This design comes from an exercise in tuning for a short achievable clock period and few clock cycles on the open sky130 flow, not from production work. Function was checked by simulation only, so behaviour that the tests miss may differ from the original. Not every run is shown, and edits may drop behaviour that the tests do not exercise. Power is estimated from default activity; no workload was simulated.

run_1/final_ir_drop.png
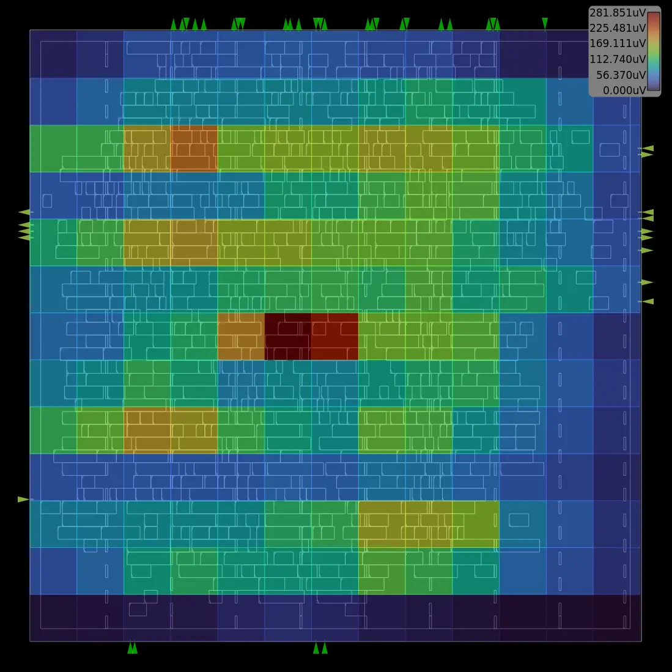
run_1/wire_density.png
The bar under the picture is 50 microns long. The die is cut into 26 by 26 equal tiles; dark blue is low, red is high, scaled to the fullest tile. Values are wire area over tile area, all layers added.
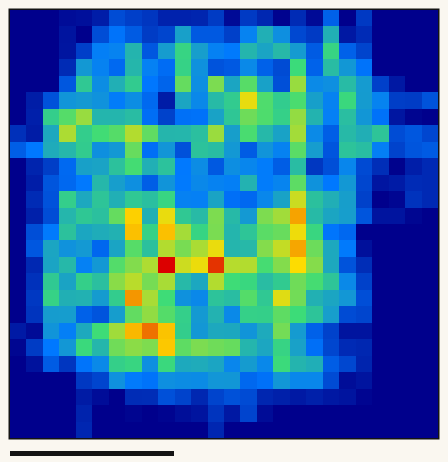
run_1/cell_classes.png
The bar under the picture is 50 microns long.
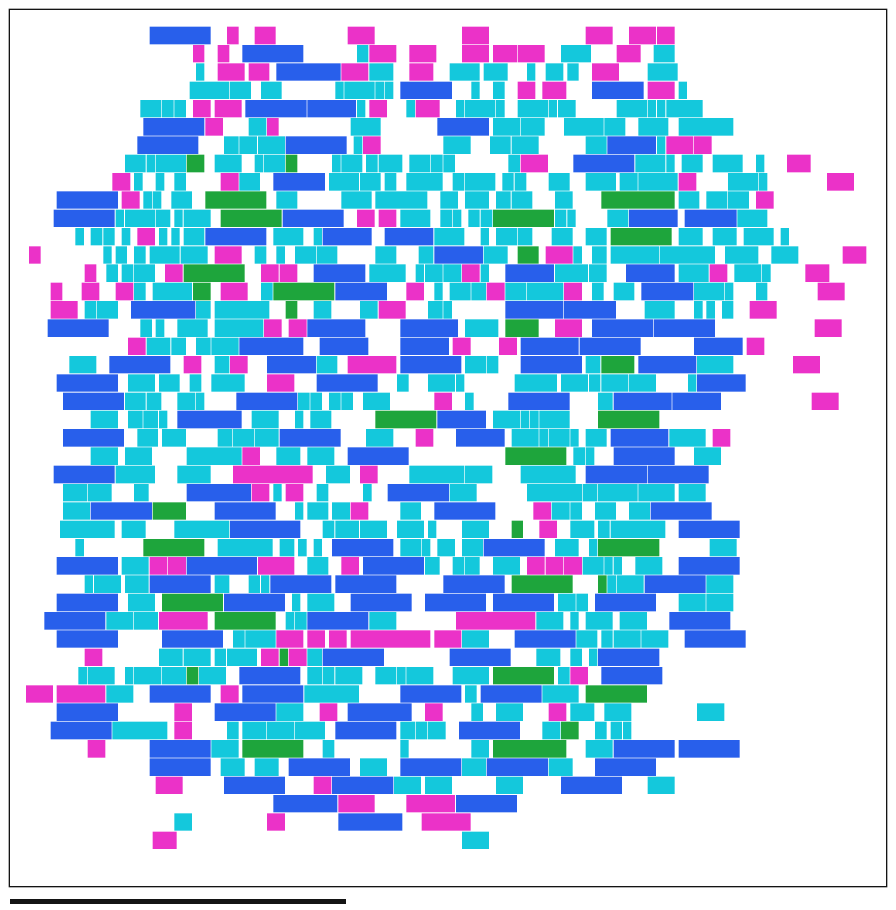
run_1/met2.png
The bar under the picture is 50 microns long.
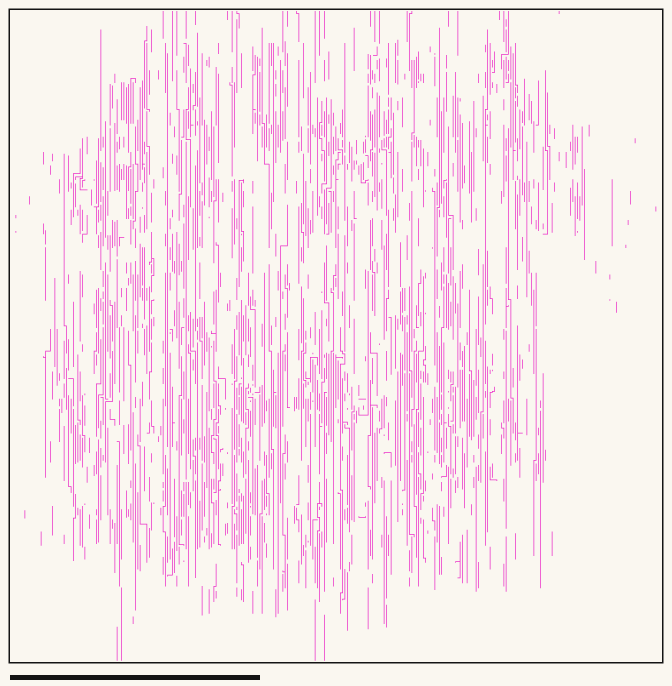
## design/flow/config.mk

```make
export PLATFORM = sky130hd
export DESIGN_NAME = toplevel
export DESIGN_NICKNAME = toplevel
export VERILOG_FILES = /design/flow/design.v
export SDC_FILE = /design/flow/constraint.sdc
export NUM_CORES = 4
export LEC_CHECK = 0
export CAP_MARGIN = 20
export CORE_MARGIN = 2
export CORE_UTILIZATION = 40
export SETUP_SLACK_MARGIN = 3.5
export SLEW_MARGIN = 20
```

## design/flow/constraint.sdc

```tcl
create_clock -name core_clock -period 5.0 [get_ports {clk}]
set_input_delay 1.0000 -clock core_clock [delete_from_list [all_inputs] [get_ports {clk}]]
set_output_delay 1.0000 -clock core_clock [all_outputs]
set_load 0.01 [all_outputs]
```

## design/flow/design.v

```verilog
module toplevel(
    input  wire clk,
    input  wire rst,
    output wire [7:0] imem_addr,
    input  wire [7:0] imem_data,
    output wire [7:0] dmem_addr,
    output wire [7:0] dmem_wdata,
    output wire       dmem_we,
    input  wire [7:0] dmem_rdata
);
    reg [7:0] fpc;
    reg [7:0] r0, r1, r2, r3, r4, r5, r6, r7;
    reg [7:0] op_a, op_b;               
    reg [7:0] op_bs;                    
    reg [7:0] st_data, st_addr;         
    reg       e_arith, e_sub, e_and, e_or, e_xor, e_load, e_store;
    reg [7:0] e_we;                     
    reg [7:0] w_res;
    reg [7:0] w_we;                     
    wire [7:0] sum   = op_a + op_bs + {7'd0, e_sub};
    wire [7:0] other = ({8{e_and}}  & (op_a & op_b))
                     | ({8{e_or}}   & (op_a | op_b))
                     | ({8{e_xor}}  & (op_a ^ op_b))
                     | ({8{e_load}} & dmem_rdata);
    wire [7:0] res   = e_arith ? sum : other;
    assign dmem_addr  = st_addr;
    assign dmem_wdata = st_data;
    assign dmem_we    = e_store;
    wire [7:0] q0 = w_we[0] ? w_res : r0;
    wire [7:0] q1 = w_we[1] ? w_res : r1;
    wire [7:0] q2 = w_we[2] ? w_res : r2;
    wire [7:0] q3 = w_we[3] ? w_res : r3;
    wire [7:0] q4 = w_we[4] ? w_res : r4;
    wire [7:0] q5 = w_we[5] ? w_res : r5;
    wire [7:0] q6 = w_we[6] ? w_res : r6;
    wire [7:0] q7 = w_we[7] ? w_res : r7;
    always @(posedge clk or posedge rst) begin
        if (rst) begin
            r0 <= 8'd0; r1 <= 8'd0; r2 <= 8'd0; r3 <= 8'd0;
            r4 <= 8'd0; r5 <= 8'd0; r6 <= 8'd0; r7 <= 8'd0;
        end else begin
            r0 <= q0; r1 <= q1; r2 <= q2; r3 <= q3;
            r4 <= q4; r5 <= q5; r6 <= q6; r7 <= q7;
        end
    end
    wire [7:0] ins = imem_data;
    wire [2:0] f_op = ins[7:5];
    wire [2:0] f_rd = ins[4:2];
    wire [1:0] f_rs = ins[1:0];
    reg [7:0] rd_val, rs_val;
    reg       hit_a, hit_b;
    always @(*) begin
        case (f_rd)
            3'd0: rd_val = q0;
            3'd1: rd_val = q1;
            3'd2: rd_val = q2;
            3'd3: rd_val = q3;
            3'd4: rd_val = q4;
            3'd5: rd_val = q5;
            3'd6: rd_val = q6;
            default: rd_val = q7;
        endcase
        case (f_rs)
            2'd0: rs_val = q0;
            2'd1: rs_val = q1;
            2'd2: rs_val = q2;
            default: rs_val = q3;
        endcase
        hit_a = e_we[f_rd];
        hit_b = e_we[{1'b0, f_rs}];
    end
    wire f_jmp   = (f_op == 3'b111);
    wire f_store = (f_op == 3'b110);
    wire f_sub   = (f_op == 3'b001);
    wire f_wr    = ~f_jmp & ~f_store;
    wire [7:0] a_next = hit_a ? res : rd_val;
    wire [7:0] b_next = hit_b ? res : rs_val;
    always @(posedge clk or posedge rst) begin
        if (rst) begin
            fpc <= 8'd0;
        end else if (f_jmp) begin
            if (!hit_b) fpc <= rs_val;
        end else begin
            fpc <= fpc + 8'd1;
        end
    end
    assign imem_addr = fpc;
    always @(posedge clk) begin
        op_a    <= a_next;
        op_b    <= b_next;
        op_bs   <= f_sub ? ~b_next : b_next;
        st_data <= a_next;
        st_addr <= b_next;
        w_res   <= res;
    end
    always @(posedge clk or posedge rst) begin
        if (rst) begin
            e_arith <= 1'b0; e_sub <= 1'b0; e_and <= 1'b0; e_or <= 1'b0;
            e_xor <= 1'b0; e_load <= 1'b0; e_store <= 1'b0;
            e_we <= 8'd0; w_we <= 8'd0;
        end else begin
            e_arith <= (f_op == 3'b000) | f_sub;
            e_sub   <= f_sub;
            e_and   <= (f_op == 3'b010);
            e_or    <= (f_op == 3'b011);
            e_xor   <= (f_op == 3'b100);
            e_load  <= (f_op == 3'b101);
            e_store <= f_store;
            e_we    <= f_wr ? (8'd1 << f_rd) : 8'd0;
            w_we    <= e_we;
        end
    end
endmodule
```

## design/flow/run.sh

```bash
#!/bin/bash
# synth_recipe.tcl (not shown) runs the flow's synth.tcl, then flattens the netlist and writes it again
# the make line also repeats each setting of config.mk as NAME=value (left out here)
make -C /OpenROAD-flow-scripts/flow DESIGN_CONFIG=/design/flow/config.mk WORK_HOME=/design/flow/orfs CLKGATE_MAP_FILE= SYNTH_SCRIPT=/design/flow/synth_recipe.tcl finish
```

==> qor.yml, run 1 <==
status: "no timing/DRC/antenna violations"
grt_use_total_pct: 22.3
insertedDiodeCount: 0
detail_route.first_pass.iterations: 5
proportion_of_netlist_area_held_by_the_largest_area_contributor_pct: 37.3
synth_cell_types: 74
synthesis.area_per_instance_sq_um: 11.0
dp.cells: 809
ys_seq_elements: 127
path_class: "reg -> reg"
numCtsBuffers: 17
hold_class: "reg -> reg"
critical-path-max-stage-delay_ns: 0.40
port_buffers: 42
library_cell_with_the_highest_instance_count_after_synthesis: "dfrtp_1"
number_of_global_route_vias_before_repair: 5187
final_instance_count_without_filler_cells: 916
maxSlewViolCount: 0
crit_buf_inv: 1
timing.final.crit_share_pct: 43.1
max_freq_ghz: 0.464
postSynth.topFlopCell: "dfrtp_1"
clock_sinks: 127
clock_pin_transition_on_the_worst_setup_and_hold_timing_paths_ns: 0.06
clkLatencyLatePin_ns: 0.42
synth_largest_area_cell: "dfrtp_1"
worstPathRequired_ns: 5.30
worst_ep_arrival_time_ns: 2.45
start_util_pct: 40.6
dieHeight_microns: 130
startpoint_type: "flip-flop"
unrepaired_setup_endpoints_after_global_routing: "true"
synthesis.instances: 581
timing.final.setup_violations: 0
setup-tns-final_ns: 0
ant_nets: 0
first_iter_violations: 385
placeableCoreArea_sq_um: 15700
cp_max_fo: 3
post_synth_design_cell_area_sq_um: 6380
clock_tree.htree_level_count: 4
grt-ovfl-total: 0
synth.yosys.seq_area_share_pct: 47.3
path_cells: "fa_2, a211oi_4, buf_6, nor2_4, o221ai_2, a31oi_4, o221a_4, xor2_1"
detail_routed_via_count_per_cell: 5.57
leakage_nw: 3.90
clockRootBuffer: "clkbuf_16"
route.detailed.wl_per_inst_microns: 19.9
drc: 0
die_width_microns: 130
leading_post_synthesis_cells_by_cell_area: "dfrtp_1, mux2_2, dfxtp_1, ha_1, mux2i_1"
skew_ns: 0.00674
end_kind: "flip-flop"
antenna_violations_before_repair: 0
finish.net_count: 730
final-hold-violation-count: 0
cpLargestDelayFamily: "compound AO/OA/AOI/OAI gates"
worst_slew_margin_rel_pct: 67.2
transition_time_at_the_pin_with_the_least_slew_margin_ns: 0.493
hold_slack_ns: 0.384
cts_hold_buf: 0
async_reset_ff_share_pct: 74.8
floorplan.die_area_sq_um: 17000
edff_count_synth: 0
post-route-min-period_ns: 2.15
pin_count_of_the_biggest_net_entering_global_routing: 47
tritoncts: "built"
syn2layout_area_growth_pct: 37.0
drive_gt1_share_pct: 47.4
most_numerous_cell_types_in_the_synthesized_netlist: "dfrtp_1, mux2_2, nor2_1"
clock_tree_buffer_depth: 2
worst_path_max_delay_cell: "fa_2"
place_congestion: 0.910
vdd.ir_drop.worst_v: 0.000220
synth_nets: 624
ys_warn_count: 1
io-pin-count: 43
half_perimeter_wire_length_of_the_detailed_placement_result_microns: 11700
max_cap_viol_count: 0
grt_pass1_wl_microns: 28400
Testbench counts for the RTL of run 1, summed over its fixed seeds: cycles 49,571.
## Picture notes: final_ir_drop.png
total power: 4.64 mW
switching power total: 1.56 mW
Int Power: 3.09 mW
Power Dens Cells: 531 nW/um^2

## Picture notes: wire_density.png
densest ninth of the die: centre
tiles over half the peak: 14%
mean over tiles: 0.17
emptiest ninth of the die: south-east
fullest tile: 0.66
nearly empty tiles: 23%

## Picture notes: cell_classes.png
| colour | class | cells |
|---|---|---|
| green | clock drivers and dummy loads | 32 |
| blue | flip-flops | 127 |
| cyan | all other logic | 417 |
| magenta | other buffers and delay cells | 124 |
summed area of non-filler cells in the final layout: 8740 sq um
num rows: 46
utilization after layout: 55.6%

## Picture notes: met2.png
wire length on this layer: 9130 microns
main direction: vertical
Total Routed Length: 18200 microns
Via Count: 5098

run 1: routing by layer:
metal	global-route usage (%)	vias to the layer above	share of wire, %
met5	0	-	0
met4	8.86	0	2.8
met3	3.57	38	4.5
met2	37.1	145	50
met1	29.1	2599	43
li1	-	2316	-
run 1: stage by stage:
| stage | total power [mW] | instance area, sq um | setup slack (ns) |
|---|---|---|---|
| CTS | 4.50 | 8450 | 2.80 |
| finish | 4.64 | 8740 | 2.85 |
| global placement | 2.99 | 7090 | 1.50 |
| global route | 4.90 | 8740 | 2.78 |
| detailed placement | 3.04 | 7090 | 1.49 |
| floorplan | 2.55 | 6670 | 2.73 |
run 1: final cells by class:
type / count / area [sq um]
clock buffer: 22 / 474
fill: 1292 / 6980
clock inverter: 10 / 111
inverter: 31 / 140
tap: 216 / 270
timing repair buffer: 124 / 1210
multi-input combinational: 386 / 3460
sequential: 127 / 3070
run 1: timing repair:
item / CTS / global route
setup endpoints to repair: 159 / 151
gates cloned: 3 / 0
pin swaps: 23 / 11
setup buffers: 50 / 22
gates resized for setup: 252 / 35
run 1: cells by family after synthesis:
group           Yosys count  share of synthesized area (%)
buf+inv                  68                           4.85
xor+xnor                  9                           1.24
simple gates            125                           9.24
flops                   127                           47.3
compound gates          133                           14.4
fa+ha+maj                25                           5.14
mux                      94                           17.8
run 1: where the power goes:
part           leakage, nW  total, mW  switching [mW]  internal, mW
combinational         2.14       1.77           0.861         0.911
sequential            1.47       1.65           0.250          1.40
clock                0.282       1.21           0.446         0.769
run 1: final timing paths:
check	startpoint	cells past startpoint	end	slack [ns]
setup reg to reg	e_sub	8	op_bs[7]	2.85
max in group asynchronous	rst	3	e_arith	3.59
min in group asynchronous	rst	3	r5[3]	1.07
setup / recovery	e_sub	8	op_bs[7]	2.85
hold / removal	e_we[4]	0	w_we[4]	0.38
hold reg to reg	e_we[4]	0	w_we[4]	0.38
run 1: layout by cell type (no fill, tap or decap), drive strengths merged, types with 3 or more instances in the layout:
cell | Yosys | routed
and2 | 3 | 3
o211ai | 6 | 6
mux2 | 63 | 63
o221ai | 5 | 5
clkbuf | 14 | 22
dfrtp | 95 | 95
nand2 | 32 | 32
xor2 | 7 | 7
dfxtp | 32 | 32
nor2 | 42 | 42
a21o | 5 | 5
ha | 23 | 23
buf | 23 | 108
a211oi | 6 | 6
mux4 | 8 | 8
o31a | 3 | 3
inv | 30 | 28
o22ai | 4 | 4
a21oi | 27 | 27
o32ai | 4 | 4
a221o | 3 | 3
clkdlybuf4s50 | 0 | 9
nand3 | 8 | 8
or3 | 3 | 3
and3 | 4 | 4
mux2i | 23 | 23
a31oi | 4 | 4
a22oi | 4 | 4
o21ai | 36 | 36
clkinvlp | 0 | 5
clkinv | 1 | 6
bufbuf | 0 | 3
nor3 | 15 | 15
nand2b | 5 | 5
==> run 2, diff against run 1 <==
--- a/design/flow/config.mk
+++ b/design/flow/config.mk
@@ -8,5 +8,5 @@
 export CAP_MARGIN = 20
 export CORE_MARGIN = 2
 export CORE_UTILIZATION = 40
-export SETUP_SLACK_MARGIN = 3.5
+export SETUP_SLACK_MARGIN = 3.0
 export SLEW_MARGIN = 20
run_2/wire_density.png
The bar under the picture is 50 microns long. The die is cut into 26 by 26 equal tiles; dark blue is low, red is high, scaled to the fullest tile. Values are wire area over tile area, all layers added.
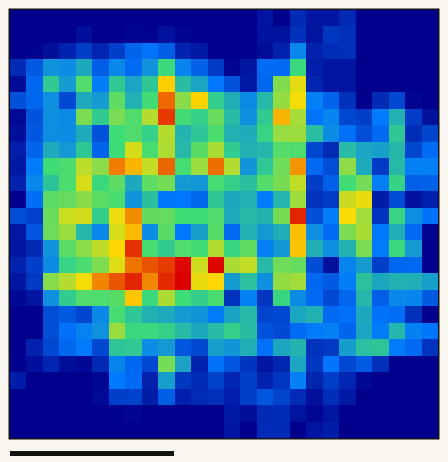
combined global-route utilization of all metal layers: 22.4%
Total Routed Length: 18300 microns
Avg WL per Cell: 20.2 microns
Via Count: 5065

run_2/final_ir_drop.png
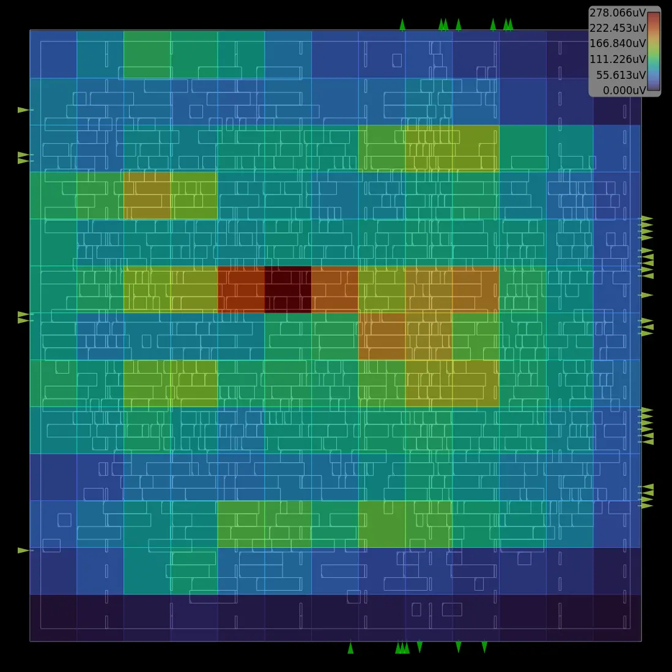
Power Dens Cells: 541 nW/um^2
switching power total: 1.53 mW
Int Power: 3.02 mW
total power: 4.56 mW

==> run 2 against run 1 <==
Net effect: wire length rose by 0.60%; synthesized cell count did not move; core utilization fell by 2.0 points; combinational power fell by 8%; critical endpoint is now op_bs[4]; critical path depth rose by 1; clock power rose by 5%; non-clock buffer count fell by 11; die area did not move; worst hold slack got worse by 0.014 ns; critical path type unchanged; final area fell by 3.7%.
==> qor.yml, run 2 <==
detail_route.first_pass.iterations: 5  # unchanged
status: "no timing/DRC/antenna violations"
drive_gt1_share_pct: 42.9  # -4.5 points
grt-ovfl-total: 0  # unchanged
ys_seq_elements: 127  # unchanged
placement.setup.worst_slack_ns: 1.56  # +0.0787 ns
syn2layout_area_growth_pct: 32.0
cp_max_fo: 3  # unchanged
synthesis.instances: 581  # unchanged
clkLatencyLatePin_ns: 0.43  # about the same
finish.net_count: 722  # -1.1%
unrepaired_setup_endpoints_after_global_routing: "true"
clock_sinks: 127  # unchanged
r2r_end: "op_bs[4]"
dieHeight_microns: 130  # unchanged
critical_path.reg2reg.startpoint: "st_data[0]"
synthesis.area_per_instance_sq_um: 11.0  # unchanged
leakage_nw: 3.74  # -3.9%
worstRegToRegCells: 9  # +1
synth_nets: 624  # unchanged
most_frequent_cells_in_the_layout: "dfrtp_1, mux2_2, buf_4, nor2_1, nand2_1"
hold_class: "reg -> reg"
final-hold-violation-count: 0  # unchanged
numCtsBuffers: 17  # unchanged
tritoncts: "built"
library_cell_with_the_highest_instance_count_after_synthesis: "dfrtp_1"
grt_pass1_wl_microns: 28400  # about the same
timing.hold.worst_endpoint: "w_we[6]"
port_buffers: 42  # unchanged
leading_post_synthesis_cells_by_cell_area: "dfrtp_1, mux2_2, dfxtp_1, ha_1, mux2i_1"
end_kind: "flip-flop"
max_cap_viol_count: 0  # unchanged
transition_time_at_the_pin_with_the_least_slew_margin_ns: 0.547  # +0.0542 ns
final_instance_count_without_filler_cells: 908  # -0.87%
post-route-min-period_ns: 2.21  # +0.0564 ns
worst_ep_arrival_time_ns: 2.50  # +0.05 ns
most_numerous_cell_types_in_the_synthesized_netlist: "dfrtp_1, mux2_2, nor2_1"
dp.cells: 809  # unchanged
insertedDiodeCount: 0  # unchanged
clock_pin_transition_on_the_worst_setup_and_hold_timing_paths_ns: 0.05  # about the same
hold_path.startpoint: "e_we[6]"
startpoint_type: "flip-flop"
number_of_global_route_vias_before_repair: 5058  # -2.5%
worstPathRequired_ns: 5.29  # about the same
power.share.switching_pct: 33.6  # +0.076 points
max_freq_ghz: 0.453  # -2.6%
cts_hold_buf: 0  # unchanged
ys_warn_count: 1  # unchanged
vdd.ir_drop.worst_v: 0.000268  # +22%
pin_count_of_the_biggest_net_entering_global_routing: 29  # -38%
die_width_microns: 130  # unchanged
path_class: "reg -> reg"
antenna_violations_before_repair: 0  # unchanged
worst_slew_margin_rel_pct: 63.4  # -3.8 points
timing.final.setup_violations: 0  # unchanged
skew_ns: 0.0124  # +0.00562 ns
synth_largest_area_cell: "dfrtp_1"
maxSlewViolCount: 0  # unchanged
clockPowerShare_pct: 27.9  # +1.7 points
placeableCoreArea_sq_um: 15700  # unchanged
proportion_of_netlist_area_held_by_the_largest_area_contributor_pct: 37.3  # unchanged
postSynth.topFlopCell: "dfrtp_1"
floorplan.die_area_sq_um: 17000  # unchanged
clock_tree_buffer_depth: 2  # unchanged
start_util_pct: 40.6  # unchanged
place_congestion: 0.933  # +2.6%
synth_cell_types: 74  # unchanged
edff_count_synth: 0  # unchanged
rows: 46  # unchanged
postLayoutSetupSlackWorst_ns: 2.79  # -0.0564 ns
post_synth_design_cell_area_sq_um: 6380  # unchanged
synth.yosys.seq_area_share_pct: 47.3  # unchanged
ant_nets: 0  # unchanged
final_common_cell: "dfrtp_1"
io-pin-count: 43  # unchanged
hold_path_depth: 0  # unchanged
clock_tree.htree_level_count: 4  # unchanged
timing.final.crit_share_pct: 44.2  # +1.1 points
detail_routed_via_count_per_cell: 5.58  # +0.23%
seqPwrFrac_pct: 36.3  # +0.7 points
async_reset_ff_share_pct: 74.8  # unchanged
drc: 0  # unchanged
setup-tns-final_ns: 0  # unchanged
clockRootBuffer: "clkbuf_16"
half_perimeter_wire_length_of_the_detailed_placement_result_microns: 12000  # +2.4%
r2r_setup_slack_ns: 2.79  # -0.06 ns
first_iter_violations: 324  # -16%
pwr-share-comb_pct: 35.8  # -2.4 points
run_2/met2.png
The bar under the picture is 50 microns long.
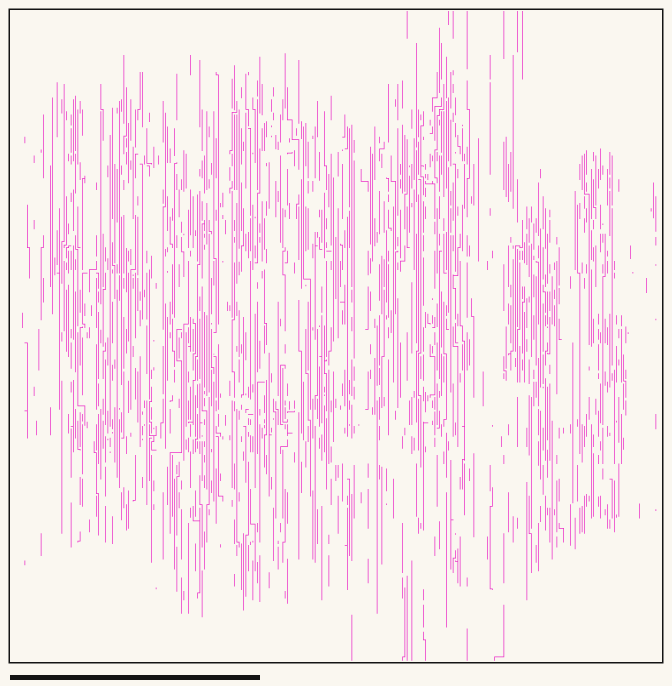
longest straight run: 58.1 microns
nets with wire on the layer: 641
main direction: vertical

-- run 2: repair_timing --
item                       4_1_cts  5_1_grt
cloned                           4        2
setup endpoints to repair      122       73
setup buffers                   40       21
gates resized for setup        220       35
pin swaps                       15       14
-- run 2: cell families (layout without fill, tap and decap cells) --
group	after synthesis	in the layout	synth area share, %
buffers and inverters	68	179	4.85
xor gates and xnor gates	9	9	1.24
adders and majority gates	25	25	5.14
DFF	127	127	47.3
muxes	94	94	17.8
AOI/OAI and AO/OA	133	133	14.4
and+or+nand+nor	125	125	9.24
-- run 2: final cells by class --
class	instances	area (sq um)
clock inverter	10	135
fill	1361	7300
sequential	127	3080
timing repair inverter	3	20.0
clock buffer	22	474
tap	216	270
multi-input combinational	386	3310
inverter	31	131
timing repair buffer	113	992
-- run 2: power groups by stage --
stage / clock [mW] / combinational (mW) / sequential, mW
3_3_place_gp: 0 / 1.33 / 1.65
4_1_cts: 1.28 / 1.54 / 1.65
3_5_place_dp: 0 / 1.36 / 1.67
5_1_grt: 1.33 / 1.77 / 1.69
2_1_floorplan: 0 / 0.931 / 1.59
6_report: 1.27 / 1.63 / 1.65
-- run 2: worst max-delay path, cell delays in order, from the launching register on --
cell     delay, ns
dfxtp_4       0.37
fa_2          0.27
inv_2         0.05
fa_2          0.34
nor2b_2       0.13
o31a_1        0.21
a21oi_2       0.05
mux2i_2       0.30
mux2i_2       0.17
xor2_1        0.18
-- run 2: how the worst max path moves through the flow --
stage,startpoint,to
4_1_cts,st_data[0],op_bs[6]
3_3_place_gp,imem_data[0],fpc[7]
2_1_floorplan,imem_data[2],st_data[7]
6_report,st_data[0],op_bs[4]
5_1_grt,op_bs[0],op_bs[4]
3_5_place_dp,imem_data[0],fpc[7]
-- run 2: layer usage --
layer	wire, microns	share of wire (%)	global-route usage, %
met3	1160	6.3	5.99
met5	0	0	0
met1	7880	43	28.9
met2	8800	48	36.2
met4	457	2.5	8.98
-- run 2: per-stage QoR --
| stage | utilization (%) | hold slack (ns) | total power, mW | cell area (sq um) |
|---|---|---|---|---|
| after floorplan | - | 0.349 | 2.52 | 6520 |
| after global placement | 44.6 | 0.353 | 2.98 | 7000 |
| after detailed placement | 44.6 | 0.364 | 3.04 | 7000 |
| after CTS | 51.8 | 0.377 | 4.47 | 8150 |
| after global routing | 53.6 | 0.397 | 4.80 | 8420 |
| final | 53.6 | 0.370 | 4.56 | 8420 |
run_2/cell_classes.png
The bar under the picture is 50 microns long.
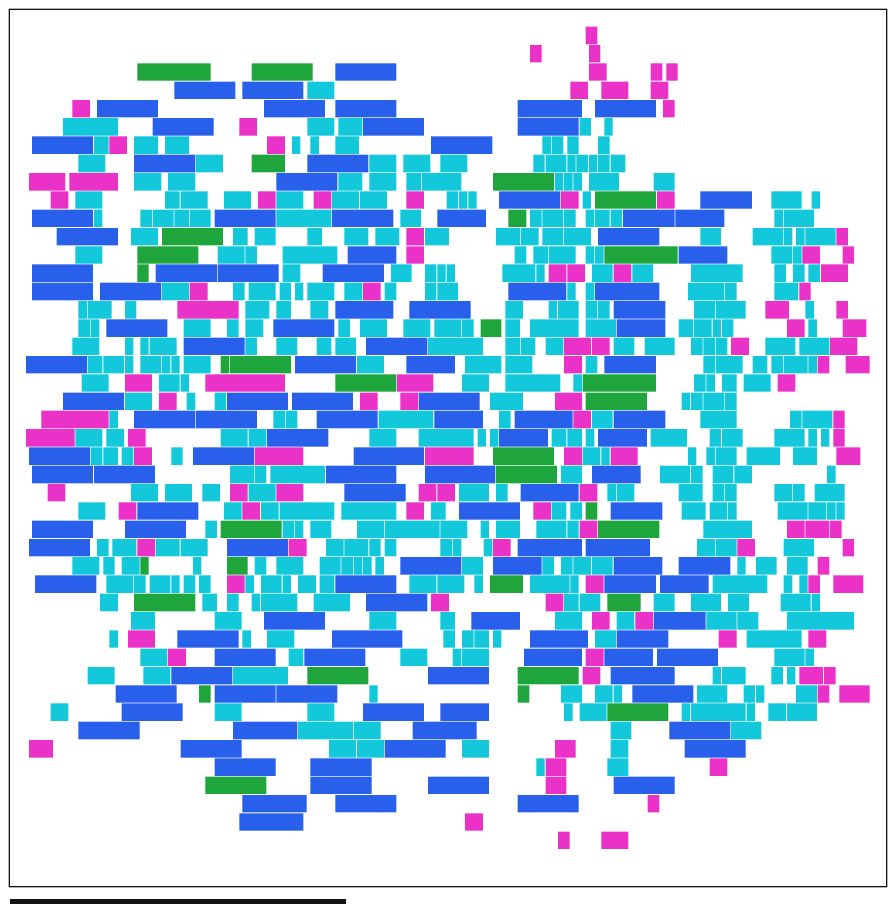

==> run 3, diff against run 2 <==
--- a/design/flow/config.mk
+++ b/design/flow/config.mk
@@ -8,5 +8,5 @@
 export CAP_MARGIN = 20
 export CORE_MARGIN = 2
 export CORE_UTILIZATION = 40
-export SETUP_SLACK_MARGIN = 3.0
+export SETUP_SLACK_MARGIN = 3.2
 export SLEW_MARGIN = 20
run_3/cell_classes.png
The bar under the picture is 50 microns long.
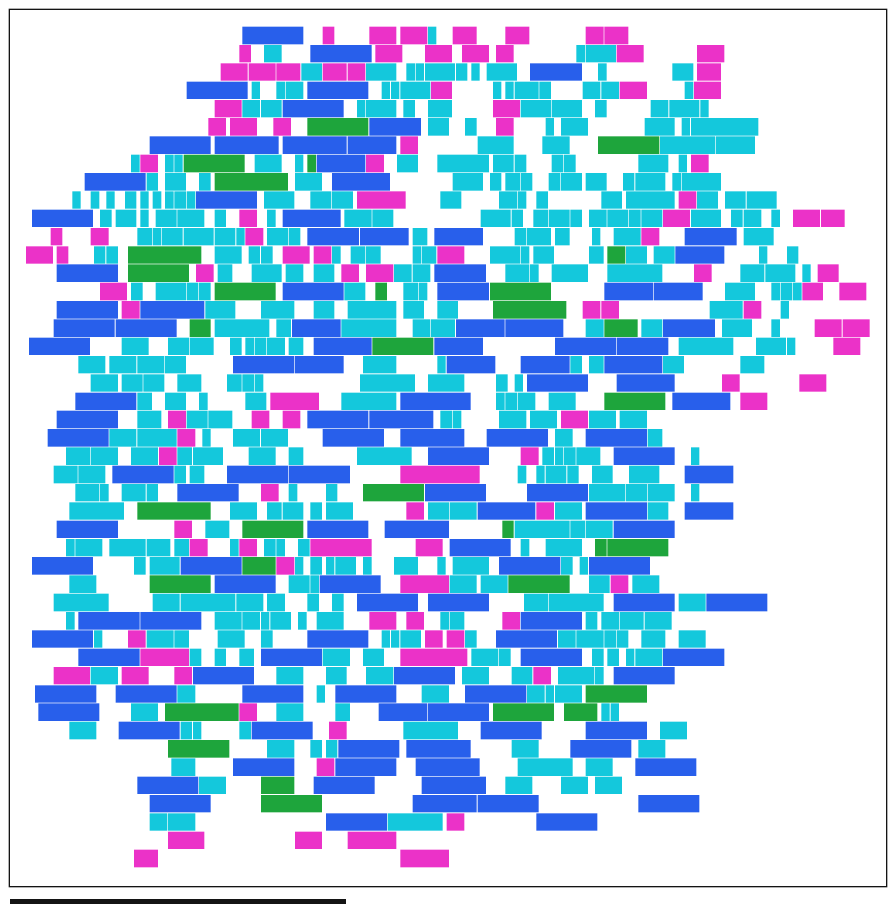
| colour | class | cells |
|---|---|---|
| green | clock drivers and dummy loads | 32 |
| blue | flip-flops | 127 |
| cyan | all other logic | 418 |
| magenta | other buffers and delay cells | 107 |

run_3/wire_density.png
The bar under the picture is 50 microns long. The die is cut into 26 by 26 equal tiles; dark blue is low, red is high, scaled to the fullest tile. Values are wire area over tile area, all layers added.
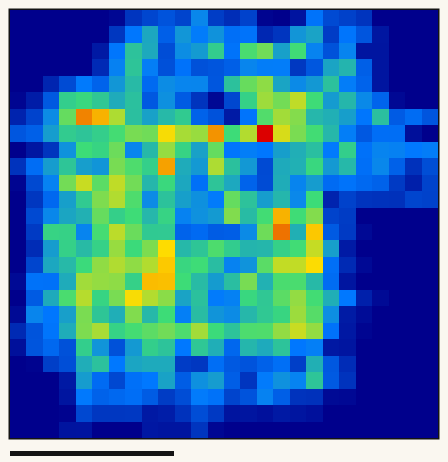
Via Count: 4951
combined global-route utilization of all metal layers: 22.5%
Avg WL per Cell: 20.1 microns
Total Routed Length: 18000 microns

run_3/met2.png
The bar under the picture is 50 microns long.
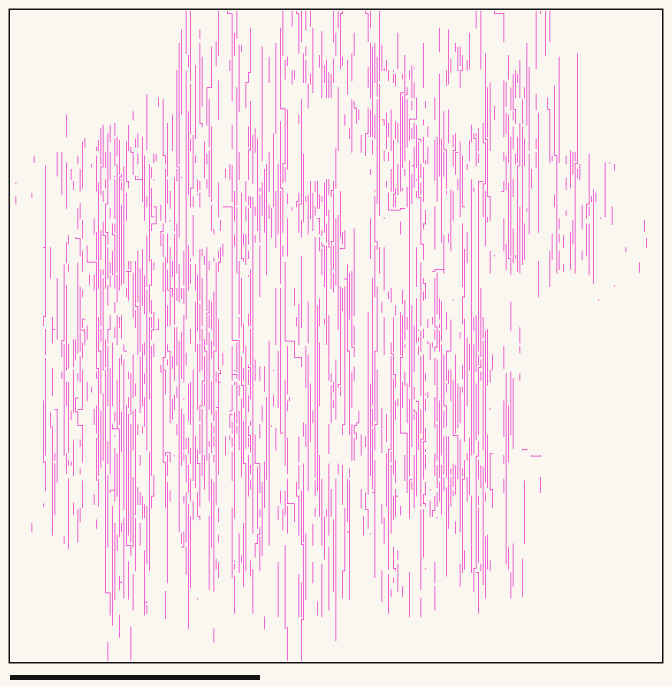
GR Layer Usage met2: 35.8%

==> run 3 against run 2 <==
Net effect: clock-buffer cell count did not move; combinational power rose by 7%; power rose by 5.1%; worst setup slack improved by 0.031 ns; fmax rose by 1.4%; core utilization rose by 1.4 points; wire length fell by 1.4%; register-to-register slack improved by 0.03 ns; largest cell class unchanged; highest routed layer unchanged.
==> qor.yml, run 3 <==
postSynth.topFlopCell: "dfrtp_1"
first_iter_violations: 387  # +19%
startpoint_type: "flip-flop"
clock_tree.htree_level_count: 4  # unchanged
worst_slew_margin_rel_pct: 48.8  # -15 points
critical-path-max-stage-delay_ns: 0.40  # +0.03 ns
vdd.ir_drop.worst_v: 0.000391  # +46%
synth_nets: 624  # unchanged
clock_sinks: 127  # unchanged
clock_pin_transition_on_the_worst_setup_and_hold_timing_paths_ns: 0.05  # about the same
worst_path_max_delay_cell: "fa_2"
cp_max_fo: 3  # unchanged
timing.final.crit_share_pct: 43.6  # -0.63 points
power.share.switching_pct: 32.5  # -1.1 points
skew_ns: 0.0101  # -0.00228 ns
transition_time_at_the_pin_with_the_least_slew_margin_ns: 0.764  # +0.218 ns
drc: 0  # unchanged
clock_tree_buffer_depth: 2  # unchanged
ys_seq_elements: 127  # unchanged
pin_count_of_the_biggest_net_entering_global_routing: 39  # +34%
post_synth_design_cell_area_sq_um: 6380  # unchanged
port_buffers: 42  # unchanged
status: "no timing/DRC/antenna violations"
utilization_after_layout_pct: 55.0  # +1.4 points
worstPathRequired_ns: 5.35  # +0.06 ns
p_sw_mw: 1.56  # +1.6%
placeableCoreArea_sq_um: 15700  # unchanged
synthesis.area_per_instance_sq_um: 11.0  # unchanged
drive_gt1_share_pct: 44.3  # +1.4 points
setup-tns-final_ns: 0  # unchanged
edff_count_synth: 0  # unchanged
final-hold-violation-count: 0  # unchanged
leading_post_synthesis_cells_by_cell_area: "dfrtp_1, mux2_2, dfxtp_1, ha_1, mux2i_1"
syn2layout_area_growth_pct: 35.4
io-pin-count: 43  # unchanged
worst_ep_arrival_time_ns: 2.53  # +0.03 ns
maxSlewViolCount: 0  # unchanged
seqPwrFrac_pct: 34.8  # -1.5 points
hold_class: "reg -> reg"
max_freq_ghz: 0.459  # +1.4%
leakage_nw: 3.81  # +1.7%
critical_path.most_common_cell: "fa_2"
start_util_pct: 40.6  # unchanged
floorplan.die_area_sq_um: 17000  # unchanged
synthesis.instances: 581  # unchanged
synth_cell_types: 74  # unchanged
end_kind: "flip-flop"
synth_largest_area_cell: "dfrtp_1"
finish.net_count: 714  # -1.1%
half_perimeter_wire_length_of_the_detailed_placement_result_microns: 11800  # -1.7%
power_density_nw_per_um2: 554  # +2.4%
ant_nets: 0  # unchanged
detail_routed_via_count_per_cell: 5.50  # -1.4%
most_numerous_cell_types_in_the_synthesized_netlist: "dfrtp_1, mux2_2, nor2_1"
max_cap_viol_count: 0  # unchanged
antenna_violations_before_repair: 0  # unchanged
place_congestion: 0.867  # -7.1%
power_report.internal_total_mw: 3.23  # +6.8%
library_cell_with_the_highest_instance_count_after_synthesis: "dfrtp_1"
proportion_of_netlist_area_held_by_the_largest_area_contributor_pct: 37.3  # unchanged
numCtsBuffers: 17  # unchanged
nFillCells: 1278  # -6.1%
path_class: "reg -> reg"
timing.final.setup_violations: 0  # unchanged
insertedDiodeCount: 0  # unchanged
crit_buf_inv: 1  # unchanged
clockRootBuffer: "clkbuf_16"
async_reset_ff_share_pct: 74.8  # unchanged
rows: 46  # unchanged
tritoncts: "built"
clockPowerShare_pct: 28.9  # +1.0 points
detail_route.first_pass.iterations: 5  # unchanged
path_cells: "fa_2, inv_2, fa_2, nor2b_2, o31a_1, a21oi_2, mux2i_4, mux2i_2, xor2_1"
cpLargestDelayFamily: "adder cells"
final_common_cell: "dfrtp_1"
grt_pass1_wl_microns: 28400  # +0.17%
dieHeight_microns: 130  # unchanged
post-route-min-period_ns: 2.18  # -0.0314 ns
number_of_global_route_vias_before_repair: 5071  # +0.26%
unrepaired_setup_endpoints_after_global_routing: "true"
pwr-share-comb_pct: 36.3  # +0.5 points
die_width_microns: 130  # unchanged
synth.yosys.seq_area_share_pct: 47.3  # unchanged
grt-ovfl-total: 0  # unchanged
most_frequent_cells_in_the_layout: "dfrtp_1, mux2_2, buf_4, nor2_1, buf_6"
clkLatencyLatePin_ns: 0.43  # about the same
ys_warn_count: 1  # unchanged
-- run 3: cell types whose count changed in the layout (fill, tap and decap cells not counted), moves of 4 or more --
cell / delta
buf_6: +23
a21oi_2: +4
a21oi_1: -4
o21ai_1: +5
buf_4: -11
buf_2: -18
o21ai_0: -8
-- run 3: repair_timing --
| action | CTS | global route |
|---|---|---|
| endpoints found under the setup margin | 138 | 98 |
| hold buffers | 0 | 0 |
| buffers inserted | 45 | 12 |
| gates cloned | 2 | 1 |
| gates resized for setup | 279 | 25 |
| pin swaps | 25 | 12 |
-- run 3: path summary, 6_finish.rpt --
| check | slack [ns] | start | cells past startpoint | end |
|---|---|---|---|---|
| min in group asynchronous | 1.14 | rst | 3 | r1[7] |
| max in group asynchronous | 3.47 | rst | 2 | r0[6] |
| hold / removal | 0.36 | e_we[5] | 0 | w_we[5] |
| hold reg to reg | 0.36 | e_we[5] | 0 | w_we[5] |
| setup reg to reg | 2.82 | e_sub | 9 | op_bs[4] |
| setup / recovery | 2.82 | e_sub | 9 | op_bs[4] |
-- run 3: cells by family after synthesis --
kind of cell / share of synthesized area, %
AND/OR/NAND/NOR: 9.24
adder cells (fa/ha/maj): 5.14
buffers and inverters: 4.85
XOR/XNOR: 1.24
AO/OA/AOI/OAI: 14.4
multiplexers: 17.8
flip-flops: 47.3
-- run 3: power groups by stage --
| stage | Combinational (mW) | Clock (mW) | Sequential [mW] |
|---|---|---|---|
| after floorplan | 0.941 | 0 | 1.59 |
| after global placement | 1.33 | 0 | 1.66 |
| after detailed placement | 1.36 | 0 | 1.67 |
| after CTS | 1.64 | 1.40 | 1.66 |
| after global routing | 1.88 | 1.45 | 1.71 |
| final | 1.74 | 1.38 | 1.67 |
-- run 3: routing by layer --
| layer | track usage (%) | vias up | wire length [microns] | share of wire (%) |
|---|---|---|---|---|
| met5 | 0 | - | 0 | 0 |
| met4 | 10.2 | 0 | 478 | 2.6 |
| met3 | 4.31 | 35 | 669 | 3.7 |
| met2 | 35.8 | 123 | 8740 | 48 |
| met1 | 29.9 | 2504 | 8160 | 45 |
| li1 | - | 2289 | - | - |
-- run 3: final cells by class --
cell class	count	area, sq um	area share [%]
multi-input cells	386	3400	39.3
flip-flops and latches	127	3070	35.6
repair inverters	1	5.00	0.0579
repair buffers	107	1090	12.6
well taps	216	270	3.13
clock buffers	22	484	5.61
clock inverters	10	181	2.10
inverters	31	136	1.58
-- run 3: metrics by stage --
stage / std cells / setup WS, ns / instance area (sq um) / hold slack (ns) / total power, mW
after floorplan: 581 / 2.73 / 6560 / 0.349 / 2.53
after global placement: 808 / 1.41 / 7010 / 0.357 / 2.99
after detailed placement: 808 / 1.37 / 7010 / 0.361 / 3.03
after CTS: 887 / 2.85 / 8450 / 0.369 / 4.70
after global routing: 900 / 2.76 / 8640 / 0.375 / 5.03
final: 900 / 2.82 / 8640 / 0.361 / 4.79
run_3/met4.png
The bar under the picture is 50 microns long.
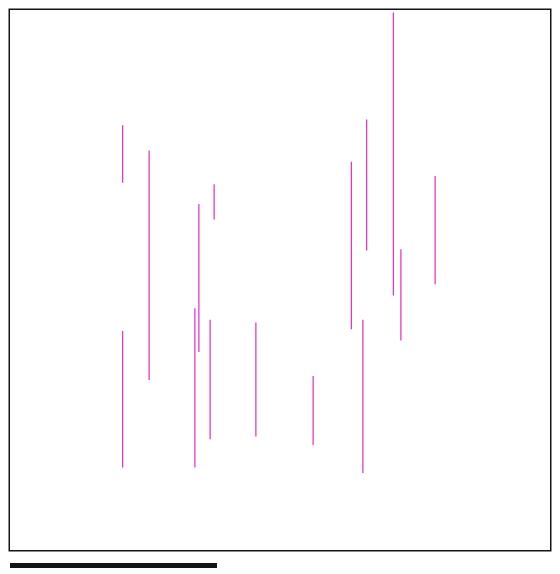

==> run 4, diff against run 3 <==
==> design/flow/flow/run.sh (new file) <==
#!/bin/bash
# Standard ORFS layout, with the port buffers inserted as buf_4 cells instead of
# the resizer's default choice (a slow delay buffer).
set -euo pipefail
bash standard.sh "BUFFER_PORTS_ARGS=-buffer_cell sky130_fd_sc_hd__buf_4" finish > standard.log 2>&1
==> design/flow/standard.sh (new file) <==
#!/bin/bash
# synth_recipe.tcl (not shown) runs the flow's synth.tcl, then flattens the netlist and writes it again
# the make line also repeats each setting of config.mk as NAME=value (left out here)
make -C /OpenROAD-flow-scripts/flow DESIGN_CONFIG=/design/flow/config.mk WORK_HOME=/design/flow/orfs CLKGATE_MAP_FILE= SYNTH_SCRIPT=/design/flow/synth_recipe.tcl "${@:-finish}"
--- a/design/flow/config.mk
+++ b/design/flow/config.mk
@@ -8,5 +8,5 @@
 export CAP_MARGIN = 20
 export CORE_MARGIN = 2
 export CORE_UTILIZATION = 40
-export SETUP_SLACK_MARGIN = 3.2
+export SETUP_SLACK_MARGIN = 3.5
 export SLEW_MARGIN = 20
removed: design/flow/run.sh
run_4/met4.png
The bar under the picture is 50 microns long.
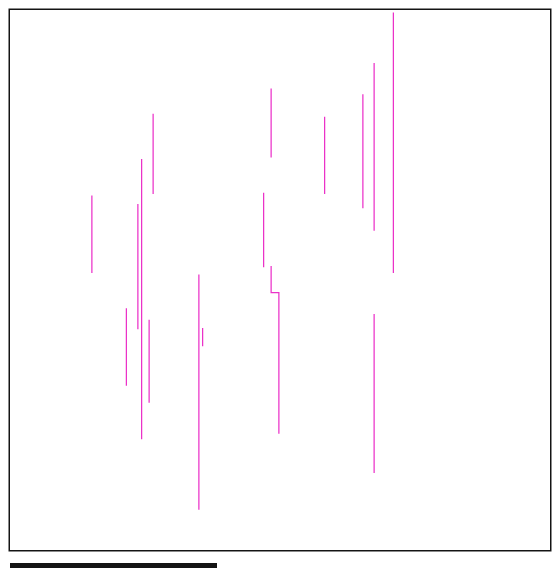
longest straight run: 67.3 microns
nets with wire on the layer: 12
wire length on this layer: 496 microns
main direction: vertical

run_4/cell_classes.png
The bar under the picture is 50 microns long.
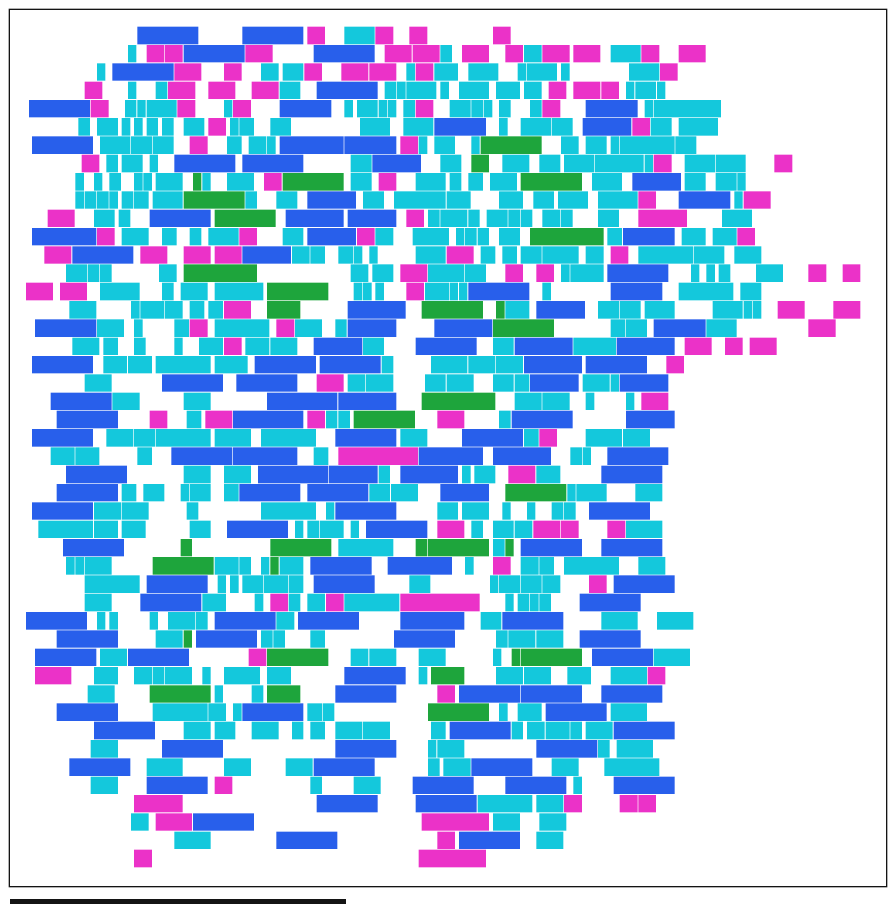
utilization after layout: 55.0%
summed area of non-filler cells in the final layout: 8640 sq um
sequential cell area share: 35.7%

run_4/met2.png
The bar under the picture is 50 microns long.
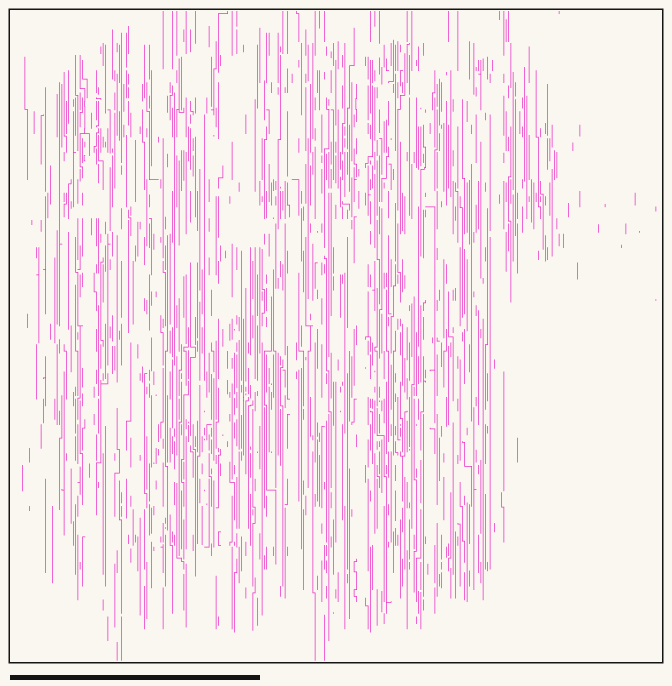
share of all routed wire: 51%
wire length on this layer: 9200 microns
GR Layer Usage met2: 36.7%
Via Count: 4994
Total Routed Length: 18100 microns

==> run 4 against run 3 <==
Net effect: synthesized cell count did not move; critical path depth unchanged; via count grew 0.87%; final area about the same; clock-buffer cell count grew 4; worst setup slack better by 0.052 ns; die area unchanged; critical endpoint unchanged; largest cell class unchanged; largest power group unchanged.
==> qor.yml, run 4 <==
status: "no timing/DRC/antenna violations"
leakage_nw: 3.84  # +0.77%
insertedDiodeCount: 0  # unchanged
worst_ep_arrival_time_ns: 2.46  # -0.07 ns
clockPowerShare_pct: 26.4  # -2.5 points
synthesis.area_per_instance_sq_um: 11.0  # unchanged
skew_ns: 0.00610  # -0.00398 ns
drive_gt1_share_pct: 46.3  # +2.0 points
timing.final.crit_share_pct: 42.5  # -1.0 points
dieHeight_microns: 130  # unchanged
proportion_of_netlist_area_held_by_the_largest_area_contributor_pct: 37.3  # unchanged
leading_post_synthesis_cells_by_cell_area: "dfrtp_1, mux2_2, dfxtp_1, ha_1, mux2i_1"
max_freq_ghz: 0.470  # +2.5%
synth_nets: 624  # unchanged
route.detailed.wl_per_inst_microns: 20.1  # +0.12%
power.share.switching_pct: 32.9  # +0.34 points
tritoncts: "built"
drc: 0  # unchanged
first_iter_violations: 301  # -22%
synth_largest_area_cell: "dfrtp_1"
clockRootBuffer: "clkbuf_16"
unrepaired_setup_endpoints_after_global_routing: "true"
number_of_global_route_vias_before_repair: 4975  # -1.9%
most_frequent_cells_in_the_layout: "dfrtp_1, buf_4, mux2_2, buf_6, nor2_1"
numCtsBuffers: 17  # unchanged
worst_path_max_delay_cell: "fa_2"
ant_nets: 0  # unchanged
hold_class: "reg -> reg"
transition_time_at_the_pin_with_the_least_slew_margin_ns: 0.552  # -0.213 ns
port_buffers: 42  # unchanged
start_util_pct: 40.6  # unchanged
die_width_microns: 130  # unchanged
maxSlewViolCount: 0  # unchanged
io-pin-count: 43  # unchanged
synth_cell_types: 74  # unchanged
path_class: "reg -> reg"
detail_routed_via_count_per_cell: 5.54  # +0.76%
grt-ovfl-total: 0  # unchanged
clock_sinks: 127  # unchanged
pin_count_of_the_biggest_net_entering_global_routing: 77  # +97%
clkLatencyLatePin_ns: 0.41  # -0.02 ns
final-hold-violation-count: 0  # unchanged
clock_tree.htree_level_count: 4  # unchanged
critical_path.most_common_cell: "fa_2"
grt_pass1_wl_microns: 27800  # -2.2%
critical-path-max-stage-delay_ns: 0.39  # about the same
final_common_cell: "dfrtp_1"
cts_hold_buf: 0  # unchanged
power_report.internal_total_mw: 3.19  # -1.3%
nFillCells: 1335  # +4.5%
startpoint_type: "flip-flop"
seqPwrFrac_pct: 35.3  # +0.5 points
setup-tns-final_ns: 0  # unchanged
finish.net_count: 715  # +0.14%
async_reset_ff_share_pct: 74.8  # unchanged
half_perimeter_wire_length_of_the_detailed_placement_result_microns: 11700  # -0.78%
postSynth.topFlopCell: "dfrtp_1"
placement.setup.worst_slack_ns: 1.80  # +0.434 ns
clock_pin_transition_on_the_worst_setup_and_hold_timing_paths_ns: 0.06  # about the same
floorplan.die_area_sq_um: 17000  # unchanged
path_cells: "fa_2, inv_2, fa_2, nor2b_2, o31a_1, a21oi_2, mux2i_2, mux2i_1, xor2_1"
pwr-share-comb_pct: 38.3  # +2.0 points
edff_count_synth: 0  # unchanged
place_congestion: 0.898  # +3.5%
ys_seq_elements: 127  # unchanged
post_synth_design_cell_area_sq_um: 6380  # unchanged
detail_route.first_pass.iterations: 5  # unchanged
post-route-min-period_ns: 2.13  # -0.0525 ns
syn2layout_area_growth_pct: 35.5  # about the same
clock_tree_buffer_depth: 2  # unchanged
ys_warn_count: 1  # unchanged
power_density_nw_per_um2: 550  # -0.83%
timing.final.setup_violations: 0  # unchanged
library_cell_with_the_highest_instance_count_after_synthesis: "dfrtp_1"
synth.yosys.seq_area_share_pct: 47.3  # unchanged
worst_slew_margin_rel_pct: 63.2  # +14 points
cp_max_fo: 3  # unchanged
postLayoutSetupSlackWorst_ns: 2.87  # +0.0525 ns
max_cap_viol_count: 0  # unchanged
p_sw_mw: 1.56  # +0.25%
vdd.ir_drop.worst_v: 0.000277  # -29%
worstPathRequired_ns: 5.34  # about the same
placeableCoreArea_sq_um: 15700  # unchanged
rows: 46  # unchanged
end_kind: "flip-flop"
grt_use_total_pct: 22.0  # -0.48 points
synthesis.instances: 581  # unchanged
most_numerous_cell_types_in_the_synthesized_netlist: "dfrtp_1, mux2_2, nor2_1"
antenna_violations_before_repair: 0  # unchanged
-- run 4: cell counts after synthesis --
No cell type changed its count.
-- run 4: layout make-up --
class | instances | area, sq um | area share, %
Clock buffer | 26 | 489 | 5.66
Clock inverter | 6 | 108 | 1.25
Inverter | 31 | 140 | 1.62
Multi-Input combinational cell | 386 | 3460 | 40.1
Sequential cell | 127 | 3080 | 35.7
Tap cell | 216 | 270 | 3.13
Timing Repair Buffer | 109 | 1090 | 12.6
-- run 4: cells by family after synthesis --
family / after synthesis / synth area share [%]
buf+inv: 68 / 4.85
compound gates: 133 / 14.4
simple gates: 125 / 9.24
fa+ha+maj: 25 / 5.14
flops: 127 / 47.3
mux: 94 / 17.8
xor+xnor: 9 / 1.24
-- run 4: stage by stage --
| stage | instance area [sq um] | cells | hold slack, ns | total power, mW |
|---|---|---|---|---|
| floorplan | 6670 | 581 | 0.349 | 2.55 |
| global placement | 6940 | 803 | 0.363 | 2.96 |
| detailed placement | 6940 | 803 | 0.360 | 3.01 |
| CTS | 8410 | 887 | 0.375 | 4.61 |
| global route | 8640 | 901 | 0.398 | 5.00 |
| finish | 8640 | 901 | 0.381 | 4.75 |
-- run 4: timing repair --
| action | in CTS | in global routing |
|---|---|---|
| gates cloned | 2 | 0 |
| gates resized for setup | 132 | 30 |
| pin swaps | 27 | 12 |
| endpoints found under the setup margin | 144 | 66 |
| setup buffers | 50 | 14 |
-- run 4: worst max-delay path, delay by kind of cell (launching register included) --
family,cells,cell delay (ns)
xor+xnor,1,0.17
fa+ha+maj,2,0.59
simple gates,1,0.05
compound gates,2,0.46
flops,1,0.37
mux,2,0.34
buf+inv,1,0.07
-- run 4: routing by layer --
layer,vias up,routed length [microns],GRT usage (%)
met5,-,0,0
met4,0,495,8.98
met3,36,889,5.21
met2,129,9200,36.7
met1,2527,7500,27.6
li1,2302,-,-
-- run 4: worst paths after layout --
| check | from | end | slack, ns | cells after the start |
|---|---|---|---|---|
| max | e_sub | op_bs[4] | 2.87 | 9 |
| min | e_we[4] | w_we[4] | 0.38 | 0 |
| max reg2reg | e_sub | op_bs[4] | 2.87 | 9 |
| min reg2reg | e_we[4] | w_we[4] | 0.38 | 0 |
| max in group asynchronous | rst | w_we[2] | 3.64 | 3 |
| min in group asynchronous | rst | r4[6] | 0.60 | 2 |
-- run 4: power by group through the flow --
stage               clock [mW]  sequential, mW  combinational (mW)
finish                    1.26            1.68                1.82
global route              1.32            1.72                1.96
CTS                       1.27            1.67                1.68
detailed placement           0            1.68                1.33
global placement             0            1.66                1.29
floorplan                    0            1.59               0.958
run_4/wire_density.png
The bar under the picture is 50 microns long. The die is cut into 26 by 26 equal tiles; dark blue is low, red is high, scaled to the fullest tile. Values are wire area over tile area, all layers added.
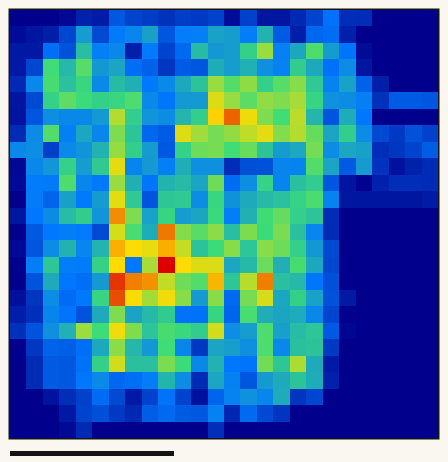

==> run 5, diff against run 4 <==
--- a/design/flow/config.mk
+++ b/design/flow/config.mk
@@ -8,5 +8,5 @@
 export CAP_MARGIN = 20
 export CORE_MARGIN = 2
 export CORE_UTILIZATION = 40
-export SETUP_SLACK_MARGIN = 3.5
+export SETUP_SLACK_MARGIN = 4.5
 export SLEW_MARGIN = 20
run_5/wire_density.png
The bar under the picture is 50 microns long. The die is cut into 26 by 26 equal tiles; dark blue is low, red is high, scaled to the fullest tile. Values are wire area over tile area, all layers added.
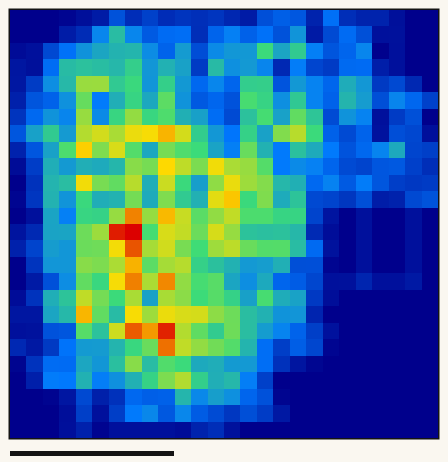
emptiest ninth of the die: south-east
mean over tiles: 0.23
densest ninth of the die: centre
Total Routed Length: 23000 microns
Via Count: 5679
Avg WL per Cell: 23.6 microns
combined global-route utilization of all metal layers: 26.8%

run_5/cell_classes.png
The bar under the picture is 50 microns long.
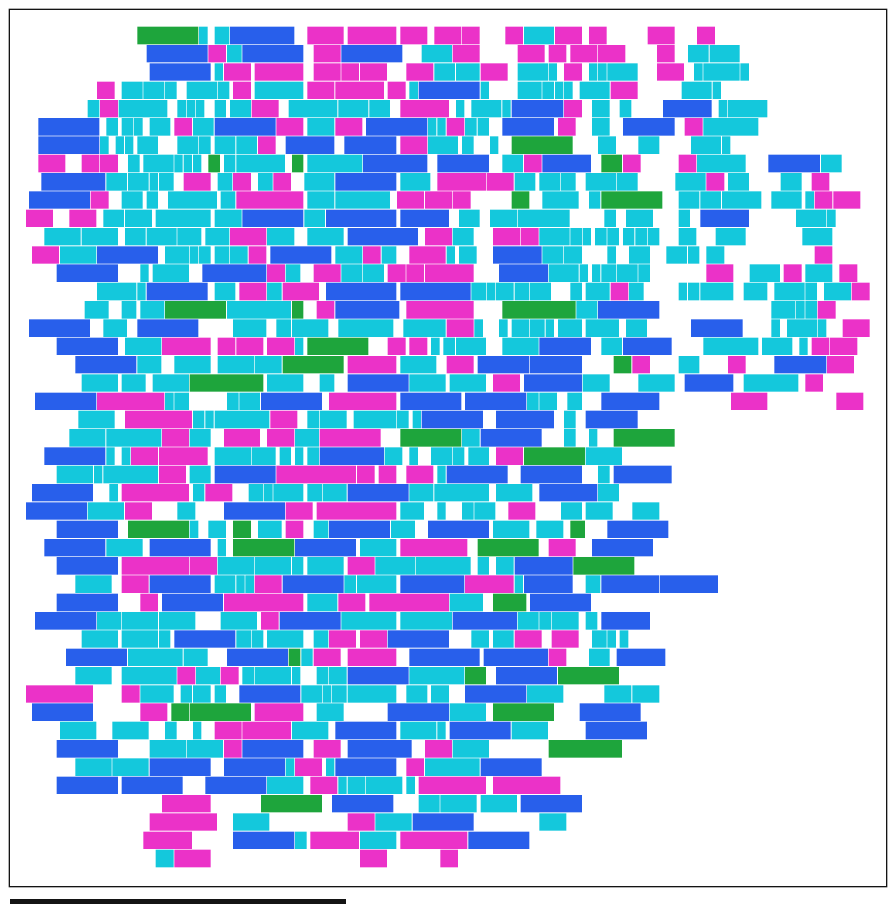
core region area: 15700 sq um
summed area of non-filler cells in the final layout: 10200 sq um
sequential cell area share: 30.4%
utilization after layout: 64.9%

run_5/met2.png
The bar under the picture is 50 microns long.
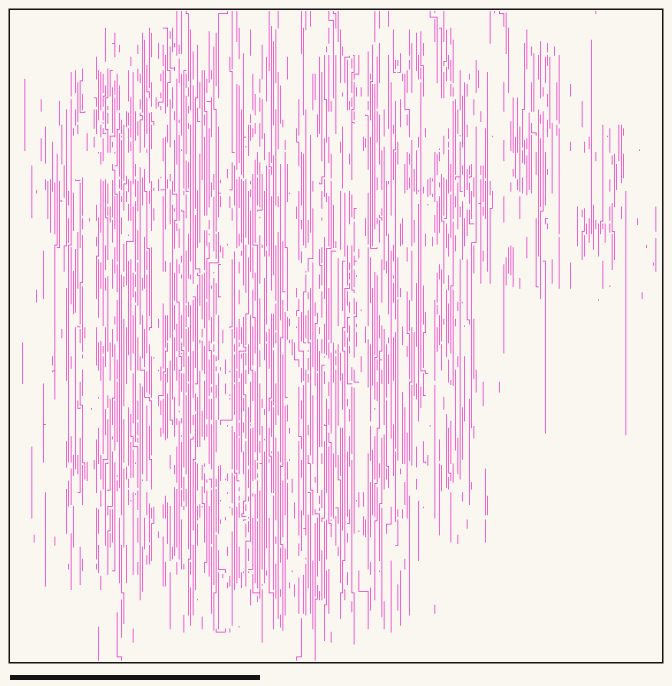
share of all routed wire: 48%
longest straight run: 59.2 microns
main direction: vertical
wire length on this layer: 11000 microns
nets with wire on the layer: 711
GR Layer Usage met2: 43.4%

==> run 5 against run 4 <==
Net effect: flip-flop and latch count stayed put; first-iteration DRC count is 88% higher; global-route usage is 4.8 points higher; still clean on timing, DRC and antenna; synthesized cell count stayed put; highest routed layer unchanged; largest cell class unchanged; die area stayed put; register-to-register slack worse by 0.05 ns; final area is 18% higher.
==> qor.yml, run 5 <==
status: "no timing/DRC/antenna violations"
syn2layout_area_growth_pct: 59.8
synth_cell_types: 74  # unchanged
start_util_pct: 40.6  # unchanged
synthesis.instances: 581  # unchanged
hold_class: "reg -> reg"
yosys.area_share.xor_xnor_pct: 1.24  # unchanged
leading_post_synthesis_cells_by_cell_area: "dfrtp_1, mux2_2, dfxtp_1, ha_1, mux2i_1"
numCtsBuffers: 17  # unchanged
pin_count_of_the_biggest_net_entering_global_routing: 27  # -65%
worstPathRequired_ns: 5.36  # +0.02 ns
drive_gt1_share_pct: 55.9  # +9.7 points
synthAdderAreaFrac_pct: 5.14  # unchanged
worst_slew_margin_rel_pct: 60.6  # -2.7 points
postSynth.topFlopCell: "dfrtp_1"
die_width_microns: 130  # unchanged
hold_slack_ns: 0.380  # -0.000597 ns
synthesis.area_per_instance_sq_um: 11.0  # unchanged
antenna_violations_before_repair: 0  # unchanged
clock_sinks: 127  # unchanged
io-pin-count: 43  # unchanged
worst_path_max_delay_cell: "fa_2"
dieHeight_microns: 130  # unchanged
tritoncts: "built"
synth_largest_area_cell: "dfrtp_1"
end_kind: "flip-flop"
timing.final.setup_violations: 0  # unchanged
ys_warn_count: 1  # unchanged
synth_nets: 624  # unchanged
first_iter_violations: 565  # +88%
timing.final.crit_share_pct: 43.5  # +1.0 points
grt-ovfl-total: 0  # unchanged
max_freq_ghz: 0.459  # -2.4%
proportion_of_netlist_area_held_by_the_largest_area_contributor_pct: 37.3  # unchanged
unrepaired_setup_endpoints_after_global_routing: "true"
rows: 46  # unchanged
most_frequent_cells_in_the_layout: "dfrtp_1, buf_6, buf_4, mux2_4, nor2_1"
insertedDiodeCount: 0  # unchanged
post_synth_design_cell_area_sq_um: 6380  # unchanged
clock_pin_transition_on_the_worst_setup_and_hold_timing_paths_ns: 0.06  # about the same
worst_ep_arrival_time_ns: 2.54  # +0.08 ns
library_cell_with_the_highest_instance_count_after_synthesis: "dfrtp_1"
skew_ns: 0.0157  # +0.00963 ns
grt_pass1_wl_microns: 33100  # +19%
floorplan.die_area_sq_um: 17000  # unchanged
ant_nets: 0  # unchanged
half_perimeter_wire_length_of_the_detailed_placement_result_microns: 11800  # +1.1%
finish.net_count: 788  # +10%
startpoint_type: "flip-flop"
ys_seq_elements: 127  # unchanged
clkLatencyLatePin_ns: 0.44  # +0.03 ns
post-route-min-period_ns: 2.18  # +0.0516 ns
cp_max_fo: 4  # +1
drc: 0  # unchanged
leakage_nw: 4.54  # +18%
cpLargestDelayFamily: "compound AO/OA/AOI/OAI gates"
nFillCells: 1087  # -19%
synthMuxAreaShare_pct: 17.8  # unchanged
most_numerous_cell_types_in_the_synthesized_netlist: "dfrtp_1, mux2_2, nor2_1"
path_class: "reg -> reg"
detail_route.first_pass.iterations: 5  # unchanged
clock_tree_buffer_depth: 2  # unchanged
detail_routed_via_count_per_cell: 5.83  # +5.2%
edff_count_synth: 0  # unchanged
setup-tns-final_ns: 0  # unchanged
synth.yosys.seq_area_share_pct: 47.3  # unchanged
power_density_nw_per_um2: 503  # -8.6%
number_of_global_route_vias_before_repair: 5582  # +12%
transition_time_at_the_pin_with_the_least_slew_margin_ns: 0.591  # +0.0390 ns
async_reset_ff_share_pct: 74.8  # unchanged
final_common_cell: "dfrtp_1"
synth_top_family_by_area: "multiplexers"
critical-path-max-stage-delay_ns: 0.44  # +0.05 ns
synth-compound-area-share_pct: 14.4  # unchanged
port_buffers: 42  # unchanged
maxSlewViolCount: 0  # unchanged
place_congestion: 0.904  # +0.74%
crit_buf_inv: 0  # -1
clock_tree.htree_level_count: 4  # unchanged
synth_simple_gate_area_share_pct: 9.24  # unchanged
path_cells: "fa_2, a211oi_4, o21ai_1, a211o_1, a31oi_4, o221a_4, xor2_1"
clockRootBuffer: "clkbuf_16"
max_cap_viol_count: 0  # unchanged
final-hold-violation-count: 0  # unchanged
vdd.ir_drop.worst_v: 0.000268  # -3.3%
[run 5: cell counts after synthesis]
No cell type changed its count.
[run 5: per-stage QoR]
stage,instances,setup slack (ns),area [sq um],power [mW],util (%)
after floorplan,581,2.73,6990,2.70,-
after global placement,803,1.92,7200,3.12,45.8
after detailed placement,803,1.83,7200,3.16,45.8
after CTS,944,2.88,9750,4.91,62.1
after global routing,974,2.75,10200,5.35,64.9
final,974,2.82,10200,5.12,64.9
[run 5: metal layers]
metal / routed length, microns / global-route usage, % / up-vias
met4: 1420 / 14.0 / 0
li1: - / - / 2438
met1: 9150 / 34.3 / 2823
met2: 11000 / 43.4 / 308
met5: 0 / 0 / -
met3: 1480 / 5.29 / 110
[run 5: worst paths after layout]
check,depth (start not counted),startpoint,end,slack [ns]
min,0,e_we[6],w_we[6],0.38
max in group asynchronous,5,rst,e_we[3],4.01
max reg2reg,7,st_data[0],op_bs[7],2.82
max,7,st_data[0],op_bs[7],2.82
min in group asynchronous,4,rst,r6[7],0.68
min reg2reg,0,e_we[6],w_we[6],0.38
[run 5: layout make-up]
| class | instances | area (sq um) | share of cell area [%] |
|---|---|---|---|
| multi-input cells | 386 | 3790 | 37.2 |
| flip-flops and latches | 127 | 3090 | 30.4 |
| repair buffers | 178 | 2240 | 22.0 |
| clock buffers | 18 | 439 | 4.31 |
| well taps | 216 | 270 | 2.65 |
| clock inverters | 14 | 164 | 1.61 |
| inverters | 31 | 148 | 1.45 |
| repair inverters | 4 | 38.8 | 0.381 |
[run 5: repair_timing]
| action | 4_1_cts | 5_1_grt |
|---|---|---|
| pin swaps | 38 | 27 |
| hold buffers | 0 | 0 |
| resized for setup | 198 | 56 |
| setup endpoints to repair | 245 | 246 |
| buffers inserted | 92 | 29 |
| gates cloned | 17 | 1 |
[run 5: cell families after synthesis]
logic type / after synthesis
simple gates: 125
mux: 94
buf+inv: 68
flops: 127
compound gates: 133
fa+ha+maj: 25
xor+xnor: 9
[run 5: report_power, final]
group / total [mW] / leakage (nW) / internal [mW] / switching (mW)
registers: 1.70 / 1.46 / 1.41 / 0.292
clock network: 1.29 / 0.288 / 0.794 / 0.498
logic: 2.13 / 2.79 / 1.17 / 0.964
run_5/met4.png
The bar under the picture is 50 microns long.
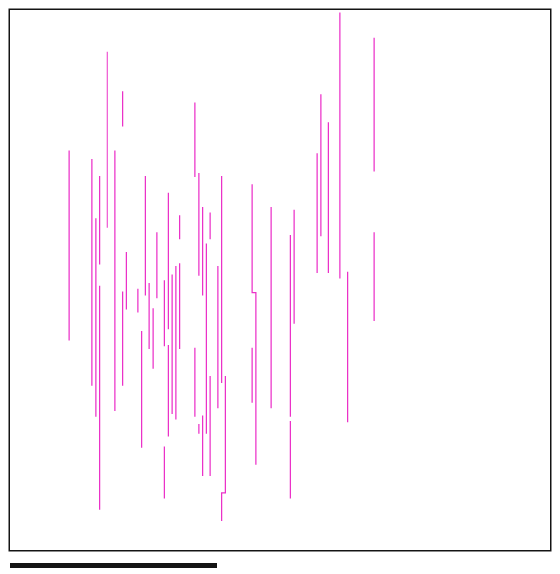

==> run 6, diff against run 5 <==
==> design/flow/flow/run.sh (replaced) <==
#!/bin/bash
# Standard ORFS layout with two changes: the port buffers are inserted as buf_4
# cells instead of the resizer's default choice (a slow delay buffer), and
# synthesis leaves adders to ABC instead of mapping them to full-adder cells.
set -euo pipefail
bash standard.sh "ADDER_MAP_FILE=" "BUFFER_PORTS_ARGS=-buffer_cell sky130_fd_sc_hd__buf_4" finish > standard.log 2>&1
--- a/design/flow/config.mk
+++ b/design/flow/config.mk
@@ -8,5 +8,5 @@
 export CAP_MARGIN = 20
 export CORE_MARGIN = 2
 export CORE_UTILIZATION = 40
-export SETUP_SLACK_MARGIN = 4.5
+export SETUP_SLACK_MARGIN = 3.5
 export SLEW_MARGIN = 20
run_6/met4.png
The bar under the picture is 50 microns long.
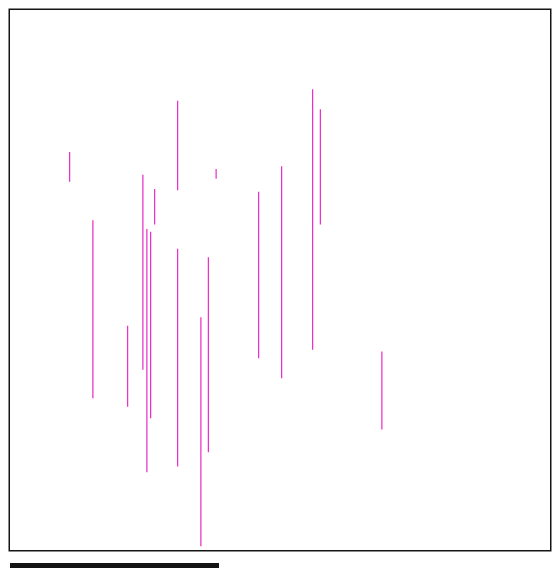
Via Count: 4875
Total Routed Length: 18100 microns

run_6/cell_classes.png
The bar under the picture is 50 microns long.
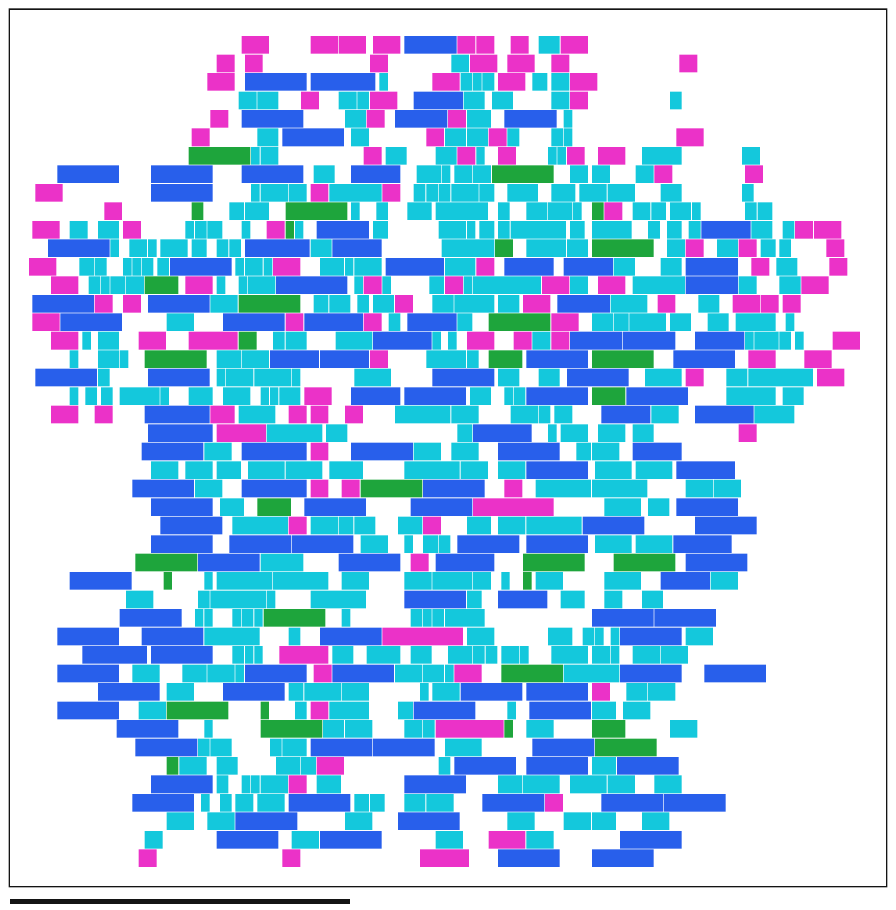
| colour | class | cells |
|---|---|---|
| magenta | other buffers and delay cells | 116 |
| cyan | all other logic | 384 |
| green | clock drivers and dummy loads | 32 |
| blue | flip-flops | 127 |

run_6/final_ir_drop.png
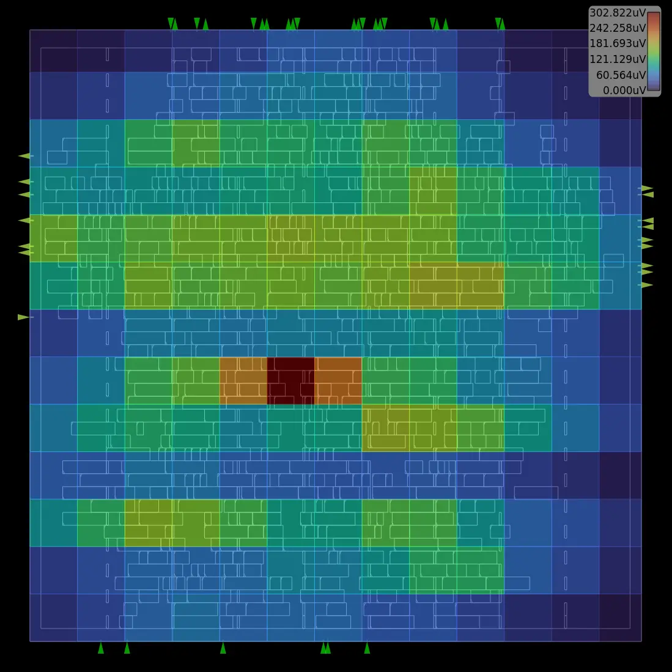
Int Power: 3.07 mW
switching power total: 1.55 mW
total power: 4.62 mW
Power Dens Cells: 549 nW/um^2

==> run 6 against run 5 <==
Net effect: critical path depth shrank 1; die area shrank 2.1%; power fell by 9.7%; highest routed layer unchanged.
==> qor.yml, run 6 <==
timing.final.crit_share_pct: 41.0  # -2.5 points
most_frequent_cells_in_the_layout: "dfrtp_1, buf_4, mux2_2, nor2_1, buf_6"
leakage_nw: 3.69  # -19%
antenna_violations_before_repair: 0  # unchanged
edff_count_synth: 0  # unchanged
worst_ep_arrival_time_ns: 2.36  # -0.18 ns
clock_tree_buffer_depth: 2  # unchanged
route.detailed.wl_per_inst_microns: 21.3  # -9.9%
cts_hold_buf: 0  # unchanged
skew_ns: 0.00708  # -0.00865 ns
postLayoutSetupSlackWorst_ns: 2.95  # +0.126 ns
pin_count_of_the_biggest_net_entering_global_routing: 43  # +59%
grt_use_total_pct: 22.1  # -4.7 points
synth_top_family_by_area: "multiplexers"
synthesis.area_per_instance_sq_um: 11.5  # +4.7%
first_iter_violations: 324  # -43%
grt_pass1_wl_microns: 27500  # -17%
proportion_of_netlist_area_held_by_the_largest_area_contributor_pct: 38.1  # +0.82 points
ys_seq_elements: 127  # unchanged
drive_gt1_share_pct: 47.5  # -8.4 points
worstPathRequired_ns: 5.31  # -0.05 ns
finish.net_count: 664  # -16%
cp_max_fo: 3  # -1
numCtsBuffers: 17  # unchanged
max_freq_ghz: 0.488  # +6.2%
critical_path.reg2reg.startpoint: "w_we[2]"
yosys.area_share.xor_xnor_pct: 2.81  # +1.6 points
synth_cell_types: 70  # -5.4%
rows: 45  # -2.2%
clockRootBuffer: "clkbuf_16"
drc: 0  # unchanged
grt-ovfl-total: 0  # unchanged
tritoncts: "built"
power.share.switching_pct: 33.6  # -0.65 points
hold_path.startpoint: "e_we[4]"
post-route-min-period_ns: 2.05  # -0.126 ns
synthAdderAreaFrac_pct: 0.521  # -4.6 points
path_class: "reg -> reg"
number_of_global_route_vias_before_repair: 4987  # -11%
clock_sinks: 127  # unchanged
status: "no timing/DRC/antenna violations"
place_congestion: 0.806  # -11%
library_cell_with_the_highest_instance_count_after_synthesis: "dfrtp_1"
maxSlewViolCount: 0  # unchanged
critical-path-max-stage-delay_ns: 0.47  # +0.03 ns
port_buffers: 42  # unchanged
final-hold-violation-count: 0  # unchanged
clockPowerShare_pct: 24.4  # -0.8 points
setup-tns-final_ns: 0  # unchanged
final_common_cell: "dfrtp_1"
ant_nets: 0  # unchanged
clkLatencyLatePin_ns: 0.42  # -0.02 ns
path_cells: "buf_6, mux2_4, mux4_2, and2_4, o22a_1, mux2_4"
insertedDiodeCount: 0  # unchanged
hold_slack_ns: 0.388  # +0.00723 ns
worst_path_max_delay_cell: "mux4_2"
synth_nets: 561  # -10%
most_numerous_cell_types_in_the_synthesized_netlist: "dfrtp_1, mux2_2, nor2_1"
ys_warn_count: 1  # unchanged
crit_path_start: "w_we[2]"
postSynth.topFlopCell: "dfrtp_1"
post_synth_design_cell_area_sq_um: 6240  # -2.2%
synth_simple_gate_area_share_pct: 9.79  # +0.54 points
pwr-share-comb_pct: 39.0  # -2.6 points
transition_time_at_the_pin_with_the_least_slew_margin_ns: 0.688  # +0.0973 ns
half_perimeter_wire_length_of_the_detailed_placement_result_microns: 11300  # -4.2%
vdd.ir_drop.worst_v: 0.000267  # -0.33%
synth_largest_area_cell: "dfrtp_1"
leading_post_synthesis_cells_by_cell_area: "dfrtp_1, mux2_2, dfxtp_1, mux4_2, mux2i_1"
dieHeight_microns: 129  # -1.1%
hold_class: "reg -> reg"
placement.setup.worst_slack_ns: 2.22  # +0.391 ns
clock_tree.htree_level_count: 4  # unchanged
io-pin-count: 43  # unchanged
syn2layout_area_growth_pct: 35.1
synth-compound-area-share_pct: 12.9  # -1.5 points
startpoint_type: "flip-flop"
max_cap_viol_count: 0  # unchanged
floorplan.die_area_sq_um: 16600  # -2.1%
detail_route.first_pass.iterations: 5  # unchanged
synth.yosys.seq_area_share_pct: 48.4  # +1.0 points
die_width_microns: 129  # -1.1%
end_kind: "flip-flop"
seqPwrFrac_pct: 36.6  # +3.4 points
synthesis.instances: 543  # -6.5%
timing.final.setup_violations: 0  # unchanged
start_util_pct: 41.0  # +0.46 points
synthMuxAreaShare_pct: 21.9  # +4.1 points
placeableCoreArea_sq_um: 15200  # -3.2%
detail_routed_via_count_per_cell: 5.76  # -1.3%
clock_pin_transition_on_the_worst_setup_and_hold_timing_paths_ns: 0.05  # about the same
worst_slew_margin_rel_pct: 53.9  # -6.7 points
critical_path.most_common_cell: "mux2_4"
async_reset_ff_share_pct: 74.8  # unchanged
unrepaired_setup_endpoints_after_global_routing: "true"
-- run 6: layout make-up --
cell class	instances	area, sq um
inverter	11	63.8
clock inverter	5	30.0
clock buffer	27	513
timing repair inverter	1	5.00
timing repair buffer	116	1150
fill	1207	6770
sequential	127	3070
multi-input combinational	372	3370
tap	188	235
-- run 6: through the flow --
stage	std cells	utilization (%)	area, sq um
global route	847	55.5	8430
global placement	742	44.6	6780
detailed placement	742	44.6	6780
finish	847	55.5	8430
CTS	832	54.1	8230
floorplan	543	-	6510
-- run 6: worst max-delay path: cells and delay by family, from the launching register on --
kind / cells / cell delay (ns)
AOI/OAI and AO/OA: 1 / 0.17
DFF: 1 / 0.43
and+or+nand+nor: 1 / 0.17
buffers and inverters: 1 / 0.15
muxes: 3 / 1.03
-- run 6: logic make-up (layout without fill, tap and decap cells) --
family | Yosys count | count (layout)
muxes | 109 | 109
xor gates and xnor gates | 20 | 20
AOI/OAI and AO/OA | 114 | 114
and+or+nand+nor | 126 | 126
DFF | 127 | 127
adders and majority gates | 3 | 3
buffers and inverters | 44 | 160
-- run 6: repair_timing --
item,in CTS,in global routing
gates resized for setup,107,26
endpoints found under the setup margin,136,64
pin swaps,17,12
gates cloned,3,0
setup buffers,55,15
-- run 6: worst paths after layout --
kind	depth (start not counted)	endpoint	slack, ns
max	6	st_data[2]	2.95
min	0	w_we[4]	0.39
max reg2reg	6	st_data[2]	2.95
min reg2reg	0	w_we[4]	0.39
max in group asynchronous	3	w_we[3]	3.67
min in group asynchronous	2	r1[3]	0.62
-- run 6: per-layer routing --
layer / share of wire, % / GRT usage [%] / vias up
li1: - / - / 2206
met1: 43 / 28.3 / 2484
met2: 49 / 36.4 / 145
met3: 4.3 / 4.41 / 40
met4: 3.3 / 9.78 / 0
met5: 0 / 0 / -
-- run 6: power groups by stage --
stage,combinational (mW),sequential (mW),clock [mW]
3_5_place_dp,1.31,1.71,0
2_1_floorplan,0.977,1.61,0
5_1_grt,1.92,1.73,1.19
4_1_cts,1.68,1.68,1.14
3_3_place_gp,1.27,1.69,0
6_report,1.80,1.69,1.13
run_6/met2.png
The bar under the picture is 50 microns long.
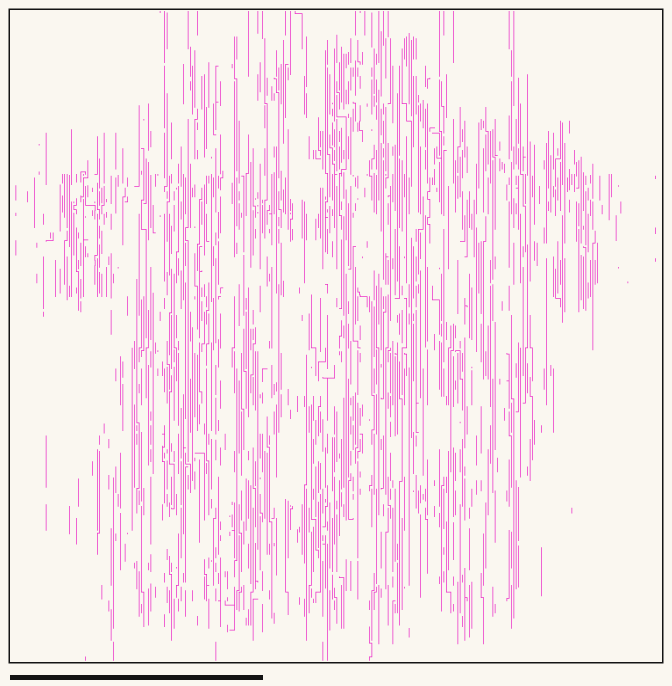

==> run 7, diff against run 6 <==
--- a/design/flow/design.v
+++ b/design/flow/design.v
@@ -11,18 +11,18 @@
     reg [7:0] fpc;
     reg [7:0] r0, r1, r2, r3, r4, r5, r6, r7;
     reg [7:0] op_a, op_b;               
-    reg [7:0] op_bs;                    
     reg [7:0] st_data, st_addr;         
     reg       e_arith, e_sub, e_and, e_or, e_xor, e_load, e_store;
     reg [7:0] e_we;                     
     reg [7:0] w_res;
     reg [7:0] w_we;                     
-    wire [7:0] sum   = op_a + op_bs + {7'd0, e_sub};
+    wire [7:0] sum   = op_a + op_b;
+    wire [7:0] diff  = op_a - op_b;
     wire [7:0] other = ({8{e_and}}  & (op_a & op_b))
                      | ({8{e_or}}   & (op_a | op_b))
                      | ({8{e_xor}}  & (op_a ^ op_b))
                      | ({8{e_load}} & dmem_rdata);
-    wire [7:0] res   = e_arith ? sum : other;
+    wire [7:0] res   = ({8{e_arith & ~e_sub}} & sum) | ({8{e_sub}} & diff) | other;
     assign dmem_addr  = st_addr;
     assign dmem_wdata = st_data;
     assign dmem_we    = e_store;
@@ -88,7 +88,6 @@
     always @(posedge clk) begin
         op_a    <= a_next;
         op_b    <= b_next;
-        op_bs   <= f_sub ? ~b_next : b_next;
         st_data <= a_next;
         st_addr <= b_next;
         w_res   <= res;
run_7/met2.png
The bar under the picture is 50 microns long.
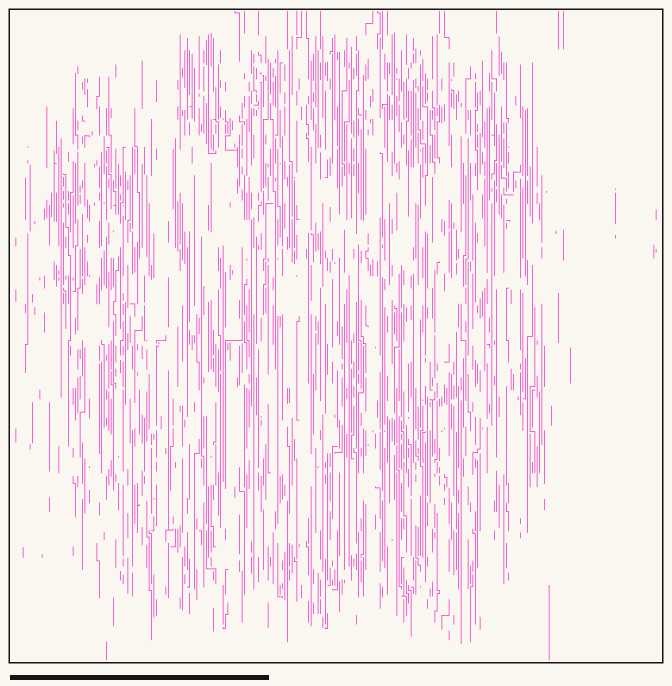
Via Count: 4965
Total Routed Length: 17400 microns
GR Layer Usage met2: 35.2%

run_7/met4.png
The bar under the picture is 50 microns long.
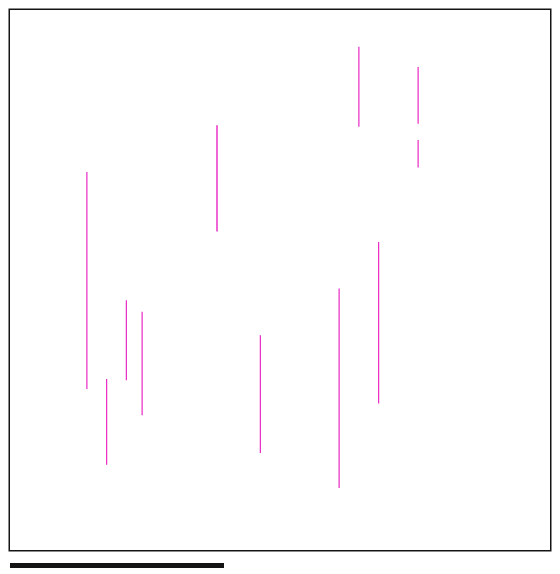
wire length on this layer: 285 microns
longest straight run: 50.3 microns
main direction: vertical

run_7/wire_density.png
The bar under the picture is 50 microns long. The die is cut into 25 by 25 equal tiles; dark blue is low, red is high, scaled to the fullest tile. Values are wire area over tile area, all layers added.
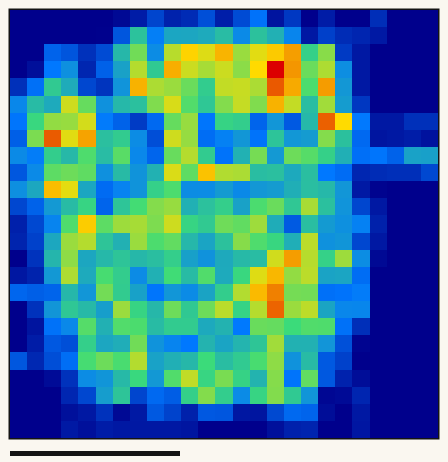
emptiest ninth of the die: south-east
tiles over half the peak: 24%
nearly empty tiles: 20%
mean over tiles: 0.17

==> run 7 against run 6 <==
Net effect: still clean on timing, DRC and antenna; combinational power grew 24%; area after synthesis fell by 4.6%; worst setup slack better by 0.028 ns; largest cell class unchanged; highest routed layer unchanged.
==> qor.yml, run 7 <==
synthesis.instances: 561  # +3.3%
post-route-min-period_ns: 2.02  # -0.0277 ns
r2r_setup_slack_ns: 3.02  # +0.07 ns
rows: 44  # -2.2%
r2r_end: "st_addr[7]"
hold_path.startpoint: "e_we[7]"
grt_pass1_wl_microns: 27700  # +0.58%
critical_path.reg2reg.startpoint: "st_data[4]"
ant_nets: 0  # unchanged
grt_use_total_pct: 22.5  # +0.43 points
syn2layout_area_growth_pct: 43.7
place_congestion: 0.875  # +8.6%
floorplan.die_area_sq_um: 15900  # -4.4%
clock_sinks: 119  # -6.3%
synthesis.area_per_instance_sq_um: 10.6  # -7.6%
hold_class: "reg -> reg"
cts_hold_buf: 0  # unchanged
clockRootBuffer: "clkbuf_16"
numCtsBuffers: 17  # unchanged
p_sw_mw: 1.80  # +16%
status: "no timing/DRC/antenna violations"
ys_warn_count: 1  # unchanged
die_width_microns: 126  # -2.2%
seqPwrFrac_pct: 32.2  # -4.4 points
antenna_violations_before_repair: 0  # unchanged
dieHeight_microns: 126  # -2.2%
timing.hold.worst_endpoint: "w_we[7]"
route.top_layer_used: "met4"
end_kind: "flip-flop"
proportion_of_netlist_area_held_by_the_largest_area_contributor_pct: 39.9  # +1.8 points
startpoint_type: "input pin"
transition_time_at_the_pin_with_the_least_slew_margin_ns: 0.666  # -0.0225 ns
drive_gt1_share_pct: 49.8  # +2.3 points
async_reset_ff_share_pct: 79.8  # +5.0 points
setup-tns-final_ns: 0  # unchanged
io-pin-count: 43  # unchanged
finish.net_count: 680  # +2.4%
clkLatencyLatePin_ns: 0.41  # about the same
nFillCells: 1153  # -4.5%
placement.setup.worst_slack_ns: 1.98  # -0.244 ns
tritoncts: "built"
timing.final.crit_share_pct: 40.5  # -0.55 points
maxSlewViolCount: 0  # unchanged
half_perimeter_wire_length_of_the_detailed_placement_result_microns: 10900  # -3.4%
first_iter_violations: 440  # +36%
m1WireLength_microns: 7710  # -1.2%
library_cell_with_the_highest_instance_count_after_synthesis: "dfrtp_1"
detail_route.first_pass.iterations: 5  # unchanged
grt-ovfl-total: 0  # unchanged
max_freq_ghz: 0.494  # +1.4%
leading_post_synthesis_cells_by_cell_area: "dfrtp_1, mux2_2, dfxtp_1, mux4_2, nor2_1"
final-hold-violation-count: 0  # unchanged
timing.final.setup_violations: 0  # unchanged
power.share.switching_pct: 33.7  # +0.15 points
synth_largest_area_cell: "dfrtp_1"
postLayoutSetupSlackWorst_ns: 2.98  # +0.0277 ns
postSynth.topFlopCell: "dfrtp_1"
insertedDiodeCount: 0  # unchanged
clock_tree.htree_level_count: 4  # unchanged
worstPathRequired_ns: 5.32  # about the same
unrepaired_setup_endpoints_after_global_routing: "true"
clockPowerShare_pct: 25.8  # +1.4 points
start_util_pct: 41.0  # -0.076 points
synth.yosys.seq_area_share_pct: 48.0  # -0.37 points
port_buffers: 42  # unchanged
power_report.internal_total_mw: 3.53  # +15%
worst_ep_arrival_time_ns: 2.35  # about the same
placeableCoreArea_sq_um: 14500  # -4.4%
pin_count_of_the_biggest_net_entering_global_routing: 66  # +53%
multi_input_area_sq_um: 3380  # +0.37%
detail_routed_via_count_per_cell: 5.78  # +0.42%
skew_ns: 0.00606  # -0.00101 ns
drc: 0  # unchanged
worstRegToRegCells: 7  # +1
route.detailed.wl_per_inst_microns: 20.2  # -5.1%
sequential_cell_area_sq_um: 2930  # -4.7%
worst_slew_margin_rel_pct: 55.4  # +1.5 points
fin_area_sq_um: 8550  # +1.5%
leakage_nw: 3.73  # +1.0%
clock_pin_transition_on_the_worst_setup_and_hold_timing_paths_ns: 0.05  # about the same
pwr-share-comb_pct: 42.1  # +3.1 points
met2_length_microns: 8470  # -4.6%
edff_count_synth: 0  # unchanged
post_synth_design_cell_area_sq_um: 5950  # -4.6%
utilization_after_layout_pct: 58.9  # +3.4 points
number_of_global_route_vias_before_repair: 5019  # +0.64%
power_density_nw_per_um2: 622  # +13%
ys_seq_elements: 119  # -6.3%
max_cap_viol_count: 0  # unchanged
synth_cell_types: 67  # -4.3%
hold_path_depth: 0  # unchanged
path_class: "in -> reg"
cp_max_fo: 6  # +3
place_area_sq_um: 6480  # -4.3%
final_common_cell: "dfrtp_1"
vdd.ir_drop.worst_v: 0.000329  # +23%
most_numerous_cell_types_in_the_synthesized_netlist: "dfrtp_1, mux2_2, nor2_1"
met3_wirelength_microns: 915  # +18%
most_frequent_cells_in_the_layout: "dfrtp_1, buf_4, mux2_2, nor2_1, buf_6"
synth_nets: 579  # +3.2%
clock_tree_buffer_depth: 2  # unchanged
Testbench counts for the RTL of run 7, summed over its fixed seeds: cycles 49,571.
[run 7: how the worst max path moves through the flow]
| stage | start | end | slack [ns] | cells after the start |
|---|---|---|---|---|
| floorplan | imem_data[0] | fpc[7] | 2.73 | 5 |
| global placement | imem_data[2] | st_data[7] | 2.06 | 5 |
| detailed placement | imem_data[2] | st_data[0] | 1.98 | 5 |
| global route | imem_data[2] | st_data[7] | 2.97 | 6 |
| finish | imem_data[2] | st_data[7] | 2.98 | 6 |
| CTS | fpc[5] | imem_addr[5] | 2.99 | 1 |
[run 7: area by class of cell]
class	instances	area share, %
Sequential cell	119	34.2
Clock buffer	23	5.47
Tap cell	184	2.69
Clock inverter	9	2.28
Multi-Input combinational cell	385	39.5
Inverter	21	1.24
Timing Repair Buffer	117	14.5
Timing Repair inverter	1	0.0585
[run 7: cell families after synthesis]
family | synth area share (%)
XOR/XNOR | 2.02
AND/OR/NAND/NOR | 11.8
adder cells (fa/ha/maj) | 1.22
AO/OA/AOI/OAI | 14.0
flip-flops | 48.0
buffers and inverters | 4.01
multiplexers | 19.0
[run 7: metal layers]
layer  GRT usage [%]  up-vias
li1                -     2242
met1            31.1     2525
met2            35.2      174
met3            4.72       24
met4            8.34        0
met5               0        -
[run 7: worst max-delay path, cell delays in order]
cell and delay, ns:
buf_16 0.10, mux4_2 0.55, mux2i_4 0.23, buf_12 0.15, and3b_1 0.18, a22oi_1 0.13
[run 7: stage by stage]
step / hold slack, ns / power [mW] / std cells
6_report: 0.369 / 5.32 / 859
5_1_grt: 0.390 / 5.61 / 859
4_1_cts: 0.372 / 5.12 / 847
3_5_place_dp: 0.357 / 3.27 / 752
3_3_place_gp: 0.358 / 3.22 / 752
2_1_floorplan: 0.349 / 2.79 / 561
[run 7: power groups by stage]
stage / clock network [mW] / registers [mW] / logic [mW]
3_5_place_dp: 0 / 1.70 / 1.57
2_1_floorplan: 0 / 1.58 / 1.21
5_1_grt: 1.44 / 1.76 / 2.41
6_report: 1.37 / 1.71 / 2.24
3_3_place_gp: 0 / 1.68 / 1.54
4_1_cts: 1.39 / 1.70 / 2.03
[run 7: timing repair]
| action | in CTS | in global routing |
|---|---|---|
| pin swaps | 26 | 24 |
| setup buffers | 59 | 12 |
| endpoints found under the setup margin | 125 | 59 |
| cloned | 4 | 0 |
| gates resized for setup | 139 | 56 |
run_7/final_ir_drop.png
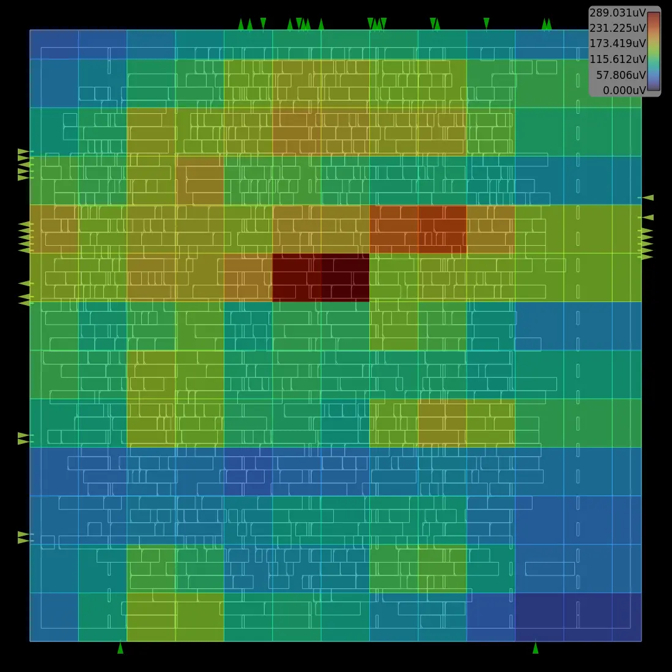

==> run 8, diff against run 7 <==
--- a/design/flow/config.mk
+++ b/design/flow/config.mk
@@ -8,5 +8,6 @@
 export CAP_MARGIN = 20
 export CORE_MARGIN = 2
 export CORE_UTILIZATION = 40
+export PLACE_DENSITY = 0.7
 export SETUP_SLACK_MARGIN = 3.5
 export SLEW_MARGIN = 20
run_8/final_ir_drop.png
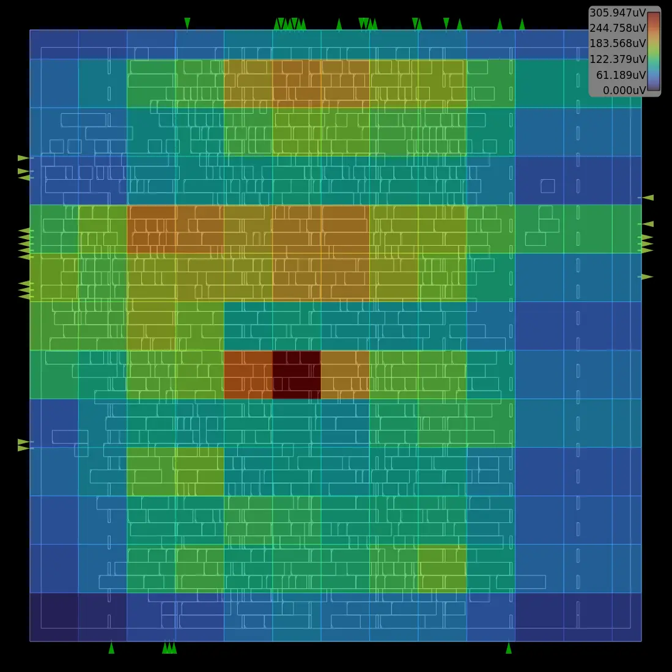
switching power total: 1.77 mW
Power Dens Cells: 607 nW/um^2
total power: 4.97 mW
Int Power: 3.20 mW

run_8/wire_density.png
The bar under the picture is 50 microns long. The die is cut into 25 by 25 equal tiles; dark blue is low, red is high, scaled to the fullest tile. Values are wire area over tile area, all layers added.
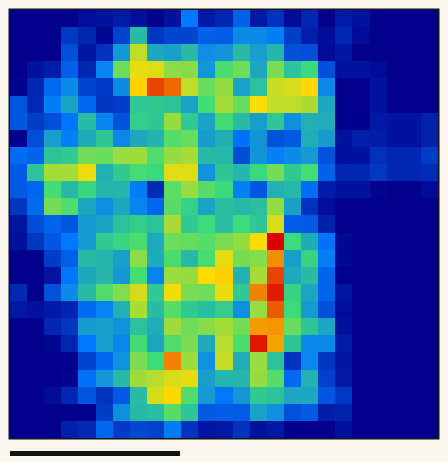
densest ninth of the die: centre
mean over tiles: 0.18
nearly empty tiles: 25%

==> run 8 against run 7 <==
Net effect: area after synthesis did not move; synthesized cell count did not move; still clean; worst setup slack improved by 0.024 ns; largest cell class unchanged; non-clock buffer count fell by 11; first-iteration DRC count rose by 21%; sequential share of layout area rose by 1.5 points; core utilization fell by 2.5 points; critical endpoint is now w_res[7]; worst hold slack improved by 0.035 ns.
==> qor.yml, run 8 <==
max_cap_viol_count: 0  # unchanged
clock_pin_transition_on_the_worst_setup_and_hold_timing_paths_ns: 0.05  # about the same
route.detailed.wl_per_inst_microns: 21.3  # +5.1%
final-hold-violation-count: 0  # unchanged
floorplan.die_area_sq_um: 15900  # unchanged
finish.net_count: 669  # -1.6%
transition_time_at_the_pin_with_the_least_slew_margin_ns: 0.784  # +0.119 ns
tritoncts: "built"
synthesis.instances: 561  # unchanged
clock_sinks: 119  # unchanged
leading_post_synthesis_cells_by_cell_area: "dfrtp_1, mux2_2, dfxtp_1, mux4_2, nor2_1"
ant_nets: 0  # unchanged
worst_ep_arrival_time_ns: 2.26  # -0.09 ns
timing.final.crit_share_pct: 40.0  # -0.48 points
crit_cells: 7  # +1
leakage_nw: 3.58  # -4.1%
cts_hold_buf: 0  # unchanged
number_of_global_route_vias_before_repair: 5036  # +0.34%
insertedDiodeCount: 0  # unchanged
crit_buf_inv: 0  # -2
async_reset_ff_share_pct: 79.8  # unchanged
synth_cell_types: 67  # unchanged
dieHeight_microns: 126  # unchanged
rows: 44  # unchanged
hold_path_depth: 0  # unchanged
clock_tree_buffer_depth: 2  # unchanged
synthesis.area_per_instance_sq_um: 10.6  # unchanged
setup-tns-final_ns: 0  # unchanged
drc: 0  # unchanged
startpoint_type: "flip-flop"
synth.yosys.seq_area_share_pct: 48.0  # unchanged
hold_slack_ns: 0.403  # +0.0345 ns
pin_count_of_the_biggest_net_entering_global_routing: 63  # -4.5%
clkLatencyLatePin_ns: 0.41  # about the same
numCtsBuffers: 17  # unchanged
seqPwrFrac_pct: 34.4  # +2.2 points
maxSlewViolCount: 0  # unchanged
synth_nets: 579  # unchanged
post_synth_design_cell_area_sq_um: 5950  # unchanged
clock_tree.htree_level_count: 4  # unchanged
ys_warn_count: 1  # unchanged
io-pin-count: 43  # unchanged
most_numerous_cell_types_in_the_synthesized_netlist: "dfrtp_1, mux2_2, nor2_1"
vdd.ir_drop.worst_v: 0.000317  # -3.7%
worst_slew_margin_rel_pct: 47.4  # -8.0 points
grt-ovfl-total: 0  # unchanged
first_iter_violations: 533  # +21%
grt_use_total_pct: 22.8  # +0.28 points
antenna_violations_before_repair: 0  # unchanged
path_cells: "xnor2_2, or4b_4, a21oi_2, o21ai_1, and3_1, o21ai_2, nand3_1"
path_class: "reg -> reg"
clockRootBuffer: "clkbuf_16"
final_common_cell: "dfrtp_1"
status: "no timing/DRC/antenna violations"
timing.final.setup_violations: 0  # unchanged
placeableCoreArea_sq_um: 14500  # unchanged
most_frequent_cells_in_the_layout: "dfrtp_1, buf_4, mux2_2, nor2_1, buf_6"
clockPowerShare_pct: 22.0  # -3.8 points
drive_gt1_share_pct: 47.1  # -2.6 points
syn2layout_area_growth_pct: 37.5
place_congestion: 0.860  # -1.7%
synth_largest_area_cell: "dfrtp_1"
die_width_microns: 126  # unchanged
detail_route.first_pass.iterations: 5  # unchanged
grt_pass1_wl_microns: 28200  # +1.9%
run_8/met4.png
The bar under the picture is 50 microns long.
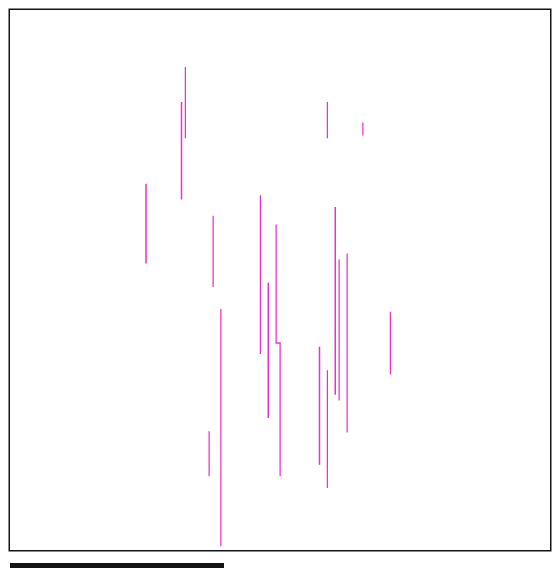
Via Count: 5028
Total Routed Length: 18000 microns

## run 8: cell type report
type                       instances  area (sq um)
timing repair inverter             1          5.00
inverter                          21           109
sequential                       119          2930
fill                            1189          6350
clock inverter                     4          20.0
tap                              184           230
timing repair buffer             106          1120
clock buffer                      28           517
multi-input combinational        385          3250
## run 8: power groups by stage
stage                     combinational (mW)  sequential [mW]  clock [mW]
after detailed placement                1.57             1.70           0
after global routing                    2.32             1.75        1.16
after global placement                  1.54             1.68           0
after CTS                               1.97             1.70        1.10
final                                   2.17             1.71        1.10
after floorplan                         1.21             1.58           0
## run 8: path summary, 6_finish.rpt
path	start	to	slack, ns
worst max-delay path	st_addr[3]	w_res[7]	3.00
worst min-delay path	e_we[2]	w_we[2]	0.40
max in group asynchronous	rst	fpc[5]	3.68
worst min register to register	e_we[2]	w_we[2]	0.40
worst max register to register	st_addr[3]	w_res[7]	3.00
min in group asynchronous	rst	r5[2]	0.64
## run 8: worst reg2reg max path, delay by kind of cell, from the launching register on
kind	cells	cell delay (ns)
DFF	1	0.37
xor gates and xnor gates	1	0.25
and+or+nand+nor	3	0.80
AOI/OAI and AO/OA	3	0.43
## run 8: cell families after synthesis
kind of cell | after synthesis | share of synthesized area (%)
compound gates | 126 | 14.0
xor+xnor | 12 | 2.02
simple gates | 150 | 11.8
mux | 90 | 19.0
buf+inv | 57 | 4.01
flops | 119 | 48.0
fa+ha+maj | 7 | 1.22
## run 8: routing by layer
metal	track usage, %	up-vias	share of wire (%)
met5	0	-	0
met4	8.08	0	2.6
met3	4.16	41	6.0
met2	37.5	211	49
met1	30.4	2552	42
li1	-	2224	-
## run 8: metrics by stage
step           setup slack, ns  std cells  total power, mW  instance area (sq um)
4_1_cts                   2.97        833             4.77                   7910
3_5_place_dp              2.03        752             3.28                   6480
5_1_grt                   2.95        848             5.23                   8190
6_report                  3.00        848             4.97                   8190
3_3_place_gp              2.05        752             3.22                   6480
2_1_floorplan             2.73        561             2.79                   6280
## run 8: what timing repair did
item | 4_1_cts | 5_1_grt
gates resized for setup | 124 | 36
setup buffers | 45 | 14
pin swaps | 17 | 24
gates cloned | 4 | 1
endpoints found under the setup margin | 122 | 121
==> run 9, diff against run 8 <==
--- a/design/flow/config.mk
+++ b/design/flow/config.mk
@@ -7,7 +7,6 @@
 export LEC_CHECK = 0
 export CAP_MARGIN = 20
 export CORE_MARGIN = 2
-export CORE_UTILIZATION = 40
-export PLACE_DENSITY = 0.7
+export CORE_UTILIZATION = 65
 export SETUP_SLACK_MARGIN = 3.5
 export SLEW_MARGIN = 20
==> run 9 against run 8 <==
Net effect: the flow now stops in global routing; synthesized cell count is the same; area after synthesis is the same.
==> qor.yml, run 9 <==
status: "stopped before the end"
last-stage-reached: "global routing"
error: "[ERROR DPL-0038] Utilization greater than 100%, impossible to legalize"
rows: 34  # -23%
edff_count_synth: 0
endpoint_type: "top-level output"
clock_tree_buffer_depth: 2  # unchanged
die_width_microns: 99.7  # -21%
proportion_of_netlist_area_held_by_the_largest_area_contributor_pct: 39.9
leading_post_synthesis_cells_by_cell_area: "dfrtp_1, mux2_2, dfxtp_1, mux4_2, nor2_1"
library_cell_with_the_highest_instance_count_after_synthesis: "dfrtp_1"
numCtsBuffers: 17  # unchanged
clockRootBuffer: "clkbuf_8"
synthesis.instances: 561  # unchanged
clock_tree.htree_level_count: 4  # unchanged
ys_seq_elements: 119
post_synth_design_cell_area_sq_um: 5950  # unchanged
grt_worst_setup_endpoint: "dmem_wdata[0]"
ys_warn_count: 1  # unchanged
async_reset_ff_share_pct: 79.8  # unchanged
half_perimeter_wire_length_of_the_detailed_placement_result_microns: 10300
pin_count_of_the_biggest_net_entering_global_routing: 58
synth_largest_area_cell: "dfrtp_1"
clock_sinks: 119  # unchanged
synthesis.area_per_instance_sq_um: 10.6  # unchanged
io-pin-count: 43  # unchanged
synth.yosys.seq_area_share_pct: 48.0  # unchanged
start_util_pct: 67.6
port_buffers: 42
cts_hold_buf: 0  # unchanged
most_numerous_cell_types_in_the_synthesized_netlist: "dfrtp_1, mux2_2, nor2_1"
synth_nets: 579  # unchanged
postSynth.topFlopCell: "dfrtp_1"
place_congestion: 0.973  # +13%
synth_cell_types: 67  # unchanged
dieHeight_microns: 99.7  # -21%
-- run 9: cell counts after synthesis --
Identical to the previous run, type by type.
-- run 9: worst max-delay path by stage --
stage,startpoint,to,depth (start not counted),slack (ns)
floorplan,imem_data[0],fpc[7],5,2.73
global placement,imem_data[2],st_data[7],5,2.10
detailed placement,imem_data[2],st_data[7],5,2.04
CTS,fpc[0],imem_addr[0],1,2.94
-- run 9: power groups by stage --
| stage | clock network (mW) | logic (mW) | registers [mW] |
|---|---|---|---|
| 4_1_cts | 1.21 | 2.29 | 1.68 |
| 3_5_place_dp | 0 | 1.57 | 1.70 |
| 3_3_place_gp | 0 | 1.52 | 1.67 |
| 2_1_floorplan | 0 | 1.21 | 1.58 |
-- run 9: cell families after synthesis --
group | share of synthesized area (%)
and+or+nand+nor | 11.8
DFF | 48.0
adders and majority gates | 1.22
xor gates and xnor gates | 2.02
muxes | 19.0
AOI/OAI and AO/OA | 14.0
buffers and inverters | 4.01
-- run 9: timing repair --
item / in CTS
gates resized for setup: 157
cloned: 3
pin swaps: 40
setup endpoints to repair: 115
setup buffers: 76
hold endpoints to repair: 0
-- run 9: metrics by stage --
stage	cell area [sq um]	worst slack, ns	cells	hold WS [ns]	total power [mW]
3_3_place_gp	6390	2.10	676	0.353	3.19
3_5_place_dp	6390	2.04	676	0.365	3.26
2_1_floorplan	6280	2.73	561	0.349	2.79
4_1_cts	8250	2.94	787	0.378	5.17
==> run 10, diff against run 9 <==
--- a/design/flow/config.mk
+++ b/design/flow/config.mk
@@ -7,6 +7,6 @@
 export LEC_CHECK = 0
 export CAP_MARGIN = 20
 export CORE_MARGIN = 2
-export CORE_UTILIZATION = 65
+export CORE_UTILIZATION = 55
 export SETUP_SLACK_MARGIN = 3.5
 export SLEW_MARGIN = 20
run_10/wire_density.png
The bar under the picture is 20 microns long. The die is cut into 22 by 22 equal tiles; dark blue is low, red is high, scaled to the fullest tile. Values are wire area over tile area, all layers added.
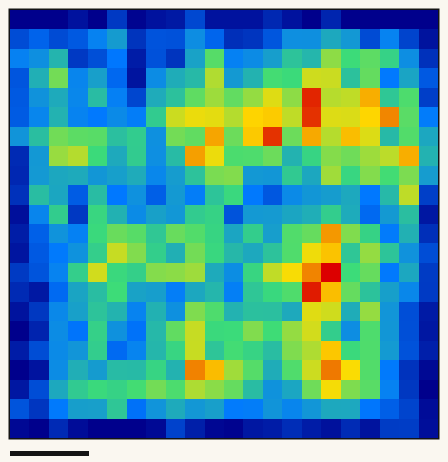
fullest tile: 0.72
tiles over half the peak: 28%
mean over tiles: 0.27
nearly empty tiles: 4.8%

run_10/met2.png
The bar under the picture is 20 microns long.
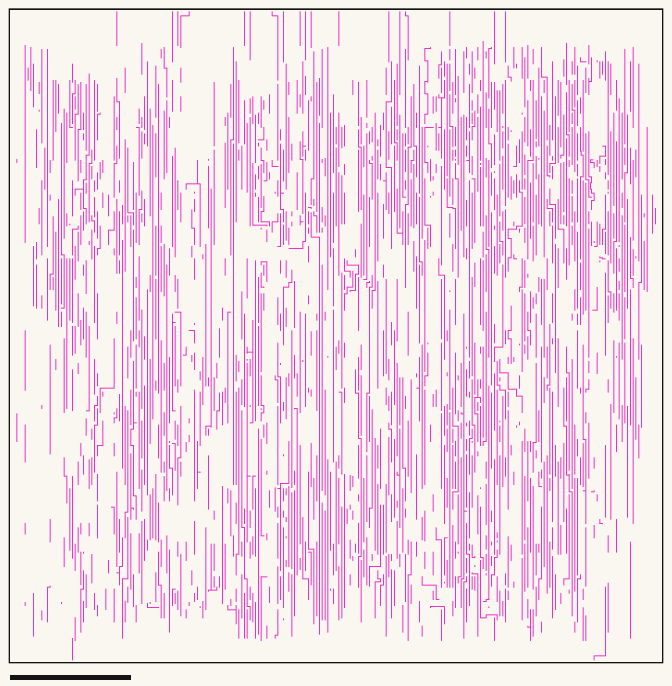
wire length on this layer: 9410 microns
share of all routed wire: 49%
nets with wire on the layer: 642
longest straight run: 65.8 microns
main direction: vertical

run_10/final_ir_drop.png
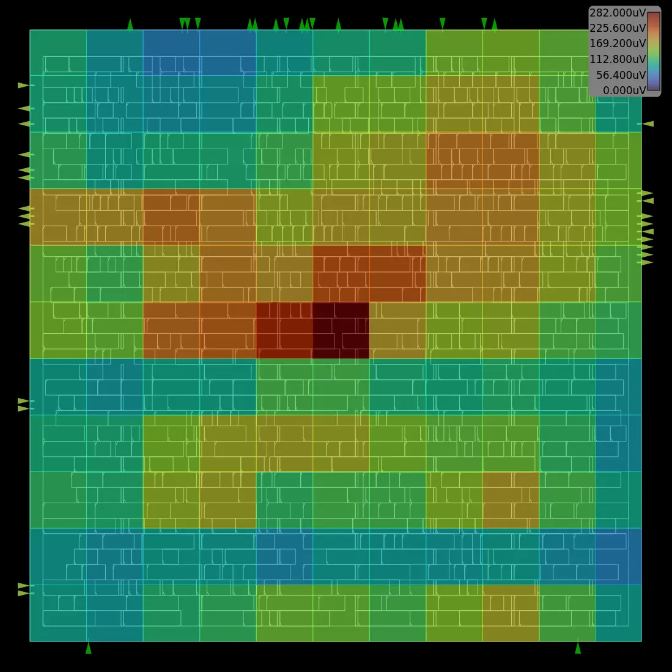
switching power total: 2.01 mW
Power Dens Cells: 640 nW/um^2
Int Power: 3.47 mW

==> run 10 against run 9 <==
Net effect: the run now finishes clean; synthesized cell count did not move; area after synthesis unchanged.
==> qor.yml, run 10 <==
number_of_global_route_vias_before_repair: 5208
grt-ovfl-total: 0
final_instance_count_without_filler_cells: 835
synth.yosys.seq_area_share_pct: 48.0  # unchanged
detail_route.first_pass.iterations: 8
clock_sinks: 119  # unchanged
port_buffers: 42  # unchanged
rows: 37  # +8.8%
tritoncts: "built"
end_kind: "output port"
synthesis.instances: 561  # unchanged
worst_path_max_delay_cell: "dfxtp_4"
dieHeight_microns: 108  # +8.4%
synthAdderAreaFrac_pct: 1.22  # unchanged
synthesis.area_per_instance_sq_um: 10.6  # unchanged
clock_tree.htree_level_count: 4  # unchanged
synth_largest_area_cell: "dfrtp_1"
worst_ep_arrival_time_ns: 1.11
grt_pass1_wl_microns: 28900
maxSlewViolCount: 0
synth_top_family_by_area: "multiplexers"
clkLatencyLatePin_ns: 0.52
ys_warn_count: 1  # unchanged
critical-path-max-stage-delay_ns: 0.35
drc: 0
postSynth.topFlopCell: "dfrtp_1"
worstPathRequired_ns: 4.00
clock_tree_buffer_depth: 2  # unchanged
async_reset_ff_share_pct: 79.8  # unchanged
leakage_nw: 3.78
timing.final.setup_violations: 0
drive_gt1_share_pct: 51.4
synthMuxAreaShare_pct: 19.0  # unchanged
setup-tns-final_ns: 0
grt_use_total_pct: 33.3
most_frequent_cells_in_the_layout: "buf_4, dfrtp_1, nor2_1, mux2_2, buf_6"
ys_seq_elements: 119  # unchanged
insertedDiodeCount: 0
synth_cell_types: 67  # unchanged
proportion_of_netlist_area_held_by_the_largest_area_contributor_pct: 39.9  # unchanged
syn2layout_area_growth_pct: 43.8
crit_path_start: "st_addr[2]"
floorplan.die_area_sq_um: 11700
numCtsBuffers: 17  # unchanged
leading_post_synthesis_cells_by_cell_area: "dfrtp_1, mux2_2, dfxtp_1, mux4_2, nor2_1"
hold_path.startpoint: "e_we[7]"
clock_pin_transition_on_the_worst_setup_and_hold_timing_paths_ns: 0.06
worst_slew_margin_rel_pct: 56.7
most_numerous_cell_types_in_the_synthesized_netlist: "dfrtp_1, mux2_2, nor2_1"
synth-compound-area-share_pct: 14.0  # unchanged
vdd.ir_drop.worst_v: 0.000363
critical_path.reg2reg.startpoint: "st_data[4]"
first_iter_violations: 478
pin_count_of_the_biggest_net_entering_global_routing: 55
detail_routed_via_count_per_cell: 6.29
hold_class: "reg -> reg"
antenna_violations_before_repair: 0
place_congestion: 0.888  # -8.8%
status: "no timing/DRC/antenna violations"
timing.final.crit_share_pct: 42.3
cp_max_fo: 2
path_class: "reg -> out"
via_count: 5248
route.detailed.wl_per_inst_microns: 23.2
io-pin-count: 43  # unchanged
wirelength_microns: 19400
dp.cells: 704  # +4.1%
startpoint_type: "flip-flop"
post-route-min-period_ns: 2.11
yosys.area_share.xor_xnor_pct: 2.02  # unchanged
design_power_total_mw: 5.48
placeableCoreArea_sq_um: 10400
clockRootBuffer: "clkbuf_8"
die_width_microns: 108  # +8.4%
final-hold-violation-count: 0
ant_nets: 0
skew_ns: 0.0108
max_cap_viol_count: 0
start_util_pct: 57.2  # -10 points
finish.net_count: 704
edff_count_synth: 0  # unchanged
post_synth_design_cell_area_sq_um: 5950  # unchanged
transition_time_at_the_pin_with_the_least_slew_margin_ns: 0.648
max_freq_ghz: 0.473
synth_nets: 579  # unchanged
synth_simple_gate_area_share_pct: 11.8  # unchanged
cts_hold_buf: 0  # unchanged
half_perimeter_wire_length_of_the_detailed_placement_result_microns: 10700  # +3.8%
unrepaired_setup_endpoints_after_global_routing: "true"
final_common_cell: "buf_4"
path_cells: "buf_4, buf_6"
library_cell_with_the_highest_instance_count_after_synthesis: "dfrtp_1"
==> run 10: metal layers <==
metal  global-route usage [%]  wire length, microns  vias up
met5                        0                     0        -
met3                     7.78                  1360       51
met4                     12.7                   453        0
li1                         -                     -     2291
met1                     45.2                  8150     2657
met2                     52.5                  9410      249
==> run 10: cells by family (layout without fill, tap and decap cells) <==
| logic type | Yosys count | count (layout) |
|---|---|---|
| xor+xnor | 12 | 12 |
| fa+ha+maj | 7 | 7 |
| simple gates | 150 | 150 |
| mux | 90 | 90 |
| buf+inv | 57 | 195 |
| flops | 119 | 119 |
| compound gates | 126 | 126 |
==> run 10: per-stage QoR <==
stage | utilization (%) | instance area, sq um | hold WS (ns) | worst slack [ns]
2_1_floorplan | - | 6280 | 0.349 | 2.73
3_3_place_gp | 61.7 | 6420 | 0.355 | 2.07
3_5_place_dp | 61.7 | 6420 | 0.357 | 1.98
4_1_cts | 78.8 | 8210 | 0.377 | 2.93
5_1_grt | 82.2 | 8560 | 0.391 | 2.85
6_report | 82.2 | 8560 | 0.378 | 2.89
==> run 10: worst max-delay path: cells and delay by family (launching register included) <==
family | cells | cell delay, ns
flops | 1 | 0.35
buf+inv | 2 | 0.25
==> run 10: cell type report <==
class	count	area, sq um
timing repair buffer	141	1390
multi-input combinational	385	3380
tap	136	170
clock buffer	19	442
timing repair inverter	1	7.51
sequential	119	2920
clock inverter	13	146
fill	572	1850
inverter	21	106
==> run 10: power breakdown <==
| group | switching, mW | internal, mW |
|---|---|---|
| sequential | 0.319 | 1.37 |
| clock | 0.466 | 0.739 |
| combinational | 1.22 | 1.36 |
==> run 10: timing repair <==
| action | 4_1_cts | 5_1_grt |
|---|---|---|
| resized for setup | 139 | 40 |
| setup buffers | 76 | 21 |
| setup endpoints to repair | 113 | 113 |
| gates cloned | 2 | 0 |
| pin swaps | 40 | 21 |
| hold endpoints to repair | 0 | 0 |
==> run 10: path summary, 6_finish.rpt <==
path / endpoint / slack (ns) / depth (start not counted)
min in group asynchronous: r5[4] / 0.55 / 2
worst min-delay path: w_we[7] / 0.38 / 0
worst max register to register: st_addr[7] / 2.89 / 8
worst min register to register: w_we[7] / 0.38 / 0
max in group asynchronous: w_we[3] / 3.69 / 3
worst max-delay path: dmem_addr[2] / 2.89 / 2

==> layout pictures side by side <==
Static IR drop.
(a)
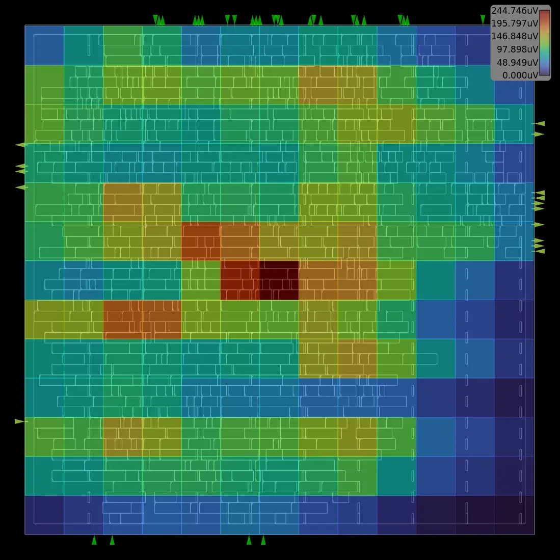
(b)
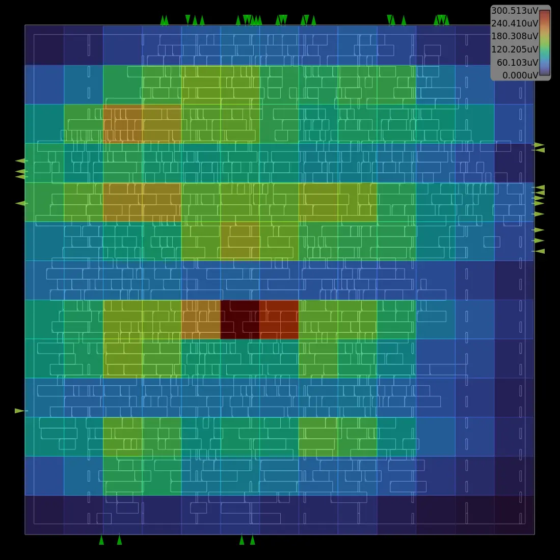
(b) comes from run 3.
(a) comes from run 5.

[re-timing with driven ports]
Ports are ideal in the flow. The routed layouts listed here were re-timed in OpenROAD.
Step 1: set_driving_cell puts a clkbuf_16 on clk and a buf_2 on each other input, an assumption about the parent block.
Step 2 also shifts input and output timing later by t, the mid clock arrival at the registers, as if the neighbouring blocks saw the same clock.
Slacks: ideal ports / drivers / drivers and shift; pairs: ideal ports / drivers.
| run | t, ns | setup WS [ns] | worst hold slack (ns) | worst setup path at the end | slew at the worst register clock pin (ns) |
|---|---|---|---|---|---|
| run 1 | 0.460 | 2.847 / 2.847 / 2.437 | 0.384 / 0.384 / 0.384 | input to register | 0.06 / 0.06 |
| run 2 | 0.460 | 2.790 / 2.790 / 2.360 | 0.370 / 0.370 / 0.370 | input to register | 0.06 / 0.06 |
| run 3 | 0.468 | 2.822 / 2.822 / 2.456 | 0.361 / 0.361 / 0.361 | input to register | 0.06 / 0.06 |
| run 4 | 0.454 | 2.874 / 2.874 / 2.424 | 0.381 / 0.381 / 0.381 | input to register | 0.06 / 0.06 |
| run 5 | 0.472 | 2.823 / 2.823 / 2.430 | 0.380 / 0.380 / 0.380 | input to register | 0.07 / 0.07 |
| run 6 | 0.457 | 2.949 / 2.866 / 2.409 | 0.388 / 0.388 / 0.388 | input to register | 0.06 / 0.06 |
| run 7 | 0.448 | 2.977 / 2.891 / 2.443 | 0.369 / 0.369 / 0.369 | input to register | 0.05 / 0.05 |
| run 8 | 0.449 | 3.000 / 2.925 / 2.476 | 0.403 / 0.403 / 0.403 | input to register | 0.05 / 0.05 |
| run 10 | 0.554 | 2.885 / 2.850 / 2.477 | 0.378 / 0.378 / 0.378 | input to register | 0.06 / 0.06 |
After both steps every run listed still meets setup and hold. For run 6, which loses most, drivers alone change the setup slack by -0.083 ns; drivers and shift together by -0.540 ns.
